From an optimization exercise on the open Yosys and OpenROAD flow, aimed at small area, a short achievable clock period and few clock cycles per item; shortcuts taken in it are not production practice. At most, simulation tests tie the RTL to the original design; equivalence was not proved. Not every run is shown, and edits may drop behaviour that the tests do not exercise. Function not checked in runs 2 to 11 and 14: the RTL went through the layout flow alone.

--- flow/design.v ---
module ysyx_23060136_EXU_DIV(
        input                                                       clk	           ,   
        input                                                       rst 	       ,    
        input         [  64-1:0 ]                dividend       ,    
        input         [  64-1:0 ]                divisor	       ,              
        input                                                       div_valid      ,      
        input                                                       divw	       ,      
        input                                                       div_signed     ,   
        output                                                      div_ready      ,  
        output                                                      div_out_valid  ,   
        output        [  64-1:0 ]                quotient       , 
        output        [  64-1:0 ]                remainder  
 );
    wire [63 : 0]  dividend_amend  = divw ? ((div_signed && dividend[31]) ? {32'b0, -dividend[31:0]} : {32'b0, dividend[31:0]}) : 
                                            ((div_signed && dividend[63]) ? -dividend : dividend);
    wire [63 : 0]  divisor_amend   = divw ? ((div_signed && divisor[31])  ? {32'b0, -divisor[31:0]}  : {32'b0, divisor[31:0]}) : 
                                            ((div_signed && divisor[63])  ? -divisor  : divisor);
    logic                                     quotient_signed_amend      ;
    logic                                     remainder_signed_amend     ;
    always_comb begin
        if(divw) begin
            quotient_signed_amend  = div_signed && (dividend[31] ^ divisor[31]) ? 1'b1 : 1'b0   ;
            remainder_signed_amend = div_signed &&  dividend[31] ? 1'b1 : 1'b0                  ;
        end
        else begin
            quotient_signed_amend  = div_signed && (dividend[63] ^ divisor[63]) ? 1'b1 : 1'b0   ;
            remainder_signed_amend = div_signed &&  dividend[63] ? 1'b1 : 1'b0                  ;
        end
    end
    logic                 [ 63:0]          dividend_s                 ;
    logic                 [  127:0]        divisor_s                  ;
    logic                 [   8:0]         shift_times                ;
    logic                                  divider_working            ;
    logic                 [  63:0]         quotient_s                 ;
    always_ff @(posedge clk) begin
        if(rst || div_out_valid) begin
            dividend_s      <= 64'b0    ;
            divisor_s       <= 128'b0   ;
            shift_times     <= 9'b0     ;
            divider_working <= 1'b0     ;
            quotient_s      <= 64'b0    ;
        end
        else if(div_valid && div_ready) begin
            divisor_s       <= divw ? {33'b0, divisor_amend, 31'b0} : {1'b0, divisor_amend, 63'b0} ;
            dividend_s      <= dividend_amend            ;
            shift_times     <= 9'b0                      ;
            divider_working <= 1'b1                      ;
            quotient_s      <= 64'b0                     ;
        end
        else if(divider_working) begin
            if({64'b0, dividend_s} < divisor_s) begin
                divisor_s   <= {1'b0, divisor_s[127 : 1]};
                quotient_s  <= {quotient_s[62 : 0], 1'b0};
            end
            else begin
                dividend_s  <= part_sub[63 : 0]          ;
                divisor_s   <= {1'b0, divisor_s[127 : 1]};
                quotient_s  <= {quotient_s[62:0], 1'b1}  ;
            end
            shift_times     <= shift_times + 1           ;
        end
    end
    wire  [  63:0]   part_sub    =  dividend_s - divisor_s[63 : 0]                                          ;
    assign div_ready              =  ~divider_working                                                       ;
    assign div_out_valid          =  divw      ? (shift_times == 9'd32) : (shift_times == 9'd64)            ;
    assign quotient               =  quotient_signed_amend  ? -quotient_s : quotient_s                      ;
    assign remainder              =  remainder_signed_amend ? -dividend_s : dividend_s                      ;
endmodule
--- flow/run.sh ---
#!/bin/bash
# synth_recipe.tcl (not shown) runs the flow's synth.tcl, then flattens the netlist and writes it again
# the make line also repeats each setting of config.mk as NAME=value (left out here)
make -C /OpenROAD-flow-scripts/flow DESIGN_CONFIG=/design/flow/config.mk WORK_HOME=/design/flow/orfs CLKGATE_MAP_FILE= SYNTH_SCRIPT=/design/flow/synth_recipe.tcl finish
--- flow/config.mk ---
export PLATFORM = sky130hd
export DESIGN_NAME = ysyx_23060136_EXU_DIV
export DESIGN_NICKNAME = ysyx_23060136_EXU_DIV
export VERILOG_FILES = /design/flow/design.v
export SDC_FILE = /design/flow/constraint.sdc
export NUM_CORES = 4
export LEC_CHECK = 0
export CAP_MARGIN = 20
export CORE_MARGIN = 2
export CORE_UTILIZATION = 40
export SLEW_MARGIN = 20
--- flow/constraint.sdc ---
create_clock -name core_clock -period 6.5 [get_ports {clk}]
set_input_delay 1.3000 -clock core_clock [delete_from_list [all_inputs] [get_ports {clk}]]
set_output_delay 1.3000 -clock core_clock [all_outputs]
set_load 0.01 [all_outputs]
**Run 1: PDN straps and rails**

Pins as bars on the die edge.
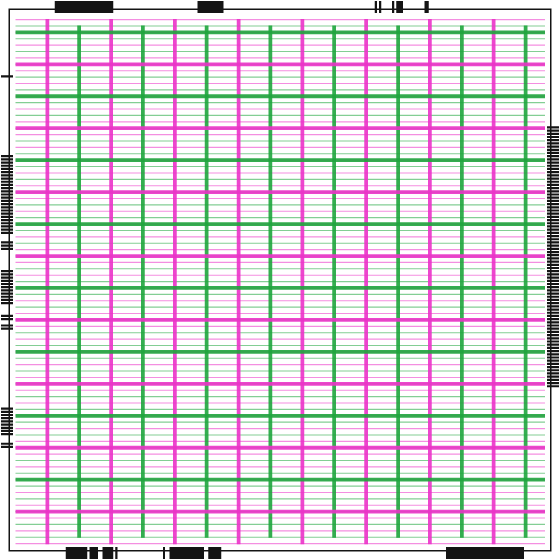
color	net
green	VDD
magenta	VSS
rows	82
met4 straps	16
met1 rails	83
signal pins	263
core footprint: 50300 um2
Die Ht: 230 um
chip width: 230 um

**Run 1: placed cells, one color a class**

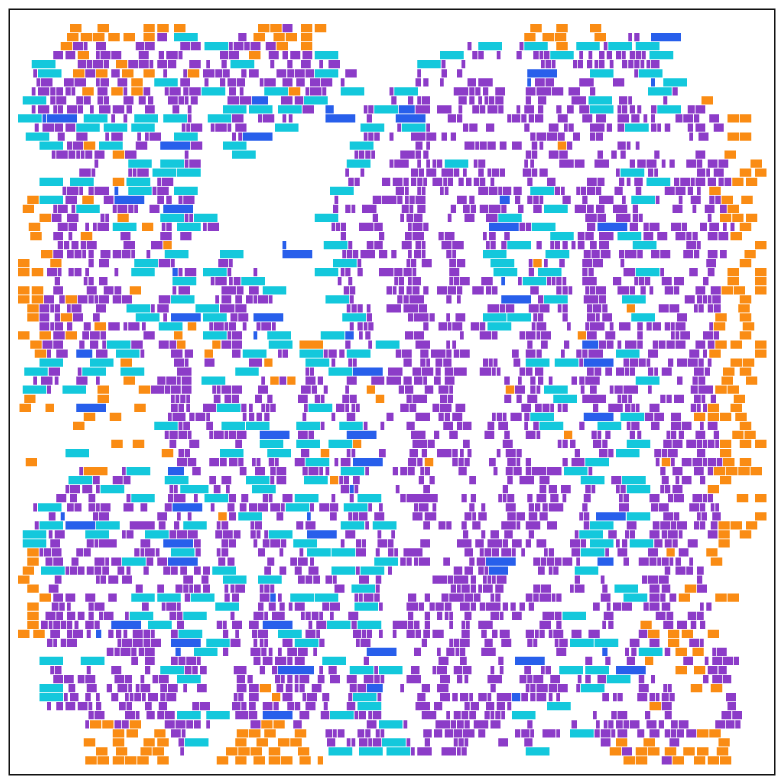
color	class	cells
orange	remaining buffers and delay cells	291
cyan	sequential cells	265
purple	combinational and other logic	2282
blue	clock drivers and dummy loads	64
sequential cell area share: 0.216
Cell Rows: 82
cell area after layout: 24600 um2

==> run_results.csv, run 1 <==
group,metric,value,unit
run_status,status,"no timing/DRC/antenna violations",
synthesis,synth_edf_count,0,
finish,buffers,291,
finish,seq_area,5310,um2
synthesis,synth_simple_gate_area_frac,0.222,
finish,area_growth,20.5,%
clock_network,clkTransAtPathRegs,0.06,ns
min_path,min-delay-path-class,"reg -> reg",
setup_path,cp_top_family,"simple AND/OR/NAND/NOR gates",
finish,multi_input_area_share,0.570,
synthesis,synthesis.nets,2938,
drt,drcViolationCount,0,
timing,period_share,0.943,
global_routing,antenna_found_initial,0,
synthesis,synth-adder-area-share,0.0439,
synthesis,synth_compound_gate_area_share,0.243,
setup_path,crit_path_cell_trace,"nor4_1 -> nand4_1 -> or4_1 -> nor2_1 -> nand3_1 -> o21ai_1 -> o21ai_0 -> xor2_1 -> clkdlybuf4s50_1",
synthesis,synth_xor_area_frac,0.131,
clock_network,cts_tree,"done",
min_path,min_path_cells,2,
finish,num-multi-input-gates,2172,
setup_path,r2r_cells,12,
drt,drtIter0Drc,1932,
finish,regMostFlops,"divisor_s",
placement,globalplace.congestion,0.923,
synthesis,syn-cell-area,20400,um2
setup_path,cp-end-kind,"output pin",
clock_network,numClockSinks,265,
timing,slew_violations,0,
clock_network,post_cts_buffers,0,
drt,avgViaCountPerCell,5.97,
drt,met2_length,32400,um
synthesis,synth_top_area_cell,"dfxtp_1",
min_path,min_from,"divisor_s[22]",
finish,final_common_cell,"nor2_1",
finish,final_cells,3574,
finish,nonClkBufAreaFrac,0.116,
setup_path,cp.arrival,4.83,ns
global_routing,top_usage_layer,"met2",
clock_network,cts-root-buf,"clkbuf_16",
setup_path,rrSetupSlack,1.68,ns
finish,nClkBuffers,53,
timing,period_minus_slack,6.13,ns
setup_path,crit_path_max_incr_delay,0.96,ns
finish,final_cell_mix,"347 x nor2_1, 264 x dfxtp_1, 261 x clkdlybuf4s50_1",
synthesis,ys_types,75,
synthesis,syn_area_per_cell,7.46,um2
drt,highest_layer,"met4",
synthesis,seq_area_frac_synth,0.260,
synthesis,yosysTopAreaCellShare,0.260,
setup_path,cp.depth,9,
floorplan,dieArea,52800,um2
setup_path,critPathMaxFanout,7,
setup_path,worst-setup-path-type,"reg -> out",
finish,clock_area_frac,0.0463,
clock_network,cts_buffers,35,
clock_network,cts_max_level,2,
synthesis,ys_top_cells_by_count,"350 x nor2_1, 265 x dfxtp_1, 234 x a21oi_1",
setup_path,reg2reg_to,"dividend_s[61]",
global_routing,use_met1,0.379,
finish,layout.nets,3079,
global_routing,grt_pass1_wl,116000,um
run,drv_cap,0,
synthesis,synthMuxAreaShare,0.0443,
finish,utilization,0.489,
timing,relSlewSlack,0.248,
global_routing,gr-usage-met2,0.420,
timing,worstMarginPinSlew,1.13,ns
synthesis,ys.flop_type,"dfxtp_1",
placement,hpwl,55800,um
placement,place_area,23400,um2
finish,reg.largest.list,"divisor_s (127), dividend_s (64), quotient_s (64)",
synthesis,synth_top_family_by_area,"compound AO/OA/AOI/OAI gates",
timing,setup-violations-final,0,
drt,wl_met3,5990,um
min_path,worstHoldEndpoint,"divisor_s[21]",
global_routing,grt_pass1_vias,20018,
setup_path,worstReg2RegStart,"dividend_s[0]",
timing,setup_ws,0.371,ns
drt,wl_met1,34100,um
clock_network,cts.hold.buffers_added,0,
synthesis,async_reset_ff_frac,0,
Testbench counts for the RTL of run 1, summed over its fixed seeds: cycles 48,288, items 960.
**Run 1: clock wires, drivers and flops**

The bar under the picture is 50 um long.
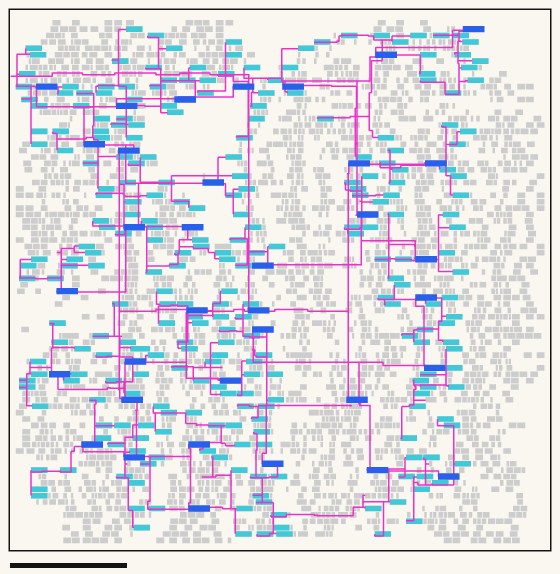
[blue] clock drivers | count: 35
[cyan] flip-flops | count: 265
[magenta] clock wires | length: 4310 um
routed clock nets	36
flops lie	widely spread
clock latency on the worst-skew pair: 0.56 ns
Setup Skew: 0.0134 ns

**Run 1: metal layers overlaid**

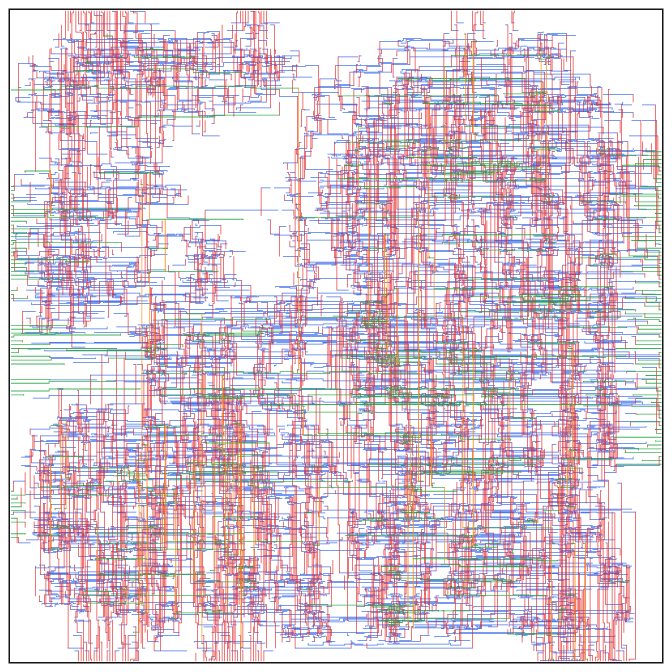
color	layer	wire length
red	metal 2	32.4 mm
orange	metal 4	2330 um
green	metal 3	5990 um
blue	metal 1	34.1 mm
GRT Util Overall: 0.273
Avg WL per Cell: 20.9 um
DRT Wirelength: 74800 um
routed vias: 21326

**Run 1: full-chip view from the flow's report step**

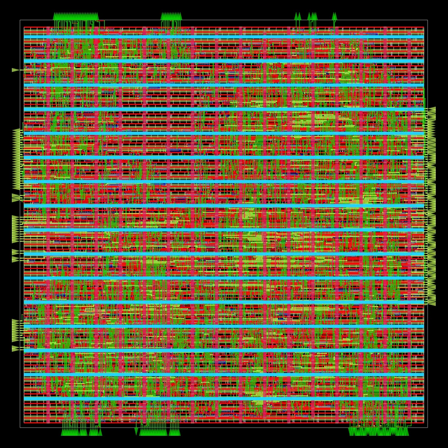

==> run 2, diff against run 1 <==
==> flow/design.v (replaced) <==
module ysyx_23060136_EXU_DIV(
        input                 clk           ,
        input                 rst           ,
        input         [63:0]  dividend      ,
        input         [63:0]  divisor       ,
        input                 div_valid     ,
        input                 divw          ,
        input                 div_signed    ,
        output                div_ready     ,
        output                div_out_valid ,
        output        [63:0]  quotient      ,
        output        [63:0]  remainder
 );
    localparam [2:0] S_IDLE  = 3'd0,
                     S_PREP  = 3'd1,
                     S_ALIGN = 3'd2,
                     S_ITER  = 3'd3,
                     S_FIX   = 3'd4,
                     S_DONE  = 3'd5;
    function automatic [6:0] lzc64(input [63:0] x);
        integer i;
        begin
            lzc64 = 7'd64;
            for (i = 0; i < 64; i = i + 1)
                if (x[i]) lzc64 = 7'd63 - i[6:0];
        end
    endfunction
    wire        sa   = div_signed & (divw ? dividend[31] : dividend[63]);
    wire        sb   = div_signed & (divw ? divisor[31]  : divisor[63]);
    wire        qneg = sa ^ sb;
    wire        rneg = sa;
    wire [63:0] a_x  = divw ? {32'b0, dividend[31:0]} : dividend;
    wire [63:0] b_x  = divw ? {32'b0, divisor[31:0]}  : divisor;
    wire [63:0] a_n  = (a_x ^ {64{sa}}) + {63'b0, sa};
    wire [63:0] b_n  = (b_x ^ {64{sb}}) + {63'b0, sb};
    wire [63:0] a_abs = divw ? {32'b0, a_n[31:0]} : a_n;
    wire [63:0] b_abs = divw ? {32'b0, b_n[31:0]} : b_n;
    wire [63:0] a_ext = divw ? {{32{sa}}, dividend[31:0]} : dividend;
    logic [2:0]  state;
    logic [63:0] R, D, Q;
    logic [5:0]  cnt;
    wire [64:0] sub  = {1'b0, R} - {1'b0, D};
    wire        ge   = ~sub[64];
    wire [63:0] r_it = ge ? sub[63:0] : R;
    wire [6:0]  lza  = lzc64(R);
    wire [6:0]  lzb  = lzc64(D);
    wire [6:0]  dd   = lzb - lza;
    wire [63:0] q_ones = divw ? (qneg ? 64'hffffffff00000001 : 64'h00000000ffffffff)
                              : (qneg ? 64'h0000000000000001 : 64'hffffffffffffffff);
    always_ff @(posedge clk) begin
        if (rst) begin
            state <= S_IDLE;
        end
        else begin
            case (state)
            S_IDLE: if (div_valid) begin
                R     <= a_abs;
                D     <= b_abs;
                state <= S_PREP;
            end
            S_PREP: begin
                cnt <= dd[5:0];
                if (lzb[6] || !ge) begin
                    R     <= a_ext;
                    Q     <= lzb[6] ? q_ones : 64'b0;
                    state <= S_DONE;
                end
                else begin
                    if (qneg) R <= sub[63:0];
                    Q     <= {64{qneg}};
                    state <= S_ALIGN;
                end
            end
            S_ALIGN: begin
                D     <= D << cnt;
                state <= S_ITER;
            end
            S_ITER: begin
                Q   <= {Q[62:0], ge ^ qneg};
                cnt <= cnt - 6'd1;
                if (cnt == 6'd0) begin
                    if (rneg) begin
                        R     <= 64'b0;
                        D     <= r_it;
                        state <= S_FIX;
                    end
                    else begin
                        R     <= r_it;
                        state <= S_DONE;
                    end
                end
                else begin
                    R <= r_it;
                    D <= {1'b0, D[63:1]};
                end
            end
            S_FIX: begin
                R     <= sub[63:0];
                state <= S_DONE;
            end
            default: state <= S_IDLE;
            endcase
        end
    end
    assign div_ready     = (state == S_IDLE);
    assign div_out_valid = (state == S_DONE);
    assign quotient      = Q;
    assign remainder     = R;
endmodule
**Run 2: full-chip view from the flow's report step**

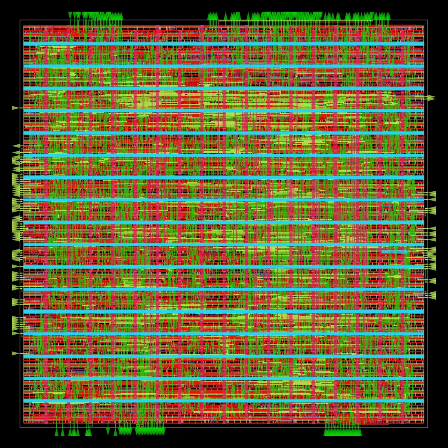
Die Ht: 248 um
cell area after layout: 28300 um2
Cell Rows: 89

**Run 2: metal layers overlaid**

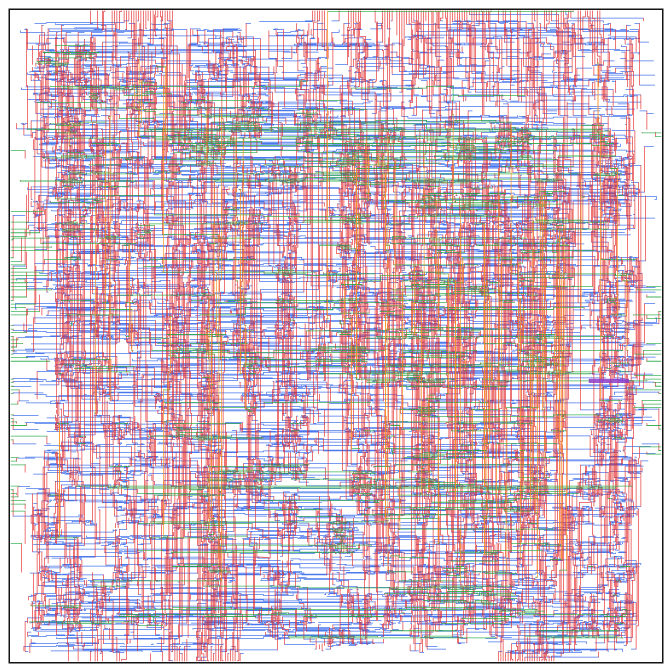
color	layer	wire length
orange	metal 4	4610 um
red	metal 2	49.8 mm
purple	metal 5	13.8 um
green	metal 3	11500 um
blue	metal 1	49.3 mm
DRT Wirelength: 115000 um
GRT Util Overall: 0.356
routed vias: 26336
Avg WL per Cell: 29.2 um

==> run_results.csv, run 2 <==
group,metric,value,unit
finish,final_cells,3953,
timing,setup_ws,0.770,ns
global_routing,grt_pass1_vias,24722,
setup_path,cp-end-kind,"flop",
clock_network,cts-root-buf,"clkbuf_16",
drt,drcViolationCount,0,
run_status,status,"no timing/DRC/antenna violations",
synthesis,synth_top_area_cell,"edfxtp_1",
min_path,min_from,"Q[53]",
min_path,min_path_cells,1,
finish,buffers,338,
global_routing,gr-usage-met2,0.541,
finish,final_common_cell,"nand2_1",
setup_path,r2r_cells,15,
global_routing,top_usage_layer,"met2",
run,drv_cap,0,
finish,layout.nets,3373,
synthesis,synth_edf_count,198,
drt,avgViaCountPerCell,6.66,
placement,globalplace.congestion,1.07,
timing,worstMarginPinSlew,1.08,ns
synthesis,async_reset_ff_frac,0,
setup_path,crit_path_max_incr_delay,0.62,ns
synthesis,syn_area_per_cell,8.01,um2
clock_network,clkTransAtPathRegs,0.06,ns
placement,place_area,27400,um2
finish,seq_area,6010,um2
finish,num-multi-input-gates,2451,
synthesis,synth_top_family_by_area,"compound AO/OA/AOI/OAI gates",
setup_path,crit_path_cell_trace,"ha_1 -> inv_1 -> fa_1 -> a211o_1 -> a2111oi_4 -> o21bai_2 -> o41a_4 -> o21a_1 -> o2111a_2 -> o21ai_2 -> nand2_2 -> buf_4 -> mux2i_1 -> a2bb2oi_1 -> o21ai_0",
floorplan,dieArea,61700,um2
clock_network,clock_latency,0.60,ns
finish,sh_seq_area,0.212,
finish,utilization,0.480,
synthesis,synth-adder-area-share,0.0415,
timing,relSlewSlack,0.278,
clock_network,numClockSinks,201,
timing,slew_violations,0,
drt,wl_met1,49300,um
clock_network,cts_max_level,1,
synthesis,syn-cell-area,23900,um2
synthesis,synthesis.nets,3193,
setup_path,critPathMaxFanout,35,
finish,area_growth,18.5,%
global_routing,antenna_found_initial,4,
min_path,min-delay-path-class,"reg -> reg",
synthesis,synthMuxAreaShare,0.107,
finish,reg.largest.list,"D (64), Q (64), R (64)",
**Run 2: clock wires, drivers and flops**

The bar under the picture is 50 um long.
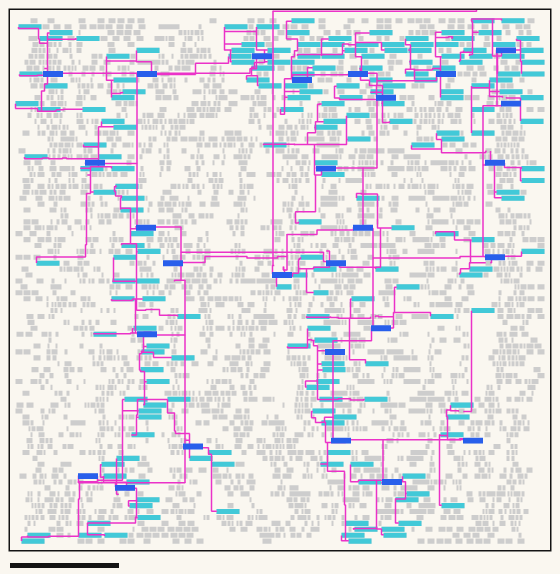

==> run 3, diff against run 2 <==
--- a/flow/config.mk
+++ b/flow/config.mk
@@ -5,7 +5,9 @@
 export SDC_FILE = /design/flow/constraint.sdc
 export NUM_CORES = 4
 export LEC_CHECK = 0
+export ABC_CLOCK_PERIOD_IN_PS = 2000
 export CAP_MARGIN = 20
 export CORE_MARGIN = 2
 export CORE_UTILIZATION = 40
+export SETUP_SLACK_MARGIN = 4.0
 export SLEW_MARGIN = 20
**Run 3: clock wires, drivers and flops**

The bar under the picture is 50 um long.
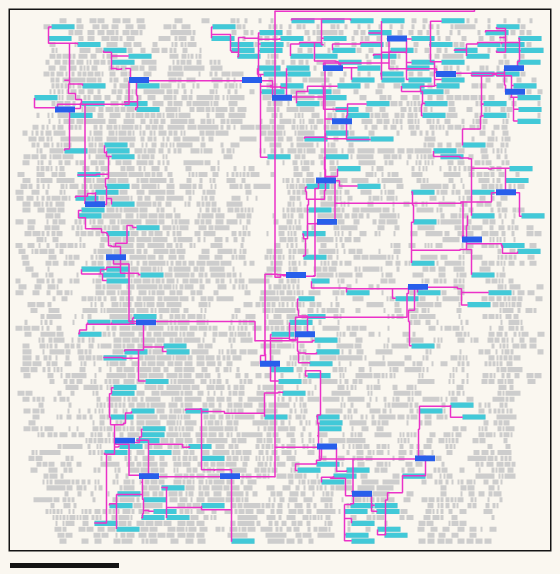
[magenta] clock wires | length: 3720 um
[cyan] flip-flops | count: 201
[blue] clock drivers | count: 27
routed clock nets	28
clock latency on the worst-skew pair: 0.59 ns

**Run 3: full-chip view from the flow's report step**

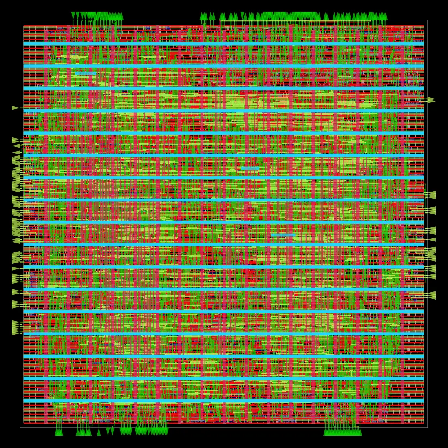
chip width: 248 um
cell area after layout: 34900 um2

==> run_results.csv, run 3 <==
group,metric,value,unit
synthesis,async_reset_ff_frac,0,
finish,sh_seq_area,0.172,
drt,wirelength,128000,um
clock_network,numClockSinks,201,
synthesis,synthesis.nets,3193,
drt,drcViolationCount,0,
clock_network,clkTransAtPathRegs,0.06,ns
drt,wl_per_cell,29.6,um
global_routing,grt_pass1_wl,183000,um
finish,layout.nets,3746,
min_path,min_path_cells,1,
clock_network,cts_tree,"done",
setup_path,crit_path_cell_trace,"buf_6 -> inv_4 -> ha_4 -> inv_2 -> fa_2 -> a211o_1 -> a2111oi_4 -> o21bai_2 -> o41a_4 -> o21a_1 -> o2111a_2 -> o21a_4 -> o21ai_4 -> buf_6 -> nor2_4 -> a221oi_4 -> buf_12 -> clkbuf_16",
global_routing,grt_pass1_vias,27296,
drt,avgViaCountPerCell,6.76,
finish,reg.largest.list,"D (64), Q (64), R (64)",
timing,setup_ws,1.87,ns
timing,timing.fmax,216,MHz
finish,clock_area_frac,0.0251,
timing,worstMarginPinSlew,1.18,ns
setup_path,r2r_cells,18,
finish,area_growth,46.2,%
finish,final_common_cell,"nand2_1",
placement,place_area,27500,um2
min_path,min-delay-path-class,"reg -> reg",
clock_network,cts_max_level,1,
synthesis,synth_top_family_by_area,"compound AO/OA/AOI/OAI gates",
synthesis,ys_ff_latch,201,
synthesis,syn_area_per_cell,8.01,um2
setup_path,crit_path_max_incr_delay,0.42,ns
run_status,status,"no timing/DRC/antenna violations",
timing,period_minus_slack,4.63,ns
global_routing,gr-usage-met2,0.586,
drt,routed-via-count,29265,
timing,slew_violations,0,
finish,final_cells,4332,
placement,globalplace.congestion,1.01,
finish,buffers,704,
setup_path,critPathMaxFanout,8,
drt,wl_met1,49600,um
global_routing,track_usage,0.390,
finish,seq_area,6010,um2
placement,hpwl,86500,um
synthesis,synth_edf_count,198,
setup_path,startpoint_type,"flop",
clock_network,cts-root-buf,"clkbuf_16",
global_routing,grt-ovfl-total,0,
min_path,min_from,"Q[11]",
floorplan,rows,89,
synthesis,synth-adder-area-share,0.0415,
finish,num-multi-input-gates,2458,
setup_path,cpMaxStageDelayCell,"a2111oi_4",
global_routing,antenna_found_initial,5,
global_routing,top_usage_layer,"met2",
finish,utilization,0.592,
floorplan,dieArea,61700,um2
timing,setup-violations-final,0,
timing,relSlewSlack,0.209,
synthesis,syn-cell-area,23900,um2
floorplan,n_tap_cell,773,
setup_path,cp-end-kind,"flop",
**Run 3: placed cells, one color a class**

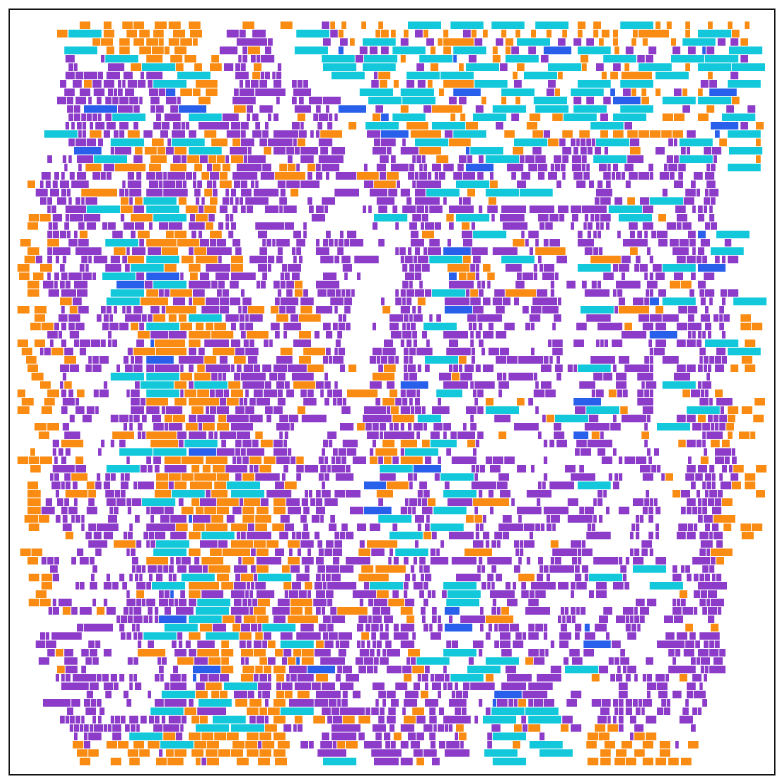

==> run 4: a larger rewrite; changed files in full <==
==> flow/design.v <==
module ysyx_23060136_EXU_DIV(
        input                 clk           ,
        input                 rst           ,
        input         [63:0]  dividend      ,
        input         [63:0]  divisor       ,
        input                 div_valid     ,
        input                 divw          ,
        input                 div_signed    ,
        output                div_ready     ,
        output                div_out_valid ,
        output        [63:0]  quotient      ,
        output        [63:0]  remainder
 );
    localparam [1:0] S_IDLE  = 2'd0,
                     S_PREP  = 2'd1,
                     S_ITER  = 2'd2,
                     S_DONE  = 2'd3;
    wire        sa_in = div_signed & (divw ? dividend[31] : dividend[63]);
    wire        sb_in = div_signed & (divw ? divisor[31]  : divisor[63]);
    wire        qn_in = sa_in ^ sb_in;
    wire [64:0] a_ext = divw ? {{33{sa_in}}, dividend[31:0]} : {sa_in, dividend};
    wire [65:0] b_ext = divw ? {{34{sb_in}}, divisor[31:0]}  : {{2{sb_in}}, divisor};
    wire [6:0]  lza, lzb;
    ysyx_23060136_EXU_DIV_lzc u_lza (.x(a_ext[63:0] ^ {64{sa_in}}), .z(lza));
    ysyx_23060136_EXU_DIV_lzc u_lzb (.x(b_ext[63:0] ^ {64{sb_in}}), .z(lzb));
    wire [5:0]  lzbc  = lzb[5:0] | {6{lzb[6]}};
    wire        dz_in = lzb[6] & ~sb_in;                     
    wire        a_lt_b = ({1'b0, lzbc} + {6'b0, sa_in}) < lza;    
    wire [5:0]  dd    = lzbc - lza[5:0] + {5'b0, sa_in};
    wire [63:0] q_ones = divw ? (qn_in ? 64'hffffffff00000001 : 64'h00000000ffffffff)
                              : (qn_in ? 64'h0000000000000001 : 64'hffffffffffffffff);
    logic [1:0]  state;
    logic [64:0] R;          
    logic [65:0] D;          
    logic [63:0] Q;
    logic [5:0]  cnt;
    logic        sa, qneg;
    wire        sub  = ~qneg;                
    wire [65:0] x    = {R[64], R};
    wire [65:0] sum;
    ysyx_23060136_EXU_DIV_add u_add (.a(x), .b(D), .cin(sub), .s(sum));
    wire [65:0] cpre = {x[64:0] | D[64:0], sub};
    wire        zero = &(~(x ^ D ^ cpre));
    wire        acc  = sa ? (sum[65] | zero) : ~sum[65];
    wire [65:0] d_sh = (D << cnt) | ({66{sub}} & ~({66{1'b1}} << cnt));
    always_ff @(posedge clk) begin
        if (rst) begin
            state <= S_IDLE;
        end
        else begin
            case (state)
            S_IDLE: if (div_valid) begin
                R     <= a_ext;
                D     <= b_ext ^ {66{~qn_in}};
                Q     <= dz_in ? q_ones : 64'b0;
                cnt   <= dd;
                sa    <= sa_in;
                qneg  <= qn_in;
                state <= (dz_in | a_lt_b) ? S_DONE : S_PREP;
            end
            S_PREP: begin
                D <= d_sh;
                if (acc) begin
                    if (qneg) R <= sum[64:0];
                    Q     <= {64{qneg}};
                    state <= S_ITER;
                end
                else begin
                    state <= S_DONE;
                end
            end
            S_ITER: begin
                if (acc) R <= sum[64:0];
                Q   <= {Q[62:0], acc ^ qneg};
                D   <= {D[65], D[65:1]};
                cnt <= cnt - 6'd1;
                if (cnt == 6'd0) state <= S_DONE;
            end
            default: state <= S_IDLE;
            endcase
        end
    end
    assign div_ready     = (state == S_IDLE);
    assign div_out_valid = (state == S_DONE);
    assign quotient      = Q;
    assign remainder     = R[63:0];
endmodule
module ysyx_23060136_EXU_DIV_add(
        input         [65:0]  a,
        input         [65:0]  b,
        input                 cin,
        output        [65:0]  s
 );
    localparam N = 67;
    wire [N-1:0] g [0:7];
    wire [N-1:0] p [0:7];
    assign g[0] = {a & b, cin};
    assign p[0] = {a ^ b, 1'b0};
    genvar l, i;
    generate
        for (l = 0; l < 7; l = l + 1) begin : lv
            for (i = 0; i < N; i = i + 1) begin : bt
                if ((i >> l) & 1) begin : m
                    localparam integer J = ((i >> l) << l) - 1;
                    assign g[l+1][i] = g[l][i] | (p[l][i] & g[l][J]);
                    assign p[l+1][i] = p[l][i] & p[l][J];
                end
                else begin : t
                    assign g[l+1][i] = g[l][i];
                    assign p[l+1][i] = p[l][i];
                end
            end
        end
    endgenerate
    assign s = p[0][66:1] ^ g[7][65:0];
endmodule
module ysyx_23060136_EXU_DIV_lzc(
        input         [63:0]  x,
        output        [6:0]   z
 );
    wire [31:0]     v1;
    wire [31:0]     c1;
    wire [15:0]     v2;
    wire [15:0][1:0] c2;
    wire [7:0]      v3;
    wire [7:0][2:0] c3;
    wire [3:0]      v4;
    wire [3:0][3:0] c4;
    wire [1:0]      v5;
    wire [1:0][4:0] c5;
    genvar i;
    generate
        for (i = 0; i < 32; i = i + 1) begin : g1
            assign v1[i] = x[2*i+1] | x[2*i];
            assign c1[i] = ~x[2*i+1];
        end
        for (i = 0; i < 16; i = i + 1) begin : g2
            assign v2[i] = v1[2*i+1] | v1[2*i];
            assign c2[i] = v1[2*i+1] ? {1'b0, c1[2*i+1]} : {1'b1, c1[2*i]};
        end
        for (i = 0; i < 8; i = i + 1) begin : g3
            assign v3[i] = v2[2*i+1] | v2[2*i];
            assign c3[i] = v2[2*i+1] ? {1'b0, c2[2*i+1]} : {1'b1, c2[2*i]};
        end
        for (i = 0; i < 4; i = i + 1) begin : g4
            assign v4[i] = v3[2*i+1] | v3[2*i];
            assign c4[i] = v3[2*i+1] ? {1'b0, c3[2*i+1]} : {1'b1, c3[2*i]};
        end
        for (i = 0; i < 2; i = i + 1) begin : g5
            assign v5[i] = v4[2*i+1] | v4[2*i];
            assign c5[i] = v4[2*i+1] ? {1'b0, c4[2*i+1]} : {1'b1, c4[2*i]};
        end
    endgenerate
    assign z = (v5[1] | v5[0]) ? (v5[1] ? {2'b00, c5[1]} : {2'b01, c5[0]}) : 7'd64;
endmodule
==> flow/config.mk <==
export PLATFORM = sky130hd
export DESIGN_NAME = ysyx_23060136_EXU_DIV
export DESIGN_NICKNAME = ysyx_23060136_EXU_DIV
export VERILOG_FILES = /design/flow/design.v
export SDC_FILE = /design/flow/constraint.sdc
export NUM_CORES = 4
export LEC_CHECK = 0
export CAP_MARGIN = 20
export CORE_MARGIN = 2
export CORE_UTILIZATION = 40
export SETUP_SLACK_MARGIN = 2.0
export SLEW_MARGIN = 20
**Run 4: placed cells, one color a class**

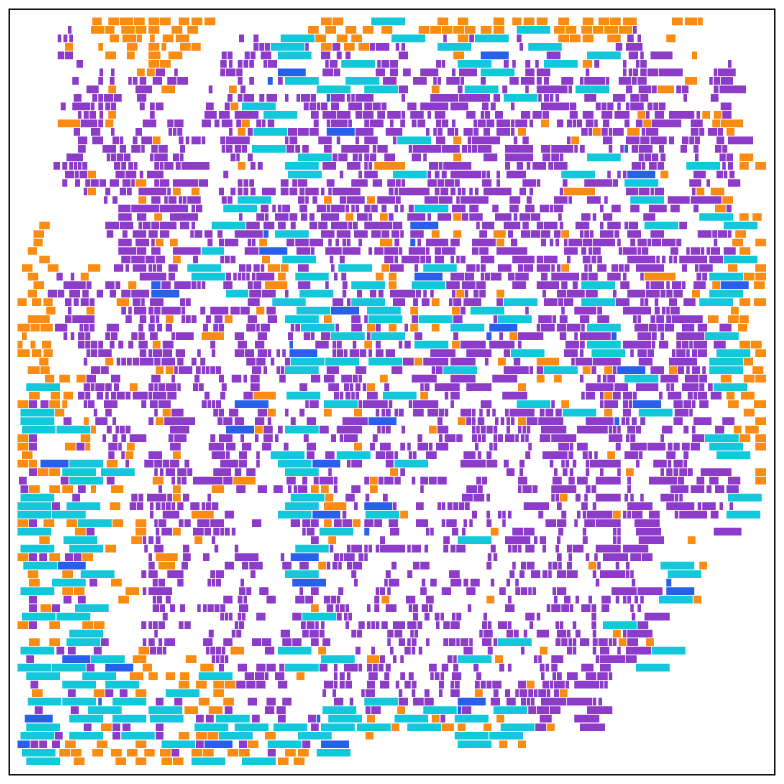
color	class	cells
cyan	sequential cells	205
purple	combinational and other logic	2322
blue	clock drivers and dummy loads	47
orange	remaining buffers and delay cells	447
Cell Rows: 88
Util after Layout: 0.514
cell area after layout: 29500 um2
core footprint: 57400 um2
sequential cell area share: 0.208

**Run 4: PDN straps and rails**

Pins as bars on the die edge.
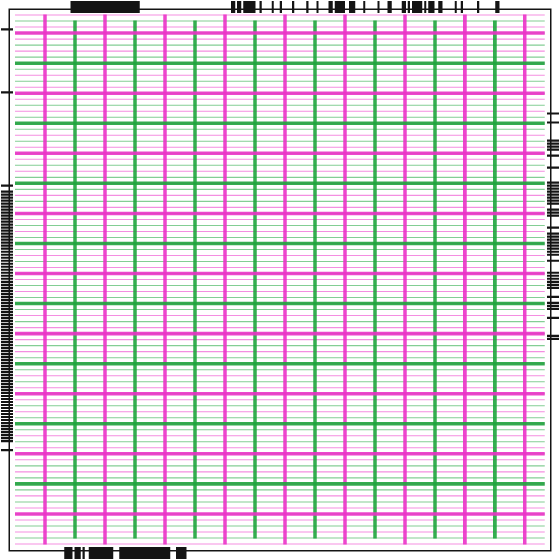
color	net
magenta	VSS
green	VDD
met1 rails	89
rows	88
signal pins	263
met5 straps	17
Die Ht: 244 um
chip width: 244 um

==> run_results.csv, run 4 <==
group,metric,value,unit
finish,layout.nets,3302,
drt,routed-via-count,24105,
placement,place_area,26200,um2
setup_path,cpMaxStageDelayCell,"mux2_4",
clock_network,clk_path_buf_depth,3,
synthesis,synthesis.nets,3068,
finish,seq_area,6140,um2
clock_network,cts-root-buf,"clkbuf_16",
finish,buffers,447,
synthesis,ys_ff_latch,205,
setup_path,r2r_cells,15,
timing,setup_ws,1.77,ns
placement,numPortBuffers,262,
synthesis,synth_top_family_by_area,"compound AO/OA/AOI/OAI gates",
synthesis,syn-cell-area,23100,um2
synthesis,yosysMostFrequentCell,"nand2_1",
setup_path,cp-end-kind,"flop",
drt,wl_per_cell,28.1,um
synthesis,synthMuxAreaShare,0.0938,
setup_path,crit_path_max_incr_delay,0.40,ns
min_path,worstHoldEndpoint,"Q[52]",
timing,period_minus_slack,4.73,ns
drt,wl_met1,42600,um
clock_network,clock_latency,0.59,ns
min_path,min-delay-path-class,"reg -> reg",
drt,drtIter0Drc,3236,
finish,num_antenna_cells,1,
min_path,min_from,"Q[51]",
floorplan,n_tap_cell,765,
setup_path,cp.depth,22,
global_routing,gr-usage-met2,0.519,
clock_network,cts_max_level,1,
run_status,status,"no timing/DRC/antenna violations",
min_path,min_path_cells,1,
timing,worstMarginPinSlew,1.01,ns
placement,hpwl,78700,um
setup_path,startpoint_type,"input pin",
finish,final_common_cell,"nand2_1",
global_routing,grt_pass1_vias,22410,
finish,final_cells,3787,
synthesis,syn_area_per_cell,8.34,um2
placement,globalplace.congestion,0.998,
clock_network,clkTransAtPathRegs,0.06,ns
floorplan,dieArea,59700,um2
setup_path,crit_path_cell_trace,"buf_12 -> mux2_4 -> nand2_8 -> buf_12 -> mux2i_4 -> o21ai_2 -> buf_4 -> o311ai_4 -> nand2b_4 -> a31oi_4 -> nor2_1 -> ha_2 -> inv_2 -> ha_4 -> a21o_1 -> a21oi_2 -> o21bai_1 -> a21oi_2 -> xnor2_2 -> xnor2_1 -> xnor2_1 -> o21ai_1",
setup_path,critPathMaxFanout,7,
finish,num-multi-input-gates,2132,
timing,timing.fmax,211,MHz
synthesis,yosysTopAreaCellShare,0.264,
drt,avgViaCountPerCell,6.37,
synthesis,synth_top_area_cell,"edfxtp_1",
synthesis,async_reset_ff_frac,0,
timing,relSlewSlack,0.319,
drt,drcViolationCount,0,
global_routing,antenna_found_initial,1,
global_routing,grt_pass1_wl,152000,um
timing,slew_violations,0,
global_routing,grt-ovfl-total,0,
clock_network,cts_tree,"done",
global_routing,track_usage,0.340,
finish,area_growth,27.5,%
drt,wirelength,106000,um
global_routing,top_usage_layer,"met2",
drt,wl_met3,11500,um
finish,reg.largest.list,"D (66), R (65), Q (64)",
synthesis,synth-adder-area-share,0.0919,
finish,clock_area_frac,0.0295,
clock_network,numClockSinks,205,
**Run 4: clock wires, drivers and flops**

The bar under the picture is 50 um long.
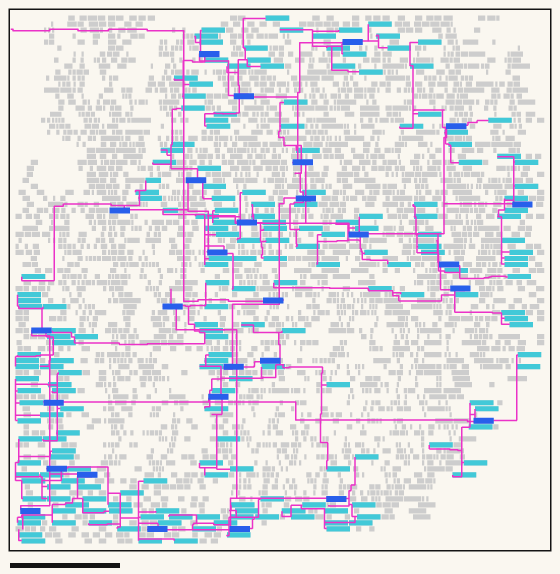

==> run 5, diff against run 4 <==
--- a/flow/config.mk
+++ b/flow/config.mk
@@ -8,5 +8,4 @@
 export CAP_MARGIN = 20
 export CORE_MARGIN = 2
 export CORE_UTILIZATION = 40
-export SETUP_SLACK_MARGIN = 2.0
 export SLEW_MARGIN = 20
**Run 5: clock wires, drivers and flops**

The bar under the picture is 50 um long.
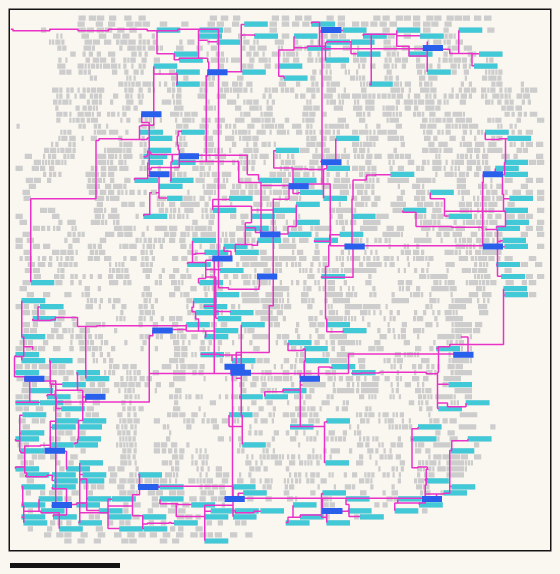
[magenta] clock wires | length: 3950 um
[cyan] flip-flops | count: 205
[blue] clock drivers | count: 27
routed clock nets	28
flops lie	widely spread
clock latency on the worst-skew pair: 0.60 ns
Setup Skew: 0.0453 ns

==> run_results.csv, run 5 <==
group,metric,value,unit
global_routing,grt_pass1_vias,22025,
synthesis,syn_area_per_cell,8.34,um2
synthesis,async_reset_ff_frac,0,
drt,drtIter0Drc,3127,
finish,final_common_cell,"nand2_1",
finish,clock_area_frac,0.0330,
min_path,min-delay-path-class,"reg -> reg",
placement,place_area,26200,um2
min_path,min_from,"Q[28]",
drt,drcViolationCount,0,
setup_path,crit_path_cell_trace,"clkdlybuf4s50_1 -> mux2_2 -> nand2_1 -> inv_2 -> buf_4 -> o41ai_1 -> o32a_1 -> o21ai_1 -> a21boi_0 -> o31ai_1 -> o21ai_1 -> ha_1 -> ha_1 -> a21o_1 -> a21oi_1 -> o21bai_1 -> a21oi_1 -> xnor2_1 -> xnor2_1 -> xnor2_1 -> o21ai_1",
global_routing,gr-usage-met2,0.495,
timing,timing.fmax,170,MHz
finish,final_cells,3690,
timing,slew_violations,0,
setup_path,startpoint_type,"input pin",
timing,relSlewSlack,0.232,
setup_path,cp.depth,21,
floorplan,die_width,244,um
synthesis,synth_top_area_cell,"edfxtp_1",
synthesis,synth_top_family_by_area,"compound AO/OA/AOI/OAI gates",
synthesis,syn-cell-area,23100,um2
finish,buffers,348,
setup_path,critPathMaxFanout,12,
drt,avgViaCountPerCell,6.31,
global_routing,top_usage_layer,"met2",
placement,hpwl,76600,um
clock_network,cts_max_level,1,
floorplan,die_h,244,um
clock_network,cts_tree,"done",
finish,fin_area,27100,um2
clock_network,clk_path_buf_depth,3,
synthesis,ys_ff_latch,205,
min_path,min_path_cells,1,
drt,wl_met3,10700,um
timing,hold_violations,0,
setup_path,r2r_cells,13,
setup_path,cp-end-kind,"flop",
drt,wirelength,99000,um
finish,seq_area,6140,um2
floorplan,rows,88,
timing,worstMarginPinSlew,1.14,ns
floorplan,core_area,57400,um2
finish,layout.nets,3202,
synthesis,synth-adder-area-share,0.0919,
setup_path,cpMaxStageDelayCell,"a21boi_0",
timing,period_minus_slack,5.89,ns
placement,numPortBuffers,262,
clock_network,numClockSinks,205,
finish,reg.largest.list,"D (66), R (65), Q (64)",
finish,num-multi-input-gates,2132,
setup_path,crit_path_max_incr_delay,0.71,ns
clock_network,cts-root-buf,"clkbuf_16",
min_path,worstHoldEndpoint,"Q[29]",
drt,routed-via-count,23280,
synthesis,yosysMostFrequentCell,"nand2_1",
drt,highest_layer,"met4",
run_status,status,"no timing/DRC/antenna violations",
synthesis,yosysTopAreaCellShare,0.264,
global_routing,track_usage,0.323,
drt,wl_per_cell,26.8,um
synthesis,synthesis.nets,3068,
drt,wl_met1,41100,um
clock_network,clkTransAtPathRegs,0.06,ns
timing,setup_ws,0.607,ns
floorplan,n_tap_cell,765,
global_routing,grt-ovfl-total,0,
finish,num_antenna_cells,0,
placement,globalplace.congestion,1.01,
setup_path,reg2reg_to,"R[28]",
synthesis,synthMuxAreaShare,0.0938,
global_routing,grt_pass1_wl,146000,um
**Run 5: placed cells, one color a class**

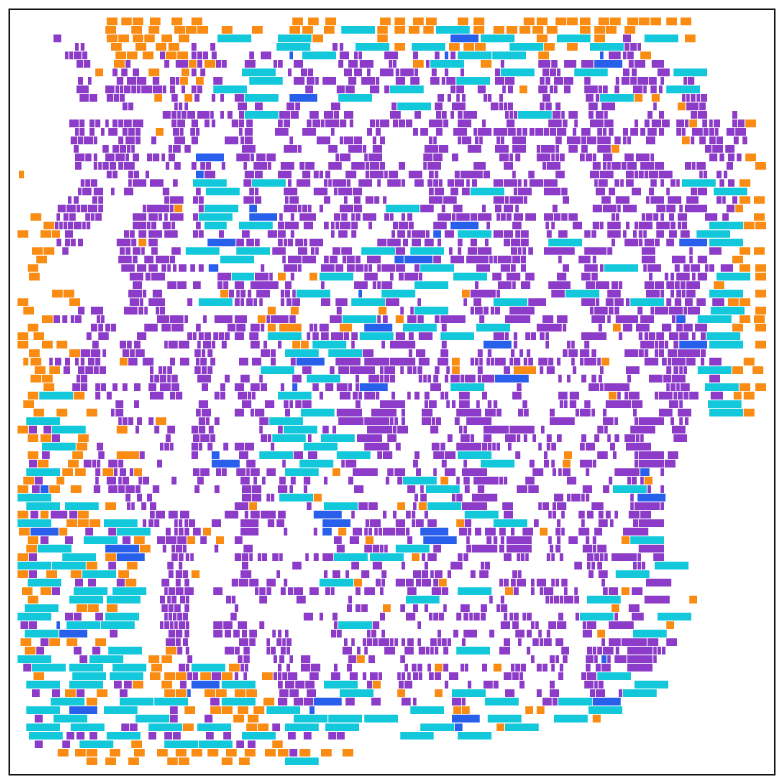
color	class	cells
cyan	sequential cells	205
blue	clock drivers and dummy loads	50
orange	remaining buffers and delay cells	348
purple	combinational and other logic	2322
Util after Layout: 0.472
sequential cell area share: 0.227

**Run 5: PDN straps and rails**

Pins as bars on the die edge.
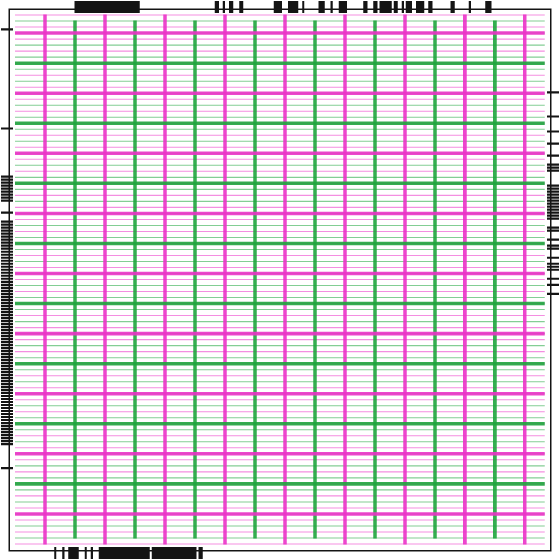

==> run 6, diff against run 5 <==
--- a/flow/design.v
+++ b/flow/design.v
@@ -11,10 +11,12 @@
         output        [63:0]  quotient      ,
         output        [63:0]  remainder
  );
-    localparam [1:0] S_IDLE  = 2'd0,
-                     S_PREP  = 2'd1,
-                     S_ITER  = 2'd2,
-                     S_DONE  = 2'd3;
+    localparam [2:0] S_IDLE  = 3'd0,
+                     S_PREP  = 3'd1,
+                     S_ITER  = 3'd2,
+                     S_CORR  = 3'd3,
+                     S_REST  = 3'd4,
+                     S_DONE  = 3'd5;
     wire        sa_in = div_signed & (divw ? dividend[31] : dividend[63]);
     wire        sb_in = div_signed & (divw ? divisor[31]  : divisor[63]);
     wire        qn_in = sa_in ^ sb_in;
@@ -26,59 +28,76 @@
     wire [5:0]  lzbc  = lzb[5:0] | {6{lzb[6]}};
     wire        dz_in = lzb[6] & ~sb_in;                     
     wire        a_lt_b = ({1'b0, lzbc} + {6'b0, sa_in}) < lza;    
-    wire [5:0]  dd    = lzbc - lza[5:0] + {5'b0, sa_in};
     wire [63:0] q_ones = divw ? (qn_in ? 64'hffffffff00000001 : 64'h00000000ffffffff)
                               : (qn_in ? 64'h0000000000000001 : 64'hffffffffffffffff);
-    logic [1:0]  state;
-    logic [64:0] R;          
+    logic [2:0]  state;
+    logic [65:0] R;          
     logic [65:0] D;          
     logic [63:0] Q;
     logic [5:0]  cnt;
+    logic [5:0]  lza_r, lzb_r;
     logic        sa, qneg;
+    logic        ind;        
     wire        sub  = ~qneg;                
-    wire [65:0] x    = {R[64], R};
+    wire [65:0] y    = D ^ {66{~ind}};
+    wire        cin  = sub ^ ~ind;
     wire [65:0] sum;
-    ysyx_23060136_EXU_DIV_add u_add (.a(x), .b(D), .cin(sub), .s(sum));
-    wire [65:0] cpre = {x[64:0] | D[64:0], sub};
-    wire        zero = &(~(x ^ D ^ cpre));
+    ysyx_23060136_EXU_DIV_add u_add (.a(R), .b(y), .cin(cin), .s(sum));
+    wire [65:0] cpre = {R[64:0] | y[64:0], cin};
+    wire        zero = &(~(R ^ y ^ cpre));
     wire        acc  = sa ? (sum[65] | zero) : ~sum[65];
-    wire [65:0] d_sh = (D << cnt) | ({66{sub}} & ~({66{1'b1}} << cnt));
+    wire [5:0]  dd   = lzb_r - lza_r + {5'b0, sa};
+    wire [65:0] d_sh = (D << dd) | ({66{sub}} & ~({66{1'b1}} << dd));
+    wire        last = (cnt == 6'd0);
     always_ff @(posedge clk) begin
         if (rst) begin
             state <= S_IDLE;
         end
         else begin
             case (state)
-            S_IDLE: if (div_valid) begin
-                R     <= a_ext;
-                D     <= b_ext ^ {66{~qn_in}};
-                Q     <= dz_in ? q_ones : 64'b0;
-                cnt   <= dd;
-                sa    <= sa_in;
-                qneg  <= qn_in;
-                state <= (dz_in | a_lt_b) ? S_DONE : S_PREP;
-            end
-            S_PREP: begin
-                D <= d_sh;
-                if (acc) begin
-                    if (qneg) R <= sum[64:0];
-                    Q     <= {64{qneg}};
-                    state <= S_ITER;
-                end
-                else begin
-                    state <= S_DONE;
-                end
-            end
-            S_ITER: begin
-                if (acc) R <= sum[64:0];
-                Q   <= {Q[62:0], acc ^ qneg};
-                D   <= {D[65], D[65:1]};
-                cnt <= cnt - 6'd1;
-                if (cnt == 6'd0) state <= S_DONE;
-            end
+            S_IDLE:  if (div_valid) state <= (dz_in | a_lt_b) ? S_DONE : S_PREP;
+            S_PREP:  state <= acc ? S_ITER : (qneg ? S_REST : S_DONE);
+            S_ITER:  if (last) state <= acc ? S_DONE : S_CORR;
+            S_CORR:  state <= S_DONE;
+            S_REST:  state <= S_DONE;
             default: state <= S_IDLE;
             endcase
         end
+    end
+    always_ff @(posedge clk) begin
+        case (state)
+        S_IDLE: begin
+            R    <= {a_ext[64], a_ext};
+            D    <= b_ext ^ {66{~qn_in}};
+            Q    <= dz_in ? q_ones : 64'b0;
+            lza_r <= lza[5:0];
+            lzb_r <= lzbc;
+            sa   <= sa_in;
+            qneg <= qn_in;
+            ind  <= 1'b1;
+        end
+        S_PREP: begin
+            R <= qneg ? sum : {a_ext[64], a_ext};
+            D   <= d_sh;
+            cnt <= dd;
+            Q   <= {64{qneg}};
+        end
+        S_ITER: begin
+            R   <= sum;
+            ind <= acc;
+            Q   <= {Q[62:0], acc ^ qneg};
+            cnt <= cnt - 6'd1;
+            if (!last) D <= {D[65], D[65:1]};
+        end
+        S_CORR: begin
+            R <= sum;
+        end
+        S_REST: begin
+            R <= {a_ext[64], a_ext};
+            Q <= 64'b0;
+        end
+        default: ;
+        endcase
     end
     assign div_ready     = (state == S_IDLE);
     assign div_out_valid = (state == S_DONE);
--- a/flow/config.mk
+++ b/flow/config.mk
@@ -8,4 +8,5 @@
 export CAP_MARGIN = 20
 export CORE_MARGIN = 2
 export CORE_UTILIZATION = 40
+export SETUP_SLACK_MARGIN = 2.0
 export SLEW_MARGIN = 20
**Run 6: PDN straps and rails**

Pins as bars on the die edge.
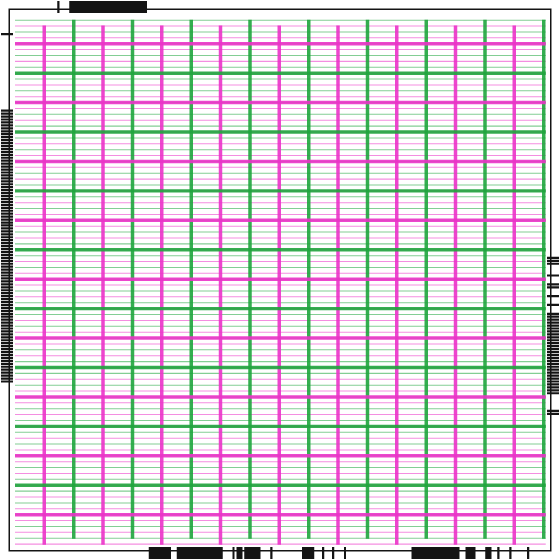
color	net
magenta	VSS
green	VDD
met4 straps	18
rows	89
met1 rails	90
core footprint: 59400 um2

**Run 6: full-chip view from the flow's report step**

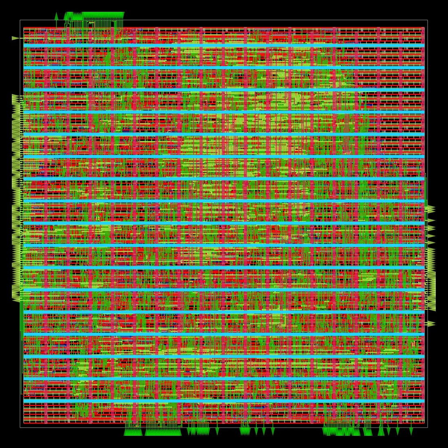
Cell Rows: 89
DRT Wirelength: 104000 um

==> run_results.csv, run 6 <==
group,metric,value,unit
placement,dp_cells,3770,
clock_network,cts-root-buf,"clkbuf_16",
global_routing,track_usage,0.318,
floorplan,n_tap_cell,773,
drt,highest_layer,"met4",
finish,reg.largest.list,"D (66), R (66), Q (64)",
finish,multi_input_area,16700,um2
timing,setup_ws,1.90,ns
drt,drtIter0Drc,2962,
global_routing,top_usage_layer,"met2",
synthesis,ys_top_cells_by_area,"edfxtp_1 27%, ha_1 7.9%, o21ai_0 5.7%",
synthesis,yosysTopAreaCellShare,0.270,
global_routing,grt-ovfl-total,0,
global_routing,grt_pass1_wl,150000,um
synthesis,async_reset_ff_frac,0,
clock_network,numClockSinks,220,
setup_path,worst-setup-path-type,"in -> reg",
synthesis,synth-adder-area-share,0.0855,
finish,num_antenna_cells,3,
drt,ant_nets,0,
synthesis,syn_area_per_cell,8.20,um2
min_path,min_from,"Q[8]",
clock_network,cts.repair.resized,160,
min_path,worstHoldEndpoint,"Q[9]",
clock_network,cts_max_level,1,
timing,tns,0,ns
finish,num-multi-input-gates,2262,
setup_path,cp.depth,20,
timing,hold_violations,0,
finish,fin_area,29500,um2
synthesis,synthesis.nets,3234,
setup_path,r2r_cells,13,
finish,seq_area,6580,um2
finish,layout.nets,3373,
floorplan,die_width,249,um
finish,utilization,0.497,
timing,clock_skew,0.0273,ns
synthesis,synth_top_family_by_area,"compound AO/OA/AOI/OAI gates",
global_routing,gr-usage-met2,0.516,
drt,drtPass1Iterations,9,
drt,avgViaCountPerCell,6.21,
finish,n_fill_cell,5702,
finish,sh_seq_area,0.223,
finish,final_cells,3879,
finish,clock_area_frac,0.0330,
finish,buffers,368,
timing,slew_violations,0,
finish,nonClkBufAreaFrac,0.121,
floorplan,dieArea,62200,um2
synthesis,syn-cell-area,24100,um2
synthesis,yosysMostFrequentCell,"nand2_1",
global_routing,use_met3,0.0617,
drt,wl_met3,10200,um
min_path,min_path_cells,1,
placement,numPortBuffers,262,
min_path,min-delay-path-class,"reg -> reg",
placement,hpwl,79700,um
synthesis,synth_xor_area_frac,0.0894,
synthesis,ys_ff_latch,220,
synthesis,synthMuxAreaShare,0.0656,
timing,timing.fmax,217,MHz
clock_network,clock_latency,0.62,ns
setup_path,crit_path_max_incr_delay,0.43,ns
clock_network,post_cts_buffers,17,
global_routing,grt_pass1_vias,22946,
clock_network,clkTransAtPathRegs,0.06,ns
floorplan,start_util,0.406,
setup_path,reg2reg_to,"D[54]",
drt,wl_per_cell,26.8,um
drt,routed-via-count,24102,
floorplan,die_h,249,um
timing,relSlewSlack,0.206,
timing,rsz0062_at_grt,"true",
setup_path,cp-end-kind,"flop",
setup_path,cpMaxStageDelayCell,"or3_4",
setup_path,crit_path_cell_trace,"buf_16 -> mux2_4 -> buf_6 -> a211oi_4 -> o22ai_2 -> or3_4 -> o2111a_2 -> buf_4 -> o31ai_4 -> o211a_1 -> ha_4 -> nand3_2 -> xnor2_1 -> ha_1 -> a21oi_1 -> nor2b_1 -> o21ai_1 -> a31o_2 -> o311a_1 -> a211o_1",
timing,hold_ws,0.549,ns
clock_network,cts_tree,"done",
floorplan,io_pins,263,
timing,worstMarginPinSlew,1.18,ns
run,drv_cap,0,
timing,period_minus_slack,4.60,ns
finish,area_growth,22.4,%
setup_path,startpoint,"divw",
synthesis,synth_top_area_cell,"edfxtp_1",
finish,final_common_cell,"nand2_1",
timing,period_share,0.708,
drt,drcViolationCount,0,
placement,globalplace.congestion,1.02,
setup_path,startpoint_type,"input pin",
finish,multi_input_area_share,0.565,
run_status,status,"no timing/DRC/antenna violations",
placement,place_area,27000,um2
setup_path,critPathMaxFanout,8,
drt,wl_met1,42500,um
synthesis,synth_cells,2941,
clock_network,clk_path_buf_depth,3,
**Run 6: placed cells, one color a class**

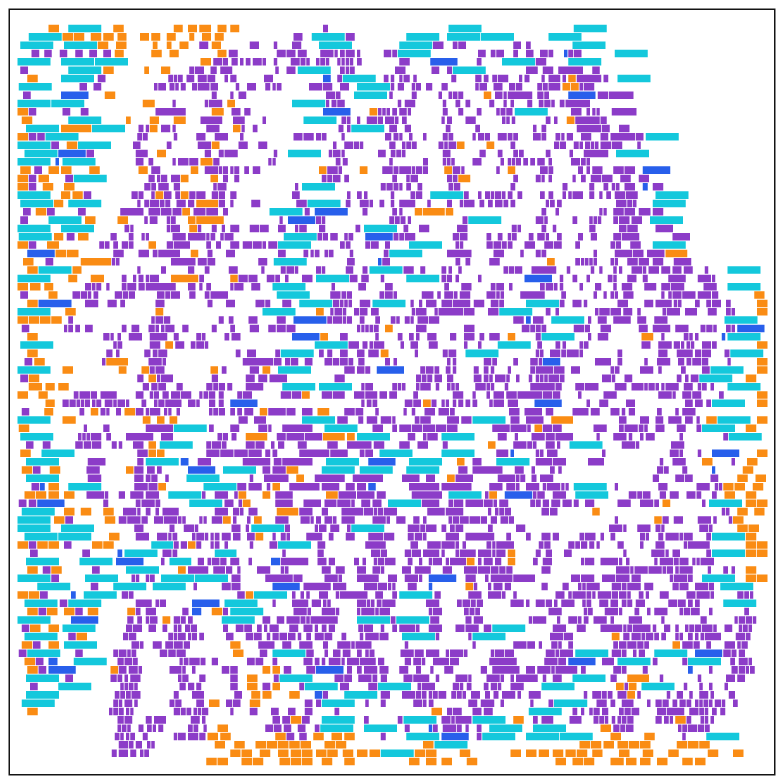

==> run 7, diff against run 6 <==
--- a/flow/config.mk
+++ b/flow/config.mk
@@ -8,5 +8,5 @@
 export CAP_MARGIN = 20
 export CORE_MARGIN = 2
 export CORE_UTILIZATION = 40
-export SETUP_SLACK_MARGIN = 2.0
+export SETUP_SLACK_MARGIN = 2.8
 export SLEW_MARGIN = 20
**Run 7: placed cells, one color a class**

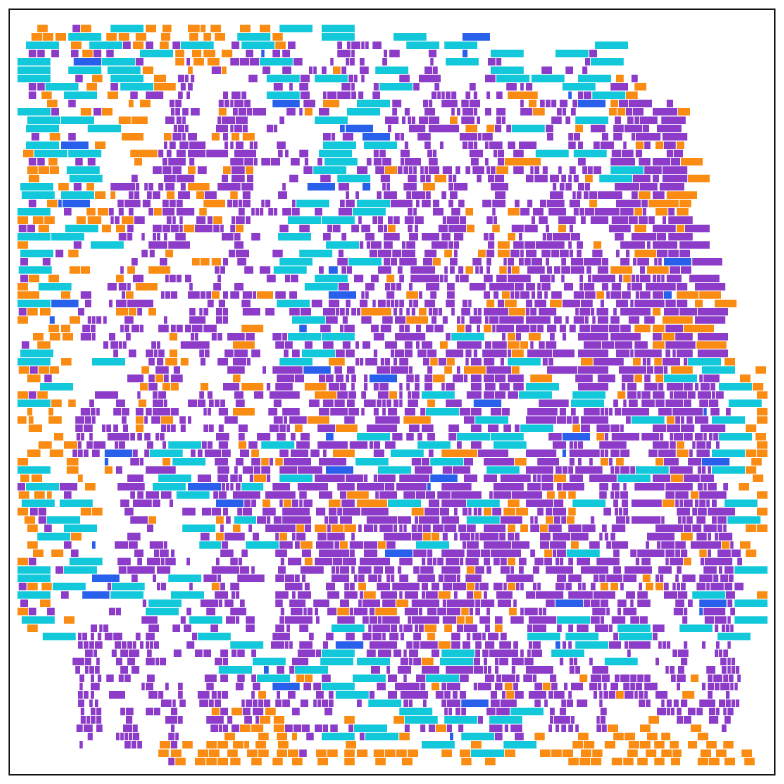
color	class	cells
blue	clock drivers and dummy loads	50
cyan	sequential cells	220
purple	combinational and other logic	2462
orange	remaining buffers and delay cells	531
sequential cell area share: 0.191
Util after Layout: 0.581
cell area after layout: 34500 um2

**Run 7: full-chip view from the flow's report step**

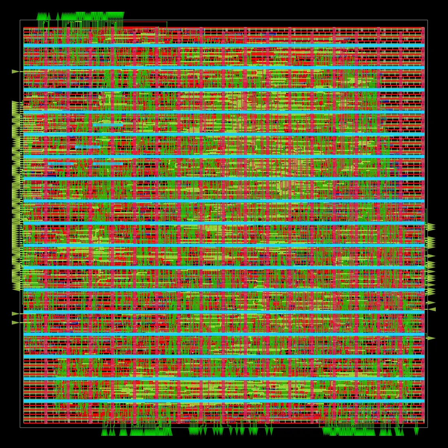
DRT Wirelength: 110000 um
chip width: 249 um
IO Count: 263
Die Ht: 249 um
full die area: 62200 um2

==> run_results.csv, run 7 <==
group,metric,value,unit
run_status,status,"no timing/DRC/antenna violations",
synthesis,synth_top_family_by_area,"compound AO/OA/AOI/OAI gates",
global_routing,grt_pass1_vias,24376,
timing,hold_ws,0.549,ns
drt,wl_met3,10600,um
drt,ant_nets,0,
synthesis,ys_ff_latch,220,
drt,routed-via-count,25439,
timing,period_minus_slack,4.50,ns
synthesis,syn-cell-area,24100,um2
clock_network,clock_latency,0.60,ns
global_routing,track_usage,0.331,
clock_network,cts-root-buf,"clkbuf_16",
finish,reg.largest.list,"D (66), R (66), Q (64)",
drt,drtIter0Drc,3055,
placement,place_area,27100,um2
floorplan,core_area,59400,um2
timing,clock_skew,0.0170,ns
min_path,min_from,"Q[44]",
floorplan,start_util,0.406,
synthesis,yosysTopAreaCellShare,0.270,
synthesis,async_reset_ff_frac,0,
drt,drtPass1Iterations,6,
timing,relSlewSlack,0.321,
synthesis,syn_area_per_cell,8.20,um2
clock_network,cts.repair.resized,737,
min_path,min-delay-path-class,"reg -> reg",
finish,final_common_cell,"nand2_1",
setup_path,r2r_cells,19,
timing,slew_violations,0,
floorplan,rows,89,
setup_path,crit_path_max_incr_delay,0.45,ns
synthesis,synthMuxAreaShare,0.0656,
clock_network,clkTransAtPathRegs,0.06,ns
synthesis,synth-adder-area-share,0.0855,
drt,avgViaCountPerCell,6.30,
clock_network,numClockSinks,220,
synthesis,synth_cells,2941,
setup_path,worst-setup-path-type,"in -> reg",
timing,hold_violations,0,
timing,tns,0,ns
finish,multi_input_area,19900,um2
finish,nonClkBufAreaFrac,0.158,
drt,drcViolationCount,0,
**Run 7: PDN straps and rails**

Pins as bars on the die edge.
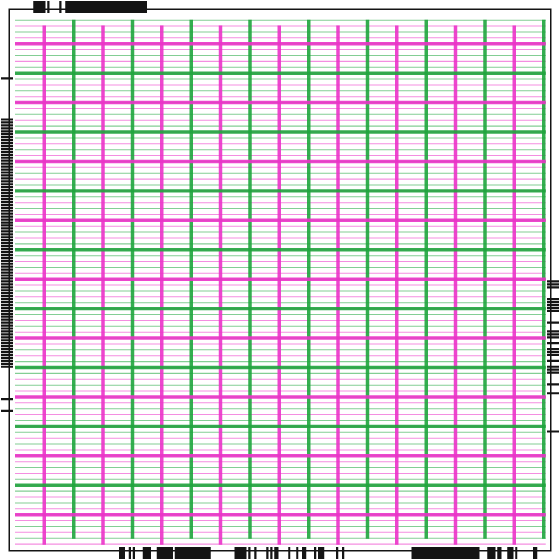

==> run 8, diff against run 7 <==
--- a/flow/design.v
+++ b/flow/design.v
@@ -38,16 +38,16 @@
     logic [5:0]  lza_r, lzb_r;
     logic        sa, qneg;
     logic        ind;        
-    wire        sub  = ~qneg;                
-    wire [65:0] y    = D ^ {66{~ind}};
-    wire        cin  = sub ^ ~ind;
+    wire        sub  = ind ^ qneg;
+    wire [65:0] y    = D ^ {66{sub}};
+    wire        cin  = sub;
     wire [65:0] sum;
     ysyx_23060136_EXU_DIV_add u_add (.a(R), .b(y), .cin(cin), .s(sum));
     wire [65:0] cpre = {R[64:0] | y[64:0], cin};
     wire        zero = &(~(R ^ y ^ cpre));
     wire        acc  = sa ? (sum[65] | zero) : ~sum[65];
     wire [5:0]  dd   = lzb_r - lza_r + {5'b0, sa};
-    wire [65:0] d_sh = (D << dd) | ({66{sub}} & ~({66{1'b1}} << dd));
+    wire [65:0] d_sh = D << dd;
     wire        last = (cnt == 6'd0);
     always_ff @(posedge clk) begin
         if (rst) begin
@@ -68,7 +68,7 @@
         case (state)
         S_IDLE: begin
             R    <= {a_ext[64], a_ext};
-            D    <= b_ext ^ {66{~qn_in}};
+            D    <= b_ext;
             Q    <= dz_in ? q_ones : 64'b0;
             lza_r <= lza[5:0];
             lzb_r <= lzbc;
--- a/flow/config.mk
+++ b/flow/config.mk
@@ -8,5 +8,5 @@
 export CAP_MARGIN = 20
 export CORE_MARGIN = 2
 export CORE_UTILIZATION = 40
-export SETUP_SLACK_MARGIN = 2.8
+export SETUP_SLACK_MARGIN = 2.0
 export SLEW_MARGIN = 20
**Run 8: PDN straps and rails**

Pins as bars on the die edge.
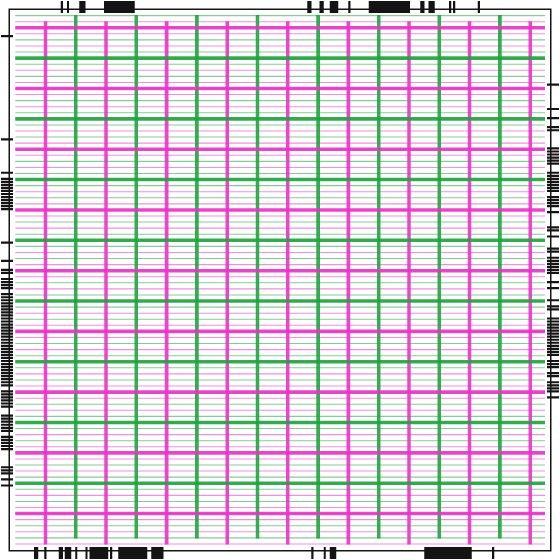
color	net
green	VDD
magenta	VSS
met1 rails	88
met5 straps	17
met4 straps	17
signal pins	263
chip width: 242 um
Die Ht: 242 um
core footprint: 56200 um2

==> run_results.csv, run 8 <==
group,metric,value,unit
finish,fin_area,28300,um2
setup_path,crit_path_cell_trace,"buf_16 -> mux2_4 -> and2_4 -> or3_4 -> o31a_1 -> nor4_4 -> buf_4 -> a21boi_4 -> o21a_1 -> a32oi_4 -> ha_4 -> ha_4 -> nand3_4 -> xnor2_2 -> ha_1 -> nand3_1 -> nor2_1 -> o21ai_0 -> nand3b_1 -> a2111o_1 -> a21oi_2 -> or3_1",
global_routing,use_met1,0.393,
timing,setup_ws,1.53,ns
timing,timing.fmax,201,MHz
drt,drcViolationCount,0,
global_routing,antenna_found_initial,0,
setup_path,worst-setup-path-type,"in -> reg",
global_routing,gr-usage-met2,0.480,
global_routing,grt_pass1_vias,20881,
timing,setup-violations-final,0,
drt,drtIter0Drc,2316,
finish,num-multi-input-gates,2074,
clock_network,clk_path_buf_depth,3,
finish,buffers,369,
timing,worstMarginPinSlew,1.03,ns
clock_network,clkTransAtPathRegs,0.06,ns
min_path,worstHoldEndpoint,"Q[31]",
timing,slew_violations,0,
timing,hold_violations,0,
drt,avgViaCountPerCell,5.95,
placement,globalplace.congestion,0.967,
global_routing,grt-ovfl-total,0,
min_path,min-delay-path-class,"reg -> reg",
finish,utilization,0.505,
finish,multi_input_area,15400,um2
placement,preCtsSetupSlack,0.165,ns
setup_path,crit_path_max_incr_delay,0.38,ns
synthesis,ys_ff_latch,220,
drt,wl_met3,6400,um
global_routing,top_usage_layer,"met2",
finish,nFlopsAndLatches,220,
clock_network,clock_latency,0.63,ns
setup_path,worstPathRequired,7.02,ns
finish,nonClkBufAreaFrac,0.128,
clock_network,numClockSinks,220,
synthesis,synth_cells,2719,
floorplan,io_pins,263,
synthesis,synth-adder-area-share,0.0897,
setup_path,worstReg2RegStart,"qneg",
drt,routed-via-count,21857,
floorplan,start_util,0.403,
setup_path,rrSetupSlack,2.09,ns
clock_network,cts-root-buf,"clkbuf_16",
placement,place_area,25700,um2
drt,met2_length,41900,um
setup_path,cpMaxStageDelayCell,"or3_1",
finish,n_fill_cell,5458,
clock_network,cts_max_level,1,
timing,rsz0062_at_grt,"true",
min_path,min_from,"Q[30]",
finish,inv_count,199,
timing,clock_skew,0.0533,ns
finish,reg.largest.list,"D (66), R (66), Q (64)",
min_path,min_path_cells,1,
run,drv_cap,0,
setup_path,r2r_cells,16,
drt,ant_nets,0,
clock_network,post_cts_buffers,30,
finish,final_common_cell,"nand2_1",
finish,num_antenna_cells,0,
synthesis,syn-cell-area,22600,um2
setup_path,cp-end-kind,"flop",
timing,period_minus_slack,4.97,ns
global_routing,track_usage,0.292,
synthesis,async_reset_ff_frac,0,
drt,drtPass1Iterations,5,
synthesis,syn_area_per_cell,8.32,um2
setup_path,critPathMaxFanout,4,
synthesis,ys_top_cells_by_count,"309 x nand2_1, 234 x o21ai_0, 217 x edfxtp_1",
timing,relSlewSlack,0.316,
setup_path,cp_top_family,"simple AND/OR/NAND/NOR gates",
synthesis,yosysTopAreaCellShare,0.288,
synthesis,synthMuxAreaShare,0.0728,
timing,tns,0,ns
drt,highest_layer,"met4",
clock_network,cts.repair.resized,162,
synthesis,synth_top_family_by_area,"compound AO/OA/AOI/OAI gates",
synthesis,synth_xor_area_frac,0.0770,
placement,dp_cells,3568,
finish,sh_seq_area,0.232,
timing,hold_ws,0.539,ns
run_status,status,"no timing/DRC/antenna violations",
setup_path,crit_path_end,"state[2]",
**Run 8: full-chip view from the flow's report step**

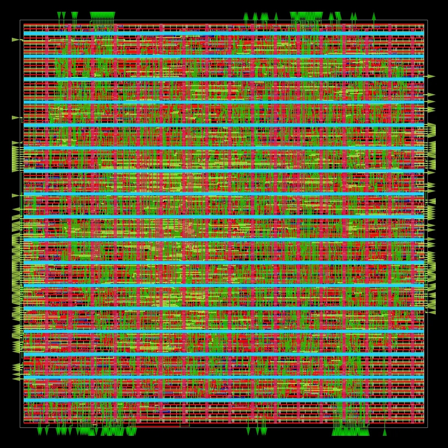
DRT Wirelength: 89800 um
Cell Rows: 87
full die area: 58500 um2

**Run 8: clock wires, drivers and flops**

The bar under the picture is 50 um long.
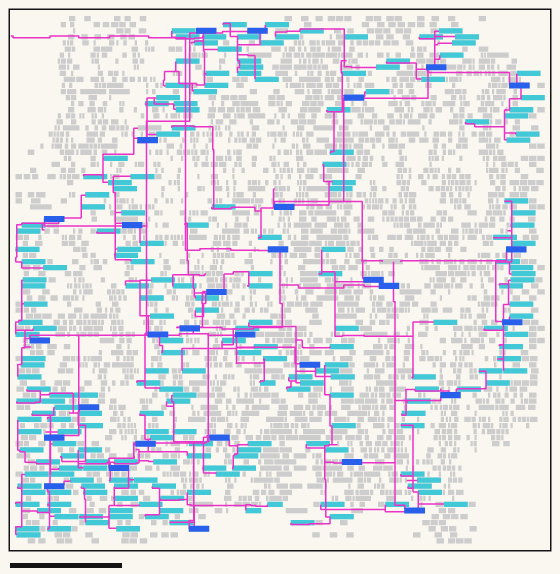

==> run 9, diff against run 8 <==
--- a/flow/config.mk
+++ b/flow/config.mk
@@ -5,6 +5,7 @@
 export SDC_FILE = /design/flow/constraint.sdc
 export NUM_CORES = 4
 export LEC_CHECK = 0
+export ABC_AREA = 1
 export CAP_MARGIN = 20
 export CORE_MARGIN = 2
 export CORE_UTILIZATION = 40
**Run 9: clock wires, drivers and flops**

The bar under the picture is 50 um long.
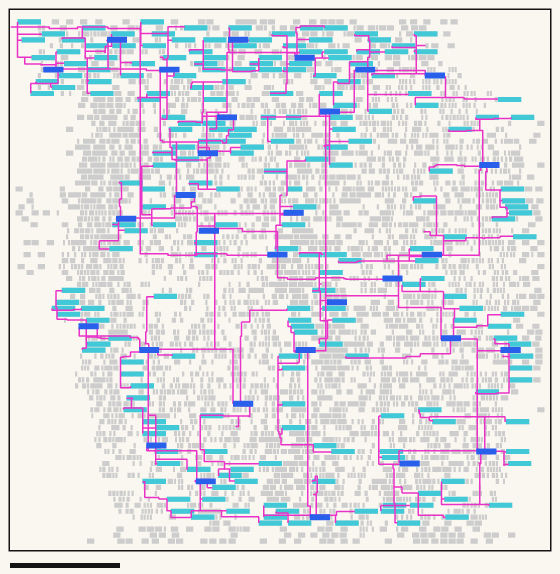
[cyan] flip-flops | count: 220
[magenta] clock wires | length: 4280 um
[blue] clock drivers | count: 30
flops lie	widely spread
routed clock nets	31
Setup Skew: 0.0365 ns

==> run_results.csv, run 9 <==
group,metric,value,unit
setup_path,cp-end-kind,"flop",
finish,inv_count,487,
global_routing,use_met1,0.410,
finish,reg.largest.list,"D (66), R (66), Q (64)",
finish,num_antenna_cells,0,
floorplan,start_util,0.406,
synthesis,syn_area_per_cell,6.90,um2
finish,nFlopsAndLatches,220,
placement,globalplace.congestion,0.970,
clock_network,numClockSinks,220,
finish,final_common_cell,"nand2_1",
min_path,worstHoldEndpoint,"Q[63]",
floorplan,die_h,246,um
timing,slew_violations,0,
drt,drcViolationCount,0,
setup_path,r2r_cells,15,
timing,period_minus_slack,4.55,ns
timing,setup-violations-final,0,
finish,fin_area,29000,um2
timing,hold_ws,0.565,ns
drt,avgViaCountPerCell,5.51,
setup_path,worstPathRequired,7.06,ns
setup_path,critPathMaxFanout,6,
synthesis,synth_cells,3397,
placement,place_area,26300,um2
global_routing,top_usage_layer,"met2",
global_routing,antenna_found_initial,2,
global_routing,grt-ovfl-total,0,
floorplan,die_width,246,um
run_status,status,"no timing/DRC/antenna violations",
drt,wl_met3,7690,um
timing,worstMarginPinSlew,1.08,ns
drt,highest_layer,"met5",
synthesis,ys_top_cells_by_count,"919 x nand2_1, 472 x inv_1, 347 x o21ai_0",
global_routing,gr-usage-met2,0.467,
floorplan,io_pins,263,
clock_network,clk_path_buf_depth,3,
clock_network,post_cts_buffers,38,
clock_network,cts_max_level,1,
timing,timing.fmax,220,MHz
finish,n_fill_cell,5784,
timing,hold_violations,0,
synthesis,syn-cell-area,23500,um2
floorplan,dieArea,60600,um2
finish,multi_input_area,14800,um2
min_path,min_from,"Q[62]",
timing,relSlewSlack,0.283,
timing,rsz0062_at_grt,"true",
finish,nonClkBufAreaFrac,0.130,
finish,sh_seq_area,0.227,
timing,setup_ws,1.95,ns
placement,dp_cells,4238,
drt,ant_nets,0,
**Run 9: metal layers overlaid**

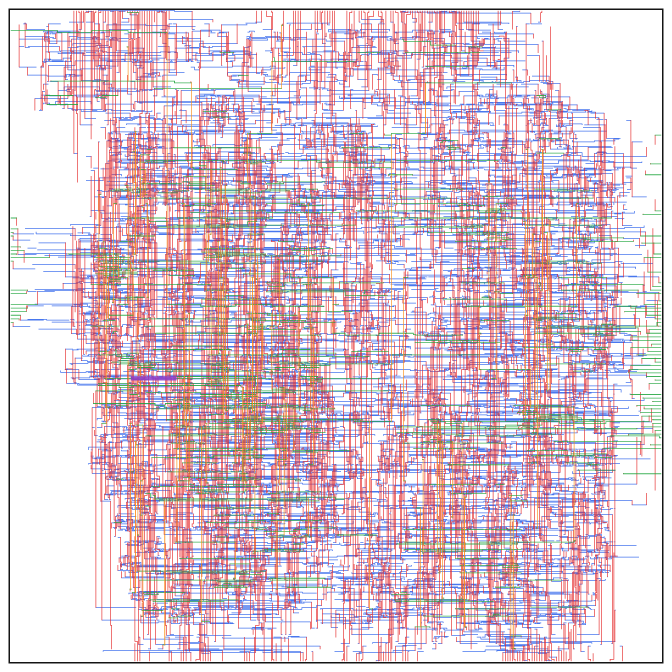
color	layer	wire length
blue	metal 1	39.1 mm
red	metal 2	41.9 mm
orange	metal 4	4110 um
green	metal 3	7690 um
purple	metal 5	15.6 um
DRT Wirelength: 92800 um
Avg WL per Cell: 21.2 um
GRT Util Overall: 0.295
routed vias: 24062

**Run 9: PDN straps and rails**

Pins as bars on the die edge.
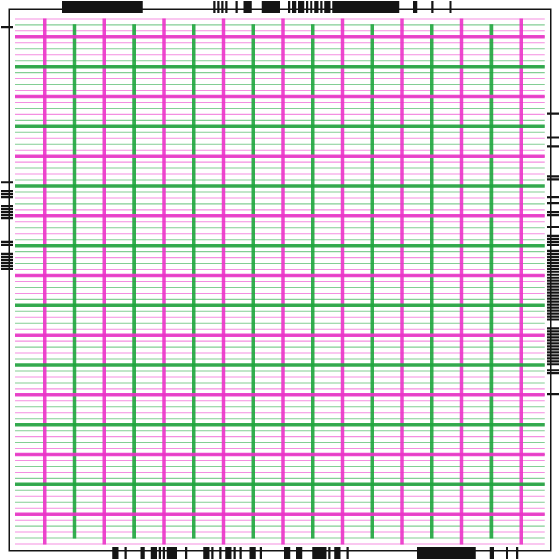

==> run 10, diff against run 9 <==
--- a/flow/design.v
+++ b/flow/design.v
@@ -37,8 +37,8 @@
     logic [5:0]  cnt;
     logic [5:0]  lza_r, lzb_r;
     logic        sa, qneg;
-    logic        ind;        
-    wire        sub  = ind ^ qneg;
+    logic        sub;        
+    logic        early;      
     wire [65:0] y    = D ^ {66{sub}};
     wire        cin  = sub;
     wire [65:0] sum;
@@ -46,6 +46,7 @@
     wire [65:0] cpre = {R[64:0] | y[64:0], cin};
     wire        zero = &(~(R ^ y ^ cpre));
     wire        acc  = sa ? (sum[65] | zero) : ~sum[65];
+    wire        sub_n = acc ^ qneg;
     wire [5:0]  dd   = lzb_r - lza_r + {5'b0, sa};
     wire [65:0] d_sh = D << dd;
     wire        last = (cnt == 6'd0);
@@ -55,8 +56,8 @@
         end
         else begin
             case (state)
-            S_IDLE:  if (div_valid) state <= (dz_in | a_lt_b) ? S_DONE : S_PREP;
-            S_PREP:  state <= acc ? S_ITER : (qneg ? S_REST : S_DONE);
+            S_IDLE:  if (div_valid) state <= S_PREP;
+            S_PREP:  state <= early ? S_IDLE : (acc ? S_ITER : (qneg ? S_REST : S_DONE));
             S_ITER:  if (last) state <= acc ? S_DONE : S_CORR;
             S_CORR:  state <= S_DONE;
             S_REST:  state <= S_DONE;
@@ -74,7 +75,8 @@
             lzb_r <= lzbc;
             sa   <= sa_in;
             qneg <= qn_in;
-            ind  <= 1'b1;
+            sub  <= ~qn_in;
+            early <= dz_in | a_lt_b;
         end
         S_PREP: begin
             R <= qneg ? sum : {a_ext[64], a_ext};
@@ -84,8 +86,8 @@
         end
         S_ITER: begin
             R   <= sum;
-            ind <= acc;
-            Q   <= {Q[62:0], acc ^ qneg};
+            sub <= sub_n;
+            Q   <= {Q[62:0], sub_n};
             cnt <= cnt - 6'd1;
             if (!last) D <= {D[65], D[65:1]};
         end
@@ -100,7 +102,7 @@
         endcase
     end
     assign div_ready     = (state == S_IDLE);
-    assign div_out_valid = (state == S_DONE);
+    assign div_out_valid = (state == S_DONE) | ((state == S_PREP) & early);
     assign quotient      = Q;
     assign remainder     = R[63:0];
 endmodule
--- a/flow/config.mk
+++ b/flow/config.mk
@@ -5,7 +5,6 @@
 export SDC_FILE = /design/flow/constraint.sdc
 export NUM_CORES = 4
 export LEC_CHECK = 0
-export ABC_AREA = 1
 export CAP_MARGIN = 20
 export CORE_MARGIN = 2
 export CORE_UTILIZATION = 40
**Run 10: PDN straps and rails**

Pins as bars on the die edge.
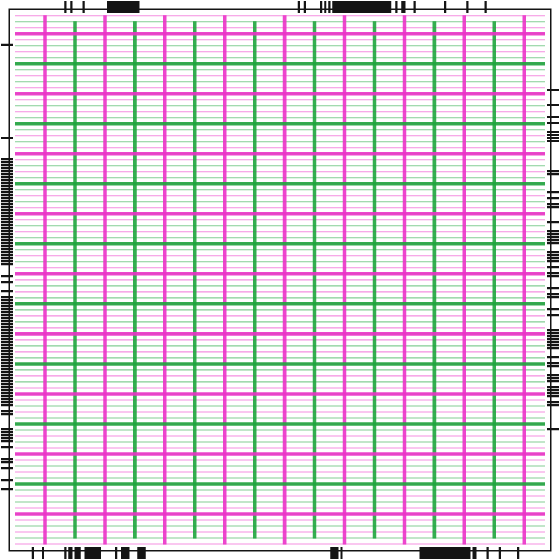
color	net
green	VDD
magenta	VSS
rows	88
met4 straps	17
met1 rails	89
signal pins	263
Die Ht: 245 um
chip width: 245 um
core footprint: 57500 um2

**Run 10: metal layers overlaid**

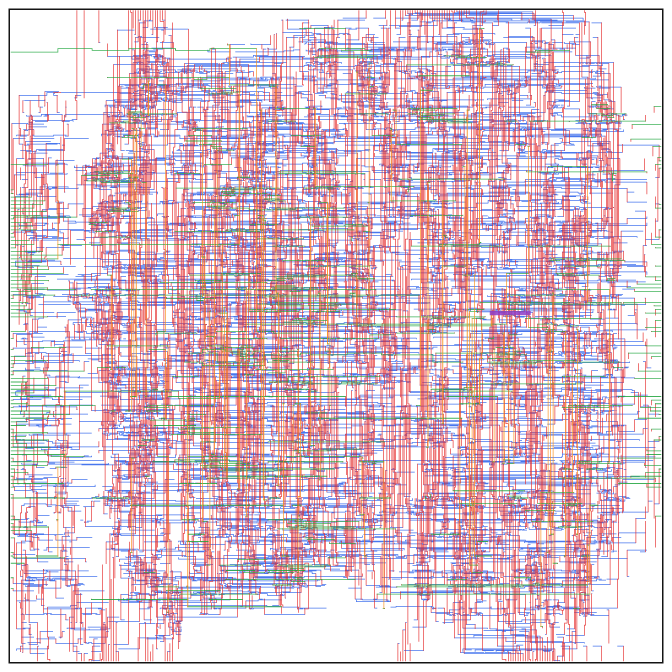
color	layer	wire length
purple	metal 5	13.8 um
orange	metal 4	4750 um
red	metal 2	45.0 mm
green	metal 3	6850 um
blue	metal 1	39.2 mm
GRT Util Overall: 0.310
Avg WL per Cell: 25.7 um
routed vias: 22739
DRT Wirelength: 95800 um

==> run_results.csv, run 10 <==
group,metric,value,unit
synthesis,syn_area_per_cell,8.43,um2
global_routing,antenna_found_initial,1,
timing,slew_violations,0,
floorplan,start_util,0.403,
drt,highest_layer,"met5",
run_status,status,"no timing/DRC/antenna violations",
synthesis,synth_cells,2747,
finish,n_fill_cell,5396,
timing,hold_ws,0.549,ns
timing,setup-violations-final,0,
global_routing,grt-ovfl-total,0,
drt,wl_met1,39200,um
finish,sh_seq_area,0.224,
timing,rsz0062_at_grt,"true",
min_path,worstHoldEndpoint,"Q[30]",
placement,globalplace.congestion,0.972,
finish,nFlopsAndLatches,221,
finish,num_antenna_cells,0,
clock_network,cts_max_level,1,
timing,clock_skew,0.0154,ns
drt,avgViaCountPerCell,6.11,
timing,relSlewSlack,0.279,
setup_path,cp-end-kind,"flop",
timing,period_minus_slack,4.66,ns
finish,fin_area,29500,um2
synthesis,ys_top_cells_by_area,"edfxtp_1 28%, ha_1 8.2%, mux2i_1 4.8%",
synthesis,syn-cell-area,23200,um2
min_path,min-delay-path-class,"reg -> reg",
finish,reg.largest.list,"D (66), R (66), Q (64)",
setup_path,r2r_cells,19,
clock_network,numClockSinks,221,
finish,inv_count,206,
placement,place_area,26200,um2
placement,dp_cells,3606,
placement,numPortBuffers,262,
finish,final_common_cell,"nand2_1",
finish,multi_input_area,16400,um2
drt,drcViolationCount,0,
clock_network,post_cts_buffers,30,
synthesis,synth-adder-area-share,0.0881,
floorplan,dieArea,59900,um2
drt,ant_nets,0,
global_routing,use_met1,0.407,
finish,nonClkBufAreaFrac,0.125,
timing,worstMarginPinSlew,1.08,ns
timing,setup_ws,1.84,ns
floorplan,io_pins,263,
timing,timing.fmax,215,MHz
drt,wl_met3,6850,um
synthesis,ys_ff_latch,221,
synthesis,ys_top_cells_by_count,"274 x nand2_1, 218 x edfxtp_1, 205 x inv_1",
setup_path,critPathMaxFanout,5,
timing,hold_violations,0,
clock_network,clk_path_buf_depth,3,
synthesis,async_reset_ff_frac,0,
global_routing,gr-usage-met2,0.510,
**Run 10: clock wires, drivers and flops**

The bar under the picture is 50 um long.
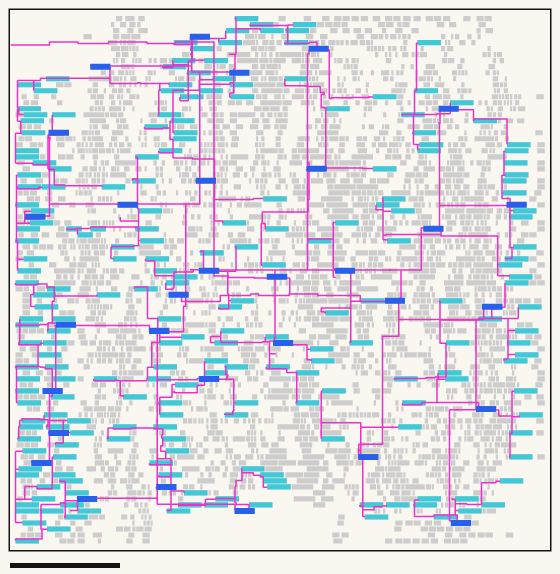

==> run 11, diff against run 10 <==
--- a/flow/design.v
+++ b/flow/design.v
@@ -121,8 +121,8 @@
     generate
         for (l = 0; l < 7; l = l + 1) begin : lv
             for (i = 0; i < N; i = i + 1) begin : bt
-                if ((i >> l) & 1) begin : m
-                    localparam integer J = ((i >> l) << l) - 1;
+                if (i >= (1 << l)) begin : m
+                    localparam integer J = i - (1 << l);
                     assign g[l+1][i] = g[l][i] | (p[l][i] & g[l][J]);
                     assign p[l+1][i] = p[l][i] & p[l][J];
                 end
**Run 11: clock wires, drivers and flops**

The bar under the picture is 50 um long.
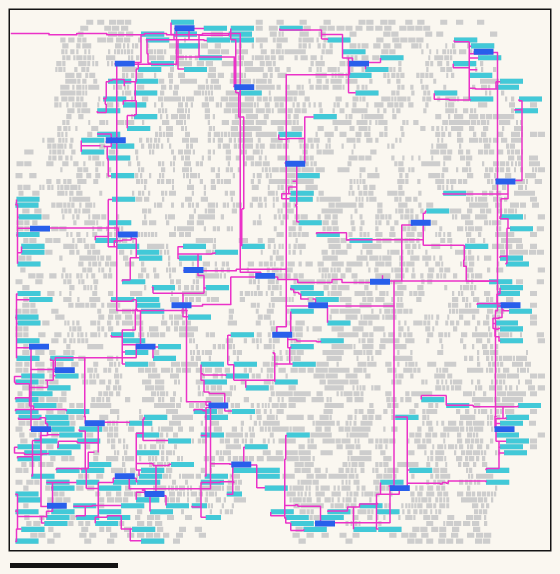
[blue] clock drivers | count: 31
[magenta] clock wires | length: 4220 um
[cyan] flip-flops | count: 221
routed clock nets	32
flops lie	widely spread
clock latency on the worst-skew pair: 0.64 ns

**Run 11: PDN straps and rails**

Pins as bars on the die edge.
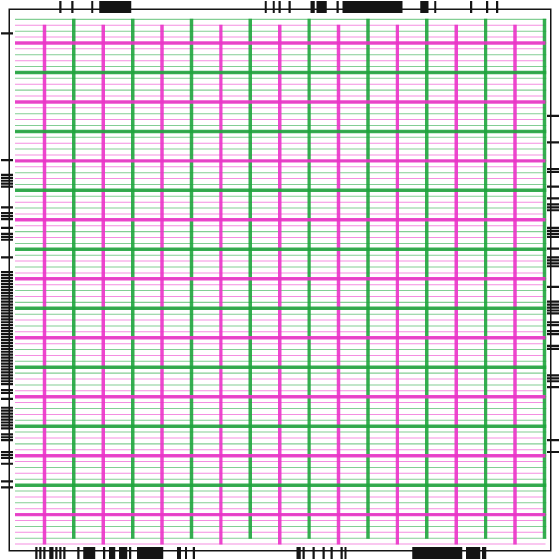
color	net
magenta	VSS
green	VDD
met5 straps	17
met1 rails	90
rows	89
met4 straps	18
signal pins	263
chip width: 249 um
Die Ht: 249 um

==> run_results.csv, run 11 <==
group,metric,value,unit
setup_path,critPathMaxFanout,12,
timing,rsz0062_at_grt,"true",
setup_path,r2r_cells,17,
placement,numPortBuffers,262,
global_routing,antenna_found_initial,1,
finish,inv_count,198,
timing,setup-violations-final,0,
timing,period_minus_slack,4.54,ns
drt,drcViolationCount,0,
min_path,worstHoldEndpoint,"Q[28]",
synthesis,ys_ff_latch,221,
synthesis,ys_top_cells_by_count,"324 x nand2_1, 245 x a21oi_1, 228 x nor2_1",
finish,nFlopsAndLatches,221,
placement,globalplace.congestion,1.01,
drt,wl_met3,6770,um
finish,final_common_cell,"nand2_1",
finish,num_antenna_cells,0,
synthesis,synth_cells,2994,
global_routing,track_usage,0.310,
synthesis,syn_area_per_cell,8.03,um2
finish,reg.largest.list,"D (66), R (66), Q (64)",
clock_network,cts.repair.resized,155,
floorplan,dieArea,62100,um2
finish,multi_input_area,17200,um2
timing,worstMarginPinSlew,1.00,ns
floorplan,start_util,0.406,
drt,wl_met1,43100,um
finish,fin_area,30100,um2
floorplan,io_pins,263,
min_path,min-delay-path-class,"reg -> reg",
drt,wirelength,102000,um
clock_network,post_cts_buffers,6,
timing,slew_violations,0,
run_status,status,"no timing/DRC/antenna violations",
synthesis,synth-adder-area-share,0.0805,
drt,wl_per_cell,26.2,um
drt,avgViaCountPerCell,6.14,
global_routing,gr-usage-met2,0.522,
floorplan,core_area,59200,um2
timing,hold_violations,0,
clock_network,numClockSinks,221,
drt,ant_nets,0,
clock_network,clk_path_buf_depth,3,
finish,n_fill_cell,5643,
global_routing,grt-ovfl-total,0,
synthesis,syn-cell-area,24000,um2
placement,dp_cells,3814,
placement,place_area,26900,um2
global_routing,use_met1,0.415,
drt,highest_layer,"met4",
timing,timing.fmax,220,MHz
**Run 11: full-chip view from the flow's report step**

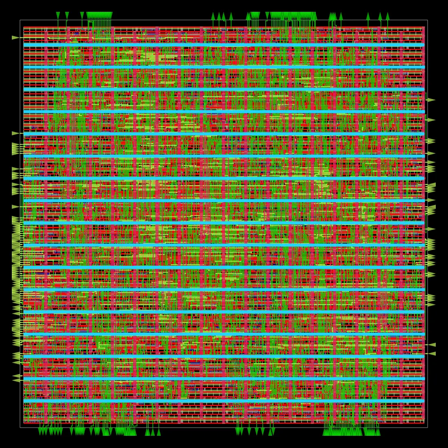

==> run 12, diff against run 11 <==
--- a/flow/design.v
+++ b/flow/design.v
@@ -27,7 +27,6 @@
     ysyx_23060136_EXU_DIV_lzc u_lzb (.x(b_ext[63:0] ^ {64{sb_in}}), .z(lzb));
     wire [5:0]  lzbc  = lzb[5:0] | {6{lzb[6]}};
     wire        dz_in = lzb[6] & ~sb_in;                     
-    wire        a_lt_b = ({1'b0, lzbc} + {6'b0, sa_in}) < lza;    
     wire [63:0] q_ones = divw ? (qn_in ? 64'hffffffff00000001 : 64'h00000000ffffffff)
                               : (qn_in ? 64'h0000000000000001 : 64'hffffffffffffffff);
     logic [2:0]  state;
@@ -35,10 +34,11 @@
     logic [65:0] D;          
     logic [63:0] Q;
     logic [5:0]  cnt;
-    logic [5:0]  lza_r, lzb_r;
+    logic [6:0]  lza_r;
+    logic [5:0]  lzb_r;
+    logic        dz;         
     logic        sa, qneg;
     logic        sub;        
-    logic        early;      
     wire [65:0] y    = D ^ {66{sub}};
     wire        cin  = sub;
     wire [65:0] sum;
@@ -47,7 +47,8 @@
     wire        zero = &(~(R ^ y ^ cpre));
     wire        acc  = sa ? (sum[65] | zero) : ~sum[65];
     wire        sub_n = acc ^ qneg;
-    wire [5:0]  dd   = lzb_r - lza_r + {5'b0, sa};
+    wire [5:0]  dd   = lzb_r - lza_r[5:0] + {5'b0, sa};
+    wire        early = dz | (({1'b0, lzb_r} + {6'b0, sa}) < lza_r);
     wire [65:0] d_sh = D << dd;
     wire        last = (cnt == 6'd0);
     always_ff @(posedge clk) begin
@@ -65,37 +66,42 @@
             endcase
         end
     end
+    wire [65:0] a_ld = {a_ext[64], a_ext};
+    always_ff @(posedge clk) begin
+        case (state)
+        S_PREP:         R <= qneg ? sum : a_ld;
+        S_ITER, S_CORR: R <= sum;
+        default:        R <= a_ld;
+        endcase
+    end
+    always_ff @(posedge clk) begin
+        case (state)
+        S_PREP:  D <= d_sh;
+        S_ITER:  D <= last ? b_ext : {D[65], D[65:1]};
+        default: D <= b_ext;
+        endcase
+    end
     always_ff @(posedge clk) begin
         case (state)
         S_IDLE: begin
-            R    <= {a_ext[64], a_ext};
-            D    <= b_ext;
-            Q    <= dz_in ? q_ones : 64'b0;
-            lza_r <= lza[5:0];
+            Q     <= dz_in ? q_ones : 64'b0;
+            lza_r <= lza;
+            dz    <= dz_in;
             lzb_r <= lzbc;
-            sa   <= sa_in;
-            qneg <= qn_in;
-            sub  <= ~qn_in;
-            early <= dz_in | a_lt_b;
+            sa    <= sa_in;
+            qneg  <= qn_in;
+            sub   <= ~qn_in;
         end
         S_PREP: begin
-            R <= qneg ? sum : {a_ext[64], a_ext};
-            D   <= d_sh;
             cnt <= dd;
             Q   <= {64{qneg}};
         end
         S_ITER: begin
-            R   <= sum;
             sub <= sub_n;
             Q   <= {Q[62:0], sub_n};
             cnt <= cnt - 6'd1;
-            if (!last) D <= {D[65], D[65:1]};
-        end
-        S_CORR: begin
-            R <= sum;
         end
         S_REST: begin
-            R <= {a_ext[64], a_ext};
             Q <= 64'b0;
         end
         default: ;
@@ -121,8 +127,8 @@
     generate
         for (l = 0; l < 7; l = l + 1) begin : lv
             for (i = 0; i < N; i = i + 1) begin : bt
-                if (i >= (1 << l)) begin : m
-                    localparam integer J = i - (1 << l);
+                if ((i >> l) & 1) begin : m
+                    localparam integer J = ((i >> l) << l) - 1;
                     assign g[l+1][i] = g[l][i] | (p[l][i] & g[l][J]);
                     assign p[l+1][i] = p[l][i] & p[l][J];
                 end
--- a/flow/config.mk
+++ b/flow/config.mk
@@ -8,5 +8,5 @@
 export CAP_MARGIN = 20
 export CORE_MARGIN = 2
 export CORE_UTILIZATION = 40
-export SETUP_SLACK_MARGIN = 2.0
+export SETUP_SLACK_MARGIN = 2.4
 export SLEW_MARGIN = 20
**Run 12: full-chip view from the flow's report step**

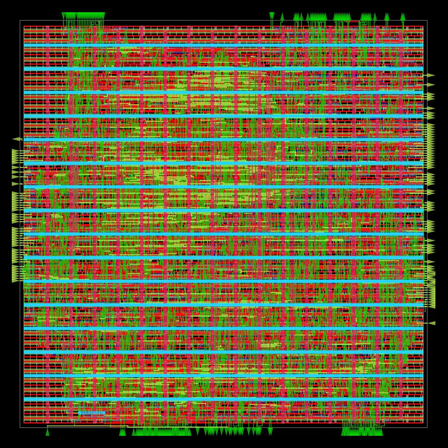
full die area: 55000 um2
Finished Layout Cells: 3618

**Run 12: PDN straps and rails**

Pins as bars on the die edge.
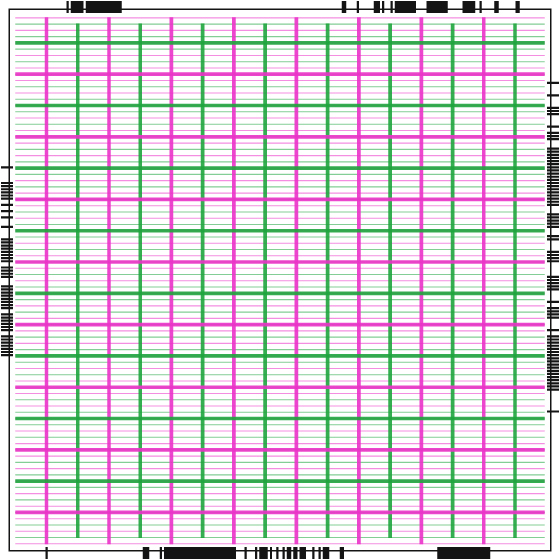
color	net
magenta	VSS
green	VDD
rows	84
met5 straps	16
met4 straps	16
met1 rails	85
signal pins	263
core footprint: 52600 um2
chip width: 235 um

==> run_results.csv, run 12 <==
group,metric,value,unit
run_status,status,"no timing/DRC/antenna violations",
drt,wl_met1,37600,um
synthesis,synth_top_family_by_area,"compound AO/OA/AOI/OAI gates",
global_routing,grt-ovfl-total,0,
drt,met2_length,40300,um
min_path,min-delay-path-class,"reg -> reg",
placement,place_area,24000,um2
finish,final_common_cell,"nand2_1",
synthesis,ys_top_cells_by_count,"294 x nand2_1, 231 x a21oi_1, 212 x o21ai_0",
placement,globalplace.congestion,0.963,
drt,drcViolationCount,0,
drt,routed-via-count,21783,
setup_path,cp-end-kind,"output pin",
timing,period_minus_slack,4.45,ns
synthesis,synth_xor_area_frac,0.0811,
clock_network,numClockSinks,222,
finish,layout.nets,3200,
timing,setup_ws,2.05,ns
placement,numPortBuffers,262,
global_routing,grt_max_degree,71,
clock_network,clk_path_buf_depth,3,
global_routing,grt_pass1_wl,129000,um
clock_network,cts-root-buf,"clkbuf_16",
synthesis,syn_area_per_cell,7.76,um2
clock_network,post_cts_buffers,26,
global_routing,gr-usage-met2,0.484,
synthesis,synth-adder-area-share,0.0954,
timing,worstMarginPinSlew,1.05,ns
floorplan,io_pins,263,
timing,hold_ws,0.551,ns
synthesis,synth_cells,2742,
synthesis,synthesis.nets,3033,
setup_path,r2r_cells,18,
drt,wl_per_cell,24.4,um
setup_path,worstPathRequired,5.20,ns
global_routing,track_usage,0.300,
timing,rsz0062_at_grt,"true",
setup_path,rrSetupSlack,2.15,ns
setup_path,worstReg2RegStart,"sub",
global_routing,antenna_found_initial,2,
clock_network,clock_latency,0.59,ns
finish,nFlopsAndLatches,222,
timing,setup-violations-final,0,
finish,multi_input_area,15400,um2
timing,timing.fmax,225,MHz
setup_path,cp.depth,12,
setup_path,path_buf_inv,1,
finish,reg.largest.list,"D (66), R (66), Q (64)",
timing,slew_violations,0,
finish,sh_seq_area,0.198,
setup_path,reg2reg_to,"sub",
finish,buffers,364,
drt,highest_layer,"met5",
drt,ant_nets,0,
setup_path,startpoint_type,"flop",
clock_network,cts.repair.resized,125,
setup_path,critPathMaxFanout,3,
placement,dp_cells,3503,
synthesis,syn-cell-area,21300,um2
floorplan,start_util,0.405,
drt,wl_met3,7510,um
finish,inv_count,195,
drt,wirelength,88400,um
synthesis,ys_ff_latch,222,
finish,n_fill_cell,5068,
synthesis,ys.flop_type,"dfxtp_1",
finish,nClkBuffers,29,
finish,fin_area,26900,um2
synthesis,synth_edf_count,88,
drt,avgViaCountPerCell,6.02,
min_path,worstHoldEndpoint,"Q[38]",
timing,hold_violations,0,
finish,num_antenna_cells,0,
global_routing,use_met1,0.410,
finish,nonClkBufAreaFrac,0.135,
Testbench counts for the RTL of run 12, summed over its fixed seeds: cycles 10,303, items 960.
**Run 12: placed cells, one color a class**

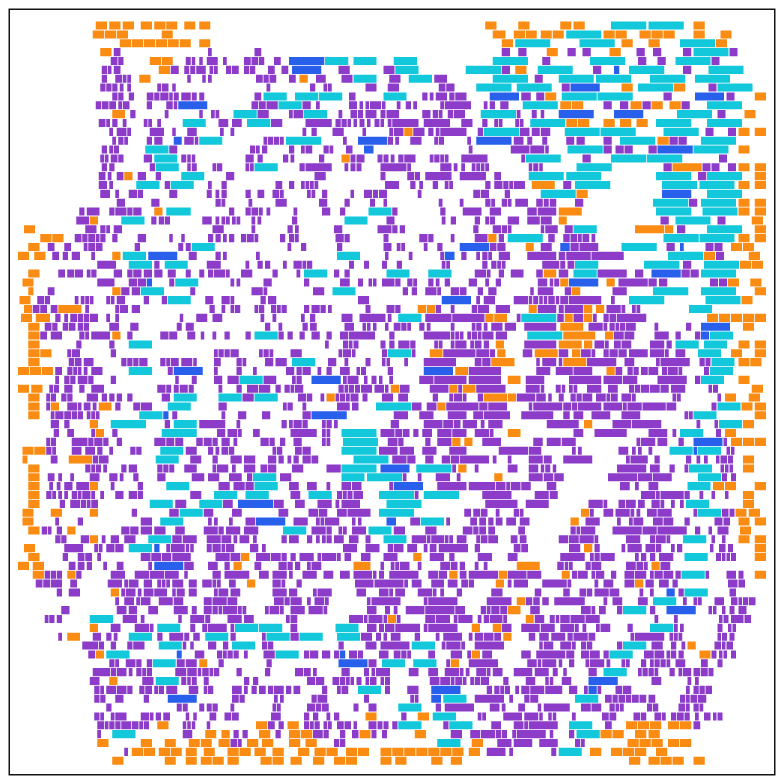

==> run 13, diff against run 12 <==
--- a/flow/config.mk
+++ b/flow/config.mk
@@ -8,5 +8,5 @@
 export CAP_MARGIN = 20
 export CORE_MARGIN = 2
 export CORE_UTILIZATION = 40
-export SETUP_SLACK_MARGIN = 2.4
+export SETUP_SLACK_MARGIN = 2.0
 export SLEW_MARGIN = 20
**Run 13: placed cells, one color a class**

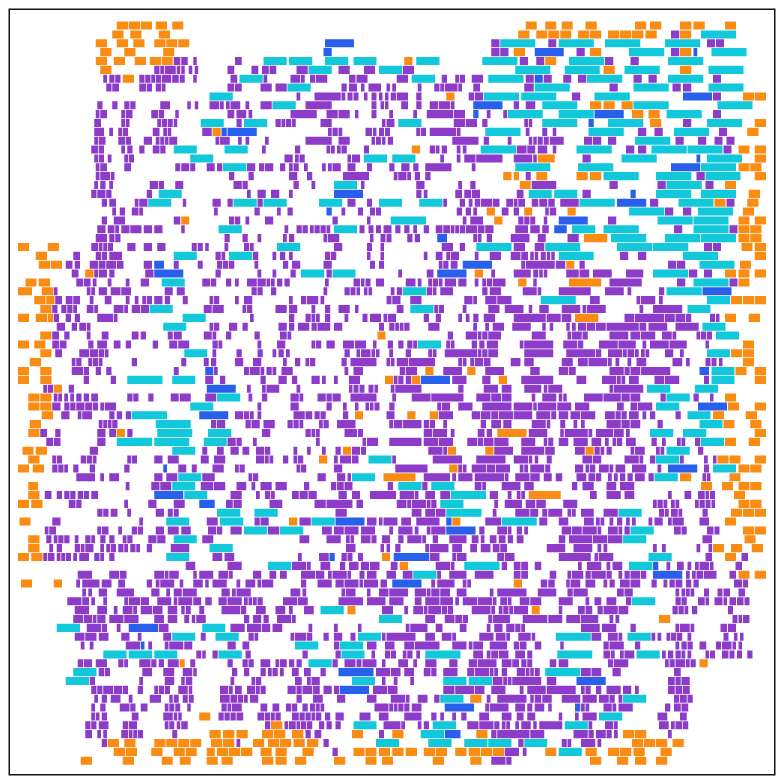
color	class	cells
orange	remaining buffers and delay cells	312
cyan	sequential cells	222
blue	clock drivers and dummy loads	52
purple	combinational and other logic	2292
cell area after layout: 25900 um2
sequential cell area share: 0.206
Util after Layout: 0.492
Cell Rows: 84

==> run_results.csv, run 13 <==
group,metric,value,unit
drt,drtIter0Drc,2164,
clock_network,cts.repair.resized,39,
setup_path,reg2reg_to,"sub",
drt,ant_nets,0,
synthesis,ys.flop_type,"dfxtp_1",
synthesis,synth-adder-area-share,0.0954,
finish,layout.nets,3147,
finish,nClkBuffers,34,
drt,drcViolationCount,0,
synthesis,yosysTopAreaCellShare,0.126,
min_path,worstHoldEndpoint,"Q[59]",
global_routing,antenna_found_initial,1,
drt,highest_layer,"met4",
floorplan,core_area,52600,um2
setup_path,worstPathRequired,5.20,ns
synthesis,synth_top_area_cell,"dfxtp_1",
timing,period_minus_slack,4.51,ns
finish,inv_count,195,
run_status,status,"no timing/DRC/antenna violations",
timing,setup-violations-final,0,
global_routing,grt_pass1_vias,19948,
finish,num_antenna_cells,1,
synthesis,synth_xor_area_frac,0.0811,
setup_path,r2r_cells,18,
synthesis,syn-cell-area,21300,um2
clock_network,cts_tree,"done",
clock_network,cts_max_level,1,
timing,worstMarginPinSlew,0.931,ns
global_routing,use_met1,0.408,
finish,buffers,312,
synthesis,synth_top_family_by_area,"compound AO/OA/AOI/OAI gates",
setup_path,cp-end-kind,"output pin",
setup_path,crit_path_max_incr_delay,0.51,ns
finish,reg.largest.list,"D (66), R (66), Q (64)",
synthesis,syn_area_per_cell,7.76,um2
clock_network,clkTransAtPathRegs,0.06,ns
global_routing,grt_max_degree,74,
setup_path,cp.depth,12,
finish,nFlopsAndLatches,222,
synthesis,synth_edf_count,88,
global_routing,top_usage_layer,"met2",
min_path,min-delay-path-class,"reg -> reg",
setup_path,startpoint,"lzb_r[0]",
timing,slew_violations,0,
synthesis,ys_ff_latch,222,
setup_path,critPathMaxFanout,2,
clock_network,post_cts_buffers,7,
timing,hold_ws,0.545,ns
timing,rsz0062_at_grt,"true",
synthesis,synth_cells,2742,
setup_path,rrSetupSlack,2.07,ns
floorplan,die_width,235,um
finish,final_common_cell,"nand2_1",
finish,largest_cell_class,"multi-input gates",
synthesis,ys_types,88,
drt,avgViaCountPerCell,5.99,
placement,globalplace.congestion,0.974,
setup_path,cpMaxStageDelayCell,"edfxtp_1",
drt,wl_met1,37900,um
finish,final_cells,3567,
setup_path,worst-setup-path-type,"reg -> out",
finish,n_fill_cell,5162,
synthesis,yosysMostFrequentCell,"nand2_1",
clock_network,clk_path_buf_depth,3,
placement,preCtsSetupSlack,1.29,ns
global_routing,track_usage,0.295,
setup_path,path_buf_inv,1,
floorplan,start_util,0.405,
setup_path,startpoint_type,"flop",
global_routing,grt_pass1_wl,126000,um
clock_network,numClockSinks,222,
floorplan,dieArea,55000,um2
finish,seq_area,5330,um2
placement,place_area,24000,um2
setup_path,cpMostUsedCell,"a21o_1",
finish,nonClkBufAreaFrac,0.120,
timing,timing.fmax,222,MHz
drt,wirelength,86100,um
clock_network,cts-root-buf,"clkbuf_16",
global_routing,grt-ovfl-total,0,
timing,hold_violations,0,
drt,routed-via-count,21355,
setup_path,crit_path_cell_trace,"ha_4 -> ha_4 -> ha_4 -> a21o_1 -> a21o_1 -> a21o_1 -> a21o_1 -> a21o_1 -> a21oi_4 -> nor3_4 -> nor2_1 -> buf_2",
finish,multi_input_area,14900,um2
synthesis,synthesis.nets,3033,
global_routing,gr-usage-met2,0.463,
global_routing,use_met3,0.0492,
floorplan,io_pins,263,
drt,wl_met3,6640,um
drt,met2_length,38400,um
drt,wl_per_cell,24.1,um
floorplan,n_tap_cell,688,
placement,dp_cells,3498,
timing,setup_ws,1.99,ns
finish,clock_area_frac,0.0351,
setup_path,worstReg2RegStart,"sub",
placement,numPortBuffers,262,
synthesis,ys_top_cells_by_count,"294 x nand2_1, 231 x a21oi_1, 212 x o21ai_0",
**Run 13: clock wires, drivers and flops**

The bar under the picture is 50 um long.
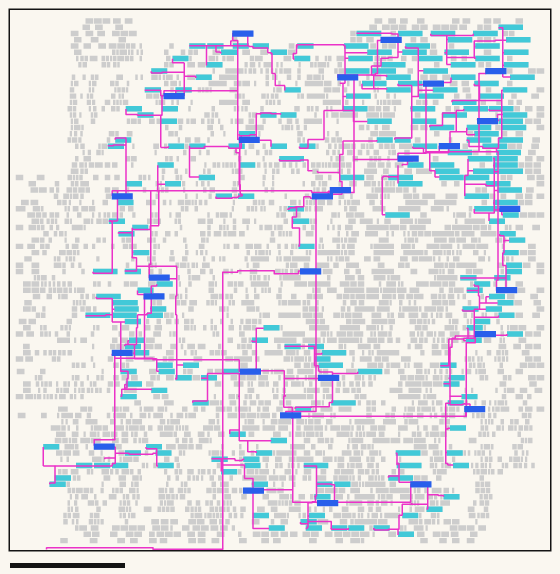
[cyan] flip-flops | count: 222
[blue] clock drivers | count: 28
[magenta] clock wires | length: 3690 um
routed clock nets	29
clock latency on the worst-skew pair: 0.60 ns
Setup Skew: 0.0334 ns

**Run 13: full-chip view from the flow's report step**

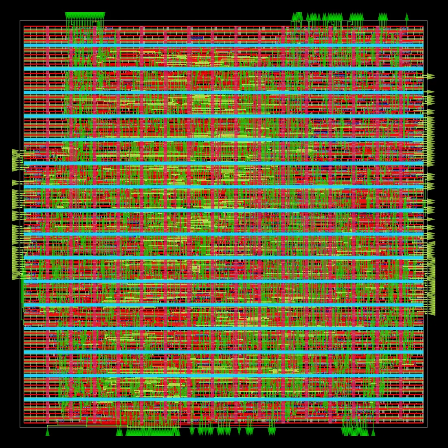

==> run 14, diff against run 13 <==
--- a/flow/design.v
+++ b/flow/design.v
@@ -35,7 +35,7 @@
     logic [63:0] Q;
     logic [5:0]  cnt;
     logic [6:0]  lza_r;
-    logic [5:0]  lzb_r;
+    logic [6:0]  lzb_r;      
     logic        dz;         
     logic        sa, qneg;
     logic        sub;        
@@ -47,8 +47,8 @@
     wire        zero = &(~(R ^ y ^ cpre));
     wire        acc  = sa ? (sum[65] | zero) : ~sum[65];
     wire        sub_n = acc ^ qneg;
-    wire [5:0]  dd   = lzb_r - lza_r[5:0] + {5'b0, sa};
-    wire        early = dz | (({1'b0, lzb_r} + {6'b0, sa}) < lza_r);
+    wire [5:0]  dd   = lzb_r[5:0] - lza_r[5:0];
+    wire        early = dz | (lzb_r < lza_r);
     wire [65:0] d_sh = D << dd;
     wire        last = (cnt == 6'd0);
     always_ff @(posedge clk) begin
@@ -87,7 +87,7 @@
             Q     <= dz_in ? q_ones : 64'b0;
             lza_r <= lza;
             dz    <= dz_in;
-            lzb_r <= lzbc;
+            lzb_r <= {1'b0, lzbc} + {6'b0, sa_in};
             sa    <= sa_in;
             qneg  <= qn_in;
             sub   <= ~qn_in;
--- a/flow/config.mk
+++ b/flow/config.mk
@@ -8,5 +8,5 @@
 export CAP_MARGIN = 20
 export CORE_MARGIN = 2
 export CORE_UTILIZATION = 40
-export SETUP_SLACK_MARGIN = 2.0
+export SETUP_SLACK_MARGIN = 1.7
 export SLEW_MARGIN = 20
**Run 14: full-chip view from the flow's report step**

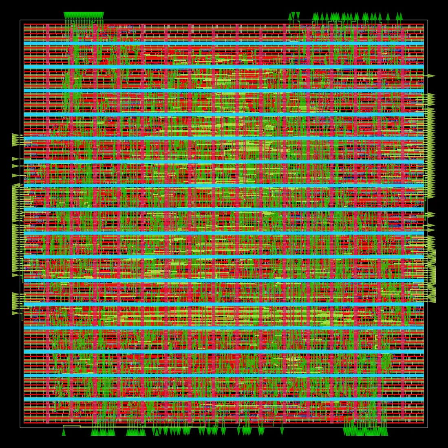
DRT Wirelength: 83600 um
Finished Layout Cells: 3522
chip width: 234 um
Die Ht: 234 um

==> run_results.csv, run 14 <==
group,metric,value,unit
run_status,status,"no timing/DRC/antenna violations",
setup_path,worstReg2RegStart,"sub",
synthesis,ys_types,83,
synthesis,synthesis.nets,2986,
global_routing,grt_max_degree,83,
clock_network,clk_path_buf_depth,3,
synthesis,yosysTopAreaCellShare,0.127,
floorplan,core_area,52300,um2
drt,ant_nets,0,
drt,wl_per_cell,23.7,um
timing,hold_ws,0.551,ns
setup_path,crit_path_max_incr_delay,0.63,ns
synthesis,synth-adder-area-share,0.0909,
setup_path,cp-end-kind,"flop",
global_routing,top_usage_layer,"met2",
setup_path,worstPathRequired,6.95,ns
setup_path,crit_path_cell_trace,"clkdlybuf4s50_1 -> and2_1 -> o21ai_1 -> buf_4 -> inv_1 -> buf_4 -> a31oi_1 -> nor2_1 -> nand3_1 -> nor2_1 -> buf_4 -> nor3_1 -> a31oi_1 -> nor2_1 -> o21a_1",
setup_path,worst-setup-path-type,"in -> reg",
placement,place_area,23800,um2
finish,layout.nets,3095,
synthesis,ys_ff_latch,223,
clock_network,cts_tree,"done",
synthesis,synth_xor_area_frac,0.0826,
setup_path,rrSetupSlack,1.88,ns
global_routing,track_usage,0.296,
floorplan,n_tap_cell,688,
finish,final_common_cell,"clkdlybuf4s50_1",
finish,clock_area_frac,0.0374,
global_routing,grt-ovfl-total,0,
setup_path,r2r_cells,17,
drt,routed-via-count,20817,
timing,hold_violations,0,
global_routing,grt_pass1_vias,19341,
synthesis,syn_area_per_cell,7.80,um2
clock_network,cts_max_level,1,
global_routing,grt_pass1_wl,122000,um
finish,multi_input_area,14100,um2
global_routing,use_met3,0.0470,
finish,nonClkBufAreaFrac,0.121,
drt,drcViolationCount,0,
finish,n_fill_cell,5154,
global_routing,use_met1,0.412,
drt,wl_met1,36900,um
synthesis,synth_top_family_by_area,"compound AO/OA/AOI/OAI gates",
drt,wl_met3,6630,um
timing,clock_skew,0.0218,ns
finish,nFlopsAndLatches,223,
min_path,worstHoldEndpoint,"D[36]",
global_routing,antenna_found_initial,0,
finish,seq_area,5360,um2
floorplan,start_util,0.403,
clock_network,clock_latency,0.60,ns
timing,rsz0062_at_grt,"false",
drt,drtIter0Drc,2011,
finish,fin_area,25000,um2
synthesis,syn-cell-area,21100,um2
finish,largest_cell_class,"multi-input gates",
timing,worstMarginPinSlew,1.21,ns
**Run 14: placed cells, one color a class**

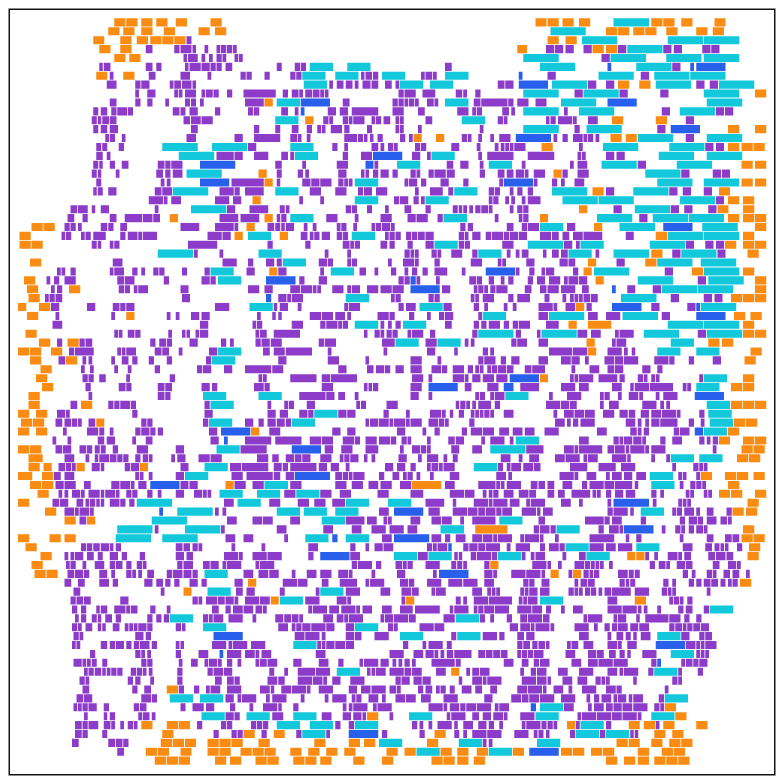
color	class	cells
orange	remaining buffers and delay cells	309
blue	clock drivers and dummy loads	51
cyan	sequential cells	223
purple	combinational and other logic	2251
Util after Layout: 0.478
sequential cell area share: 0.214


## Gallery

Full-chip view from the flow's report step.
panel A
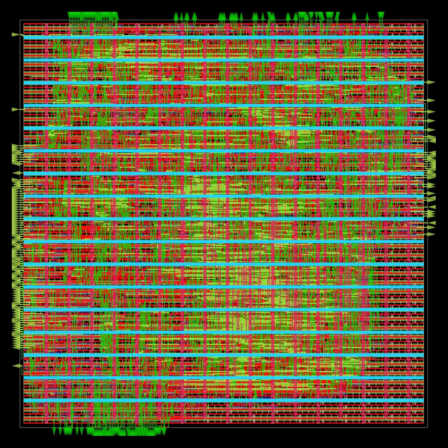
panel B
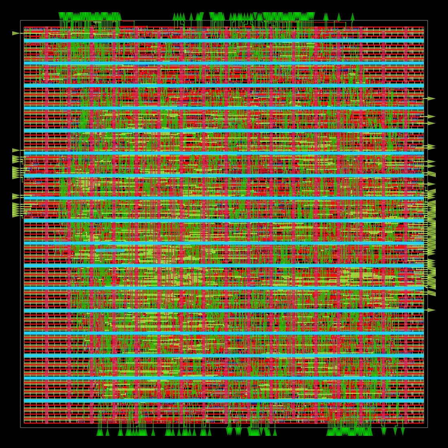
panel C
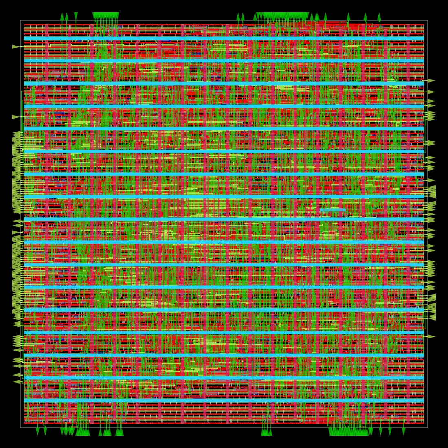
Run 5 is panel A.
Run 10 is panel C.
Run 9 is panel B.
- most cells: panel B


==> notes/layouts.md <==
Pictures saved along the way, in no particular order.

Clock wires, drivers and flops.
The bar under the picture is 50 um long.
(a)
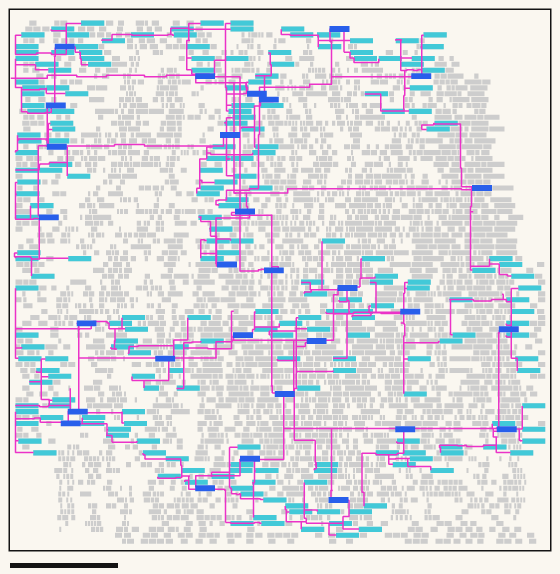
(b)
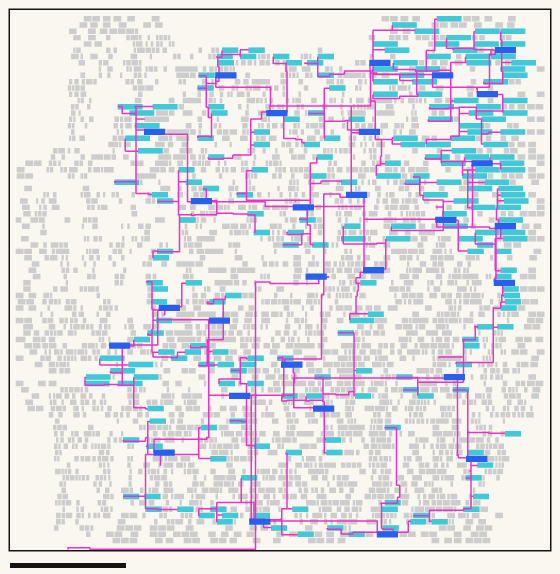
(c)
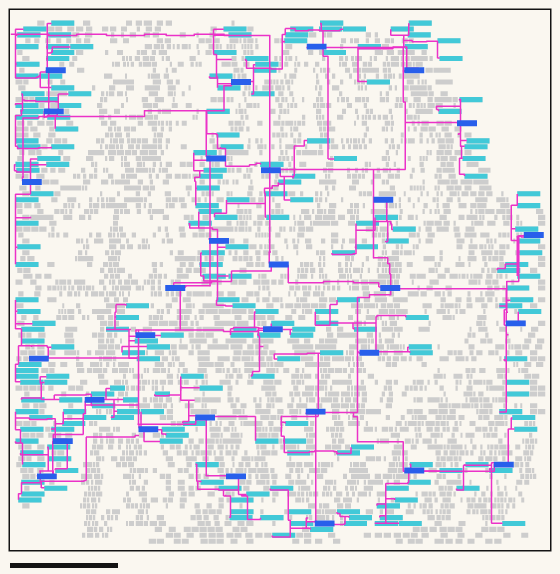
(d)
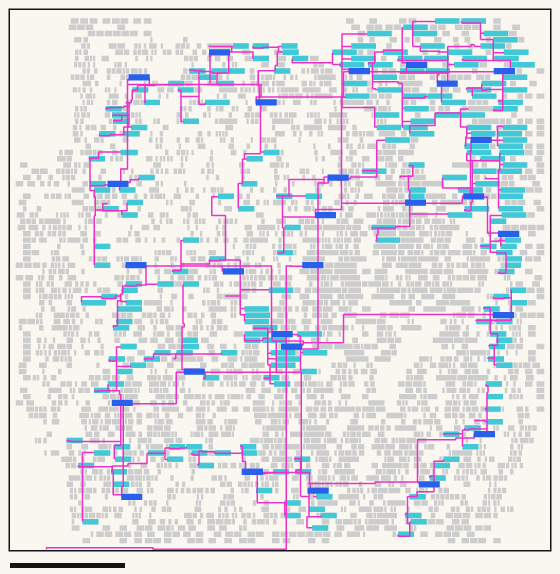
- run 7 = (a)
- run 12 = (d)
- run 14 = (b)
- run 6 = (c)

Key to (a):
[magenta] clock wires | length: 4030 um
[cyan] flip-flops | count: 220
[blue] clock drivers | count: 29
routed clock nets	30
flops lie	widely spread

-- separate check: timing with driven ports --
In the flow no input, the clock included, has a driving cell. The finished layouts below were timed again as built, in two steps. Step 1, drivers: a clkbuf_16 drives clk and a buf_2 each remaining input, both assumed. Step 2 adds t to the input delays and takes it off the output delays; t is the mean of the earliest and latest rising clock arrival at the registers after step 1. Input paths then give back, and output paths get back, about the clock's delay inside the block. Three values: ideal, step 1, step 2; two values: the first two.
run	t (ns)	setup slack, ns	slew at the worst register clock pin (ns)
run 1	0.609	0.371 / 0.312 / 0.920	0.06 / 0.06
run 2	0.648	0.770 / 0.770 / 0.294	0.07 / 0.07
run 3	0.643	1.871 / 1.871 / 1.497	0.07 / 0.07
run 4	0.647	1.769 / 1.785 / 1.138	0.07 / 0.07
run 5	0.639	0.607 / 0.648 / 0.009	0.07 / 0.07
run 6	0.669	1.900 / 1.796 / 1.128	0.06 / 0.06
run 7	0.647	1.998 / 1.999 / 1.351	0.07 / 0.07
run 8	0.665	1.529 / 1.428 / 0.763	0.07 / 0.07
run 9	0.667	1.946 / 1.867 / 1.200	0.07 / 0.07
run 10	0.677	1.843 / 1.884 / 1.206	0.07 / 0.07
run 11	0.686	1.961 / 1.961 / 1.444	0.07 / 0.07
run 12	0.631	2.054 / 1.995 / 1.866	0.07 / 0.07
run 13	0.649	1.987 / 1.926 / 1.582	0.07 / 0.07
run 14	0.646	1.777 / 1.812 / 1.166	0.07 / 0.07
After both steps every run listed still meets setup and hold. The setup slack of run 6, which loses most, moves by -0.104 ns with the drivers and by -0.772 ns with both steps.
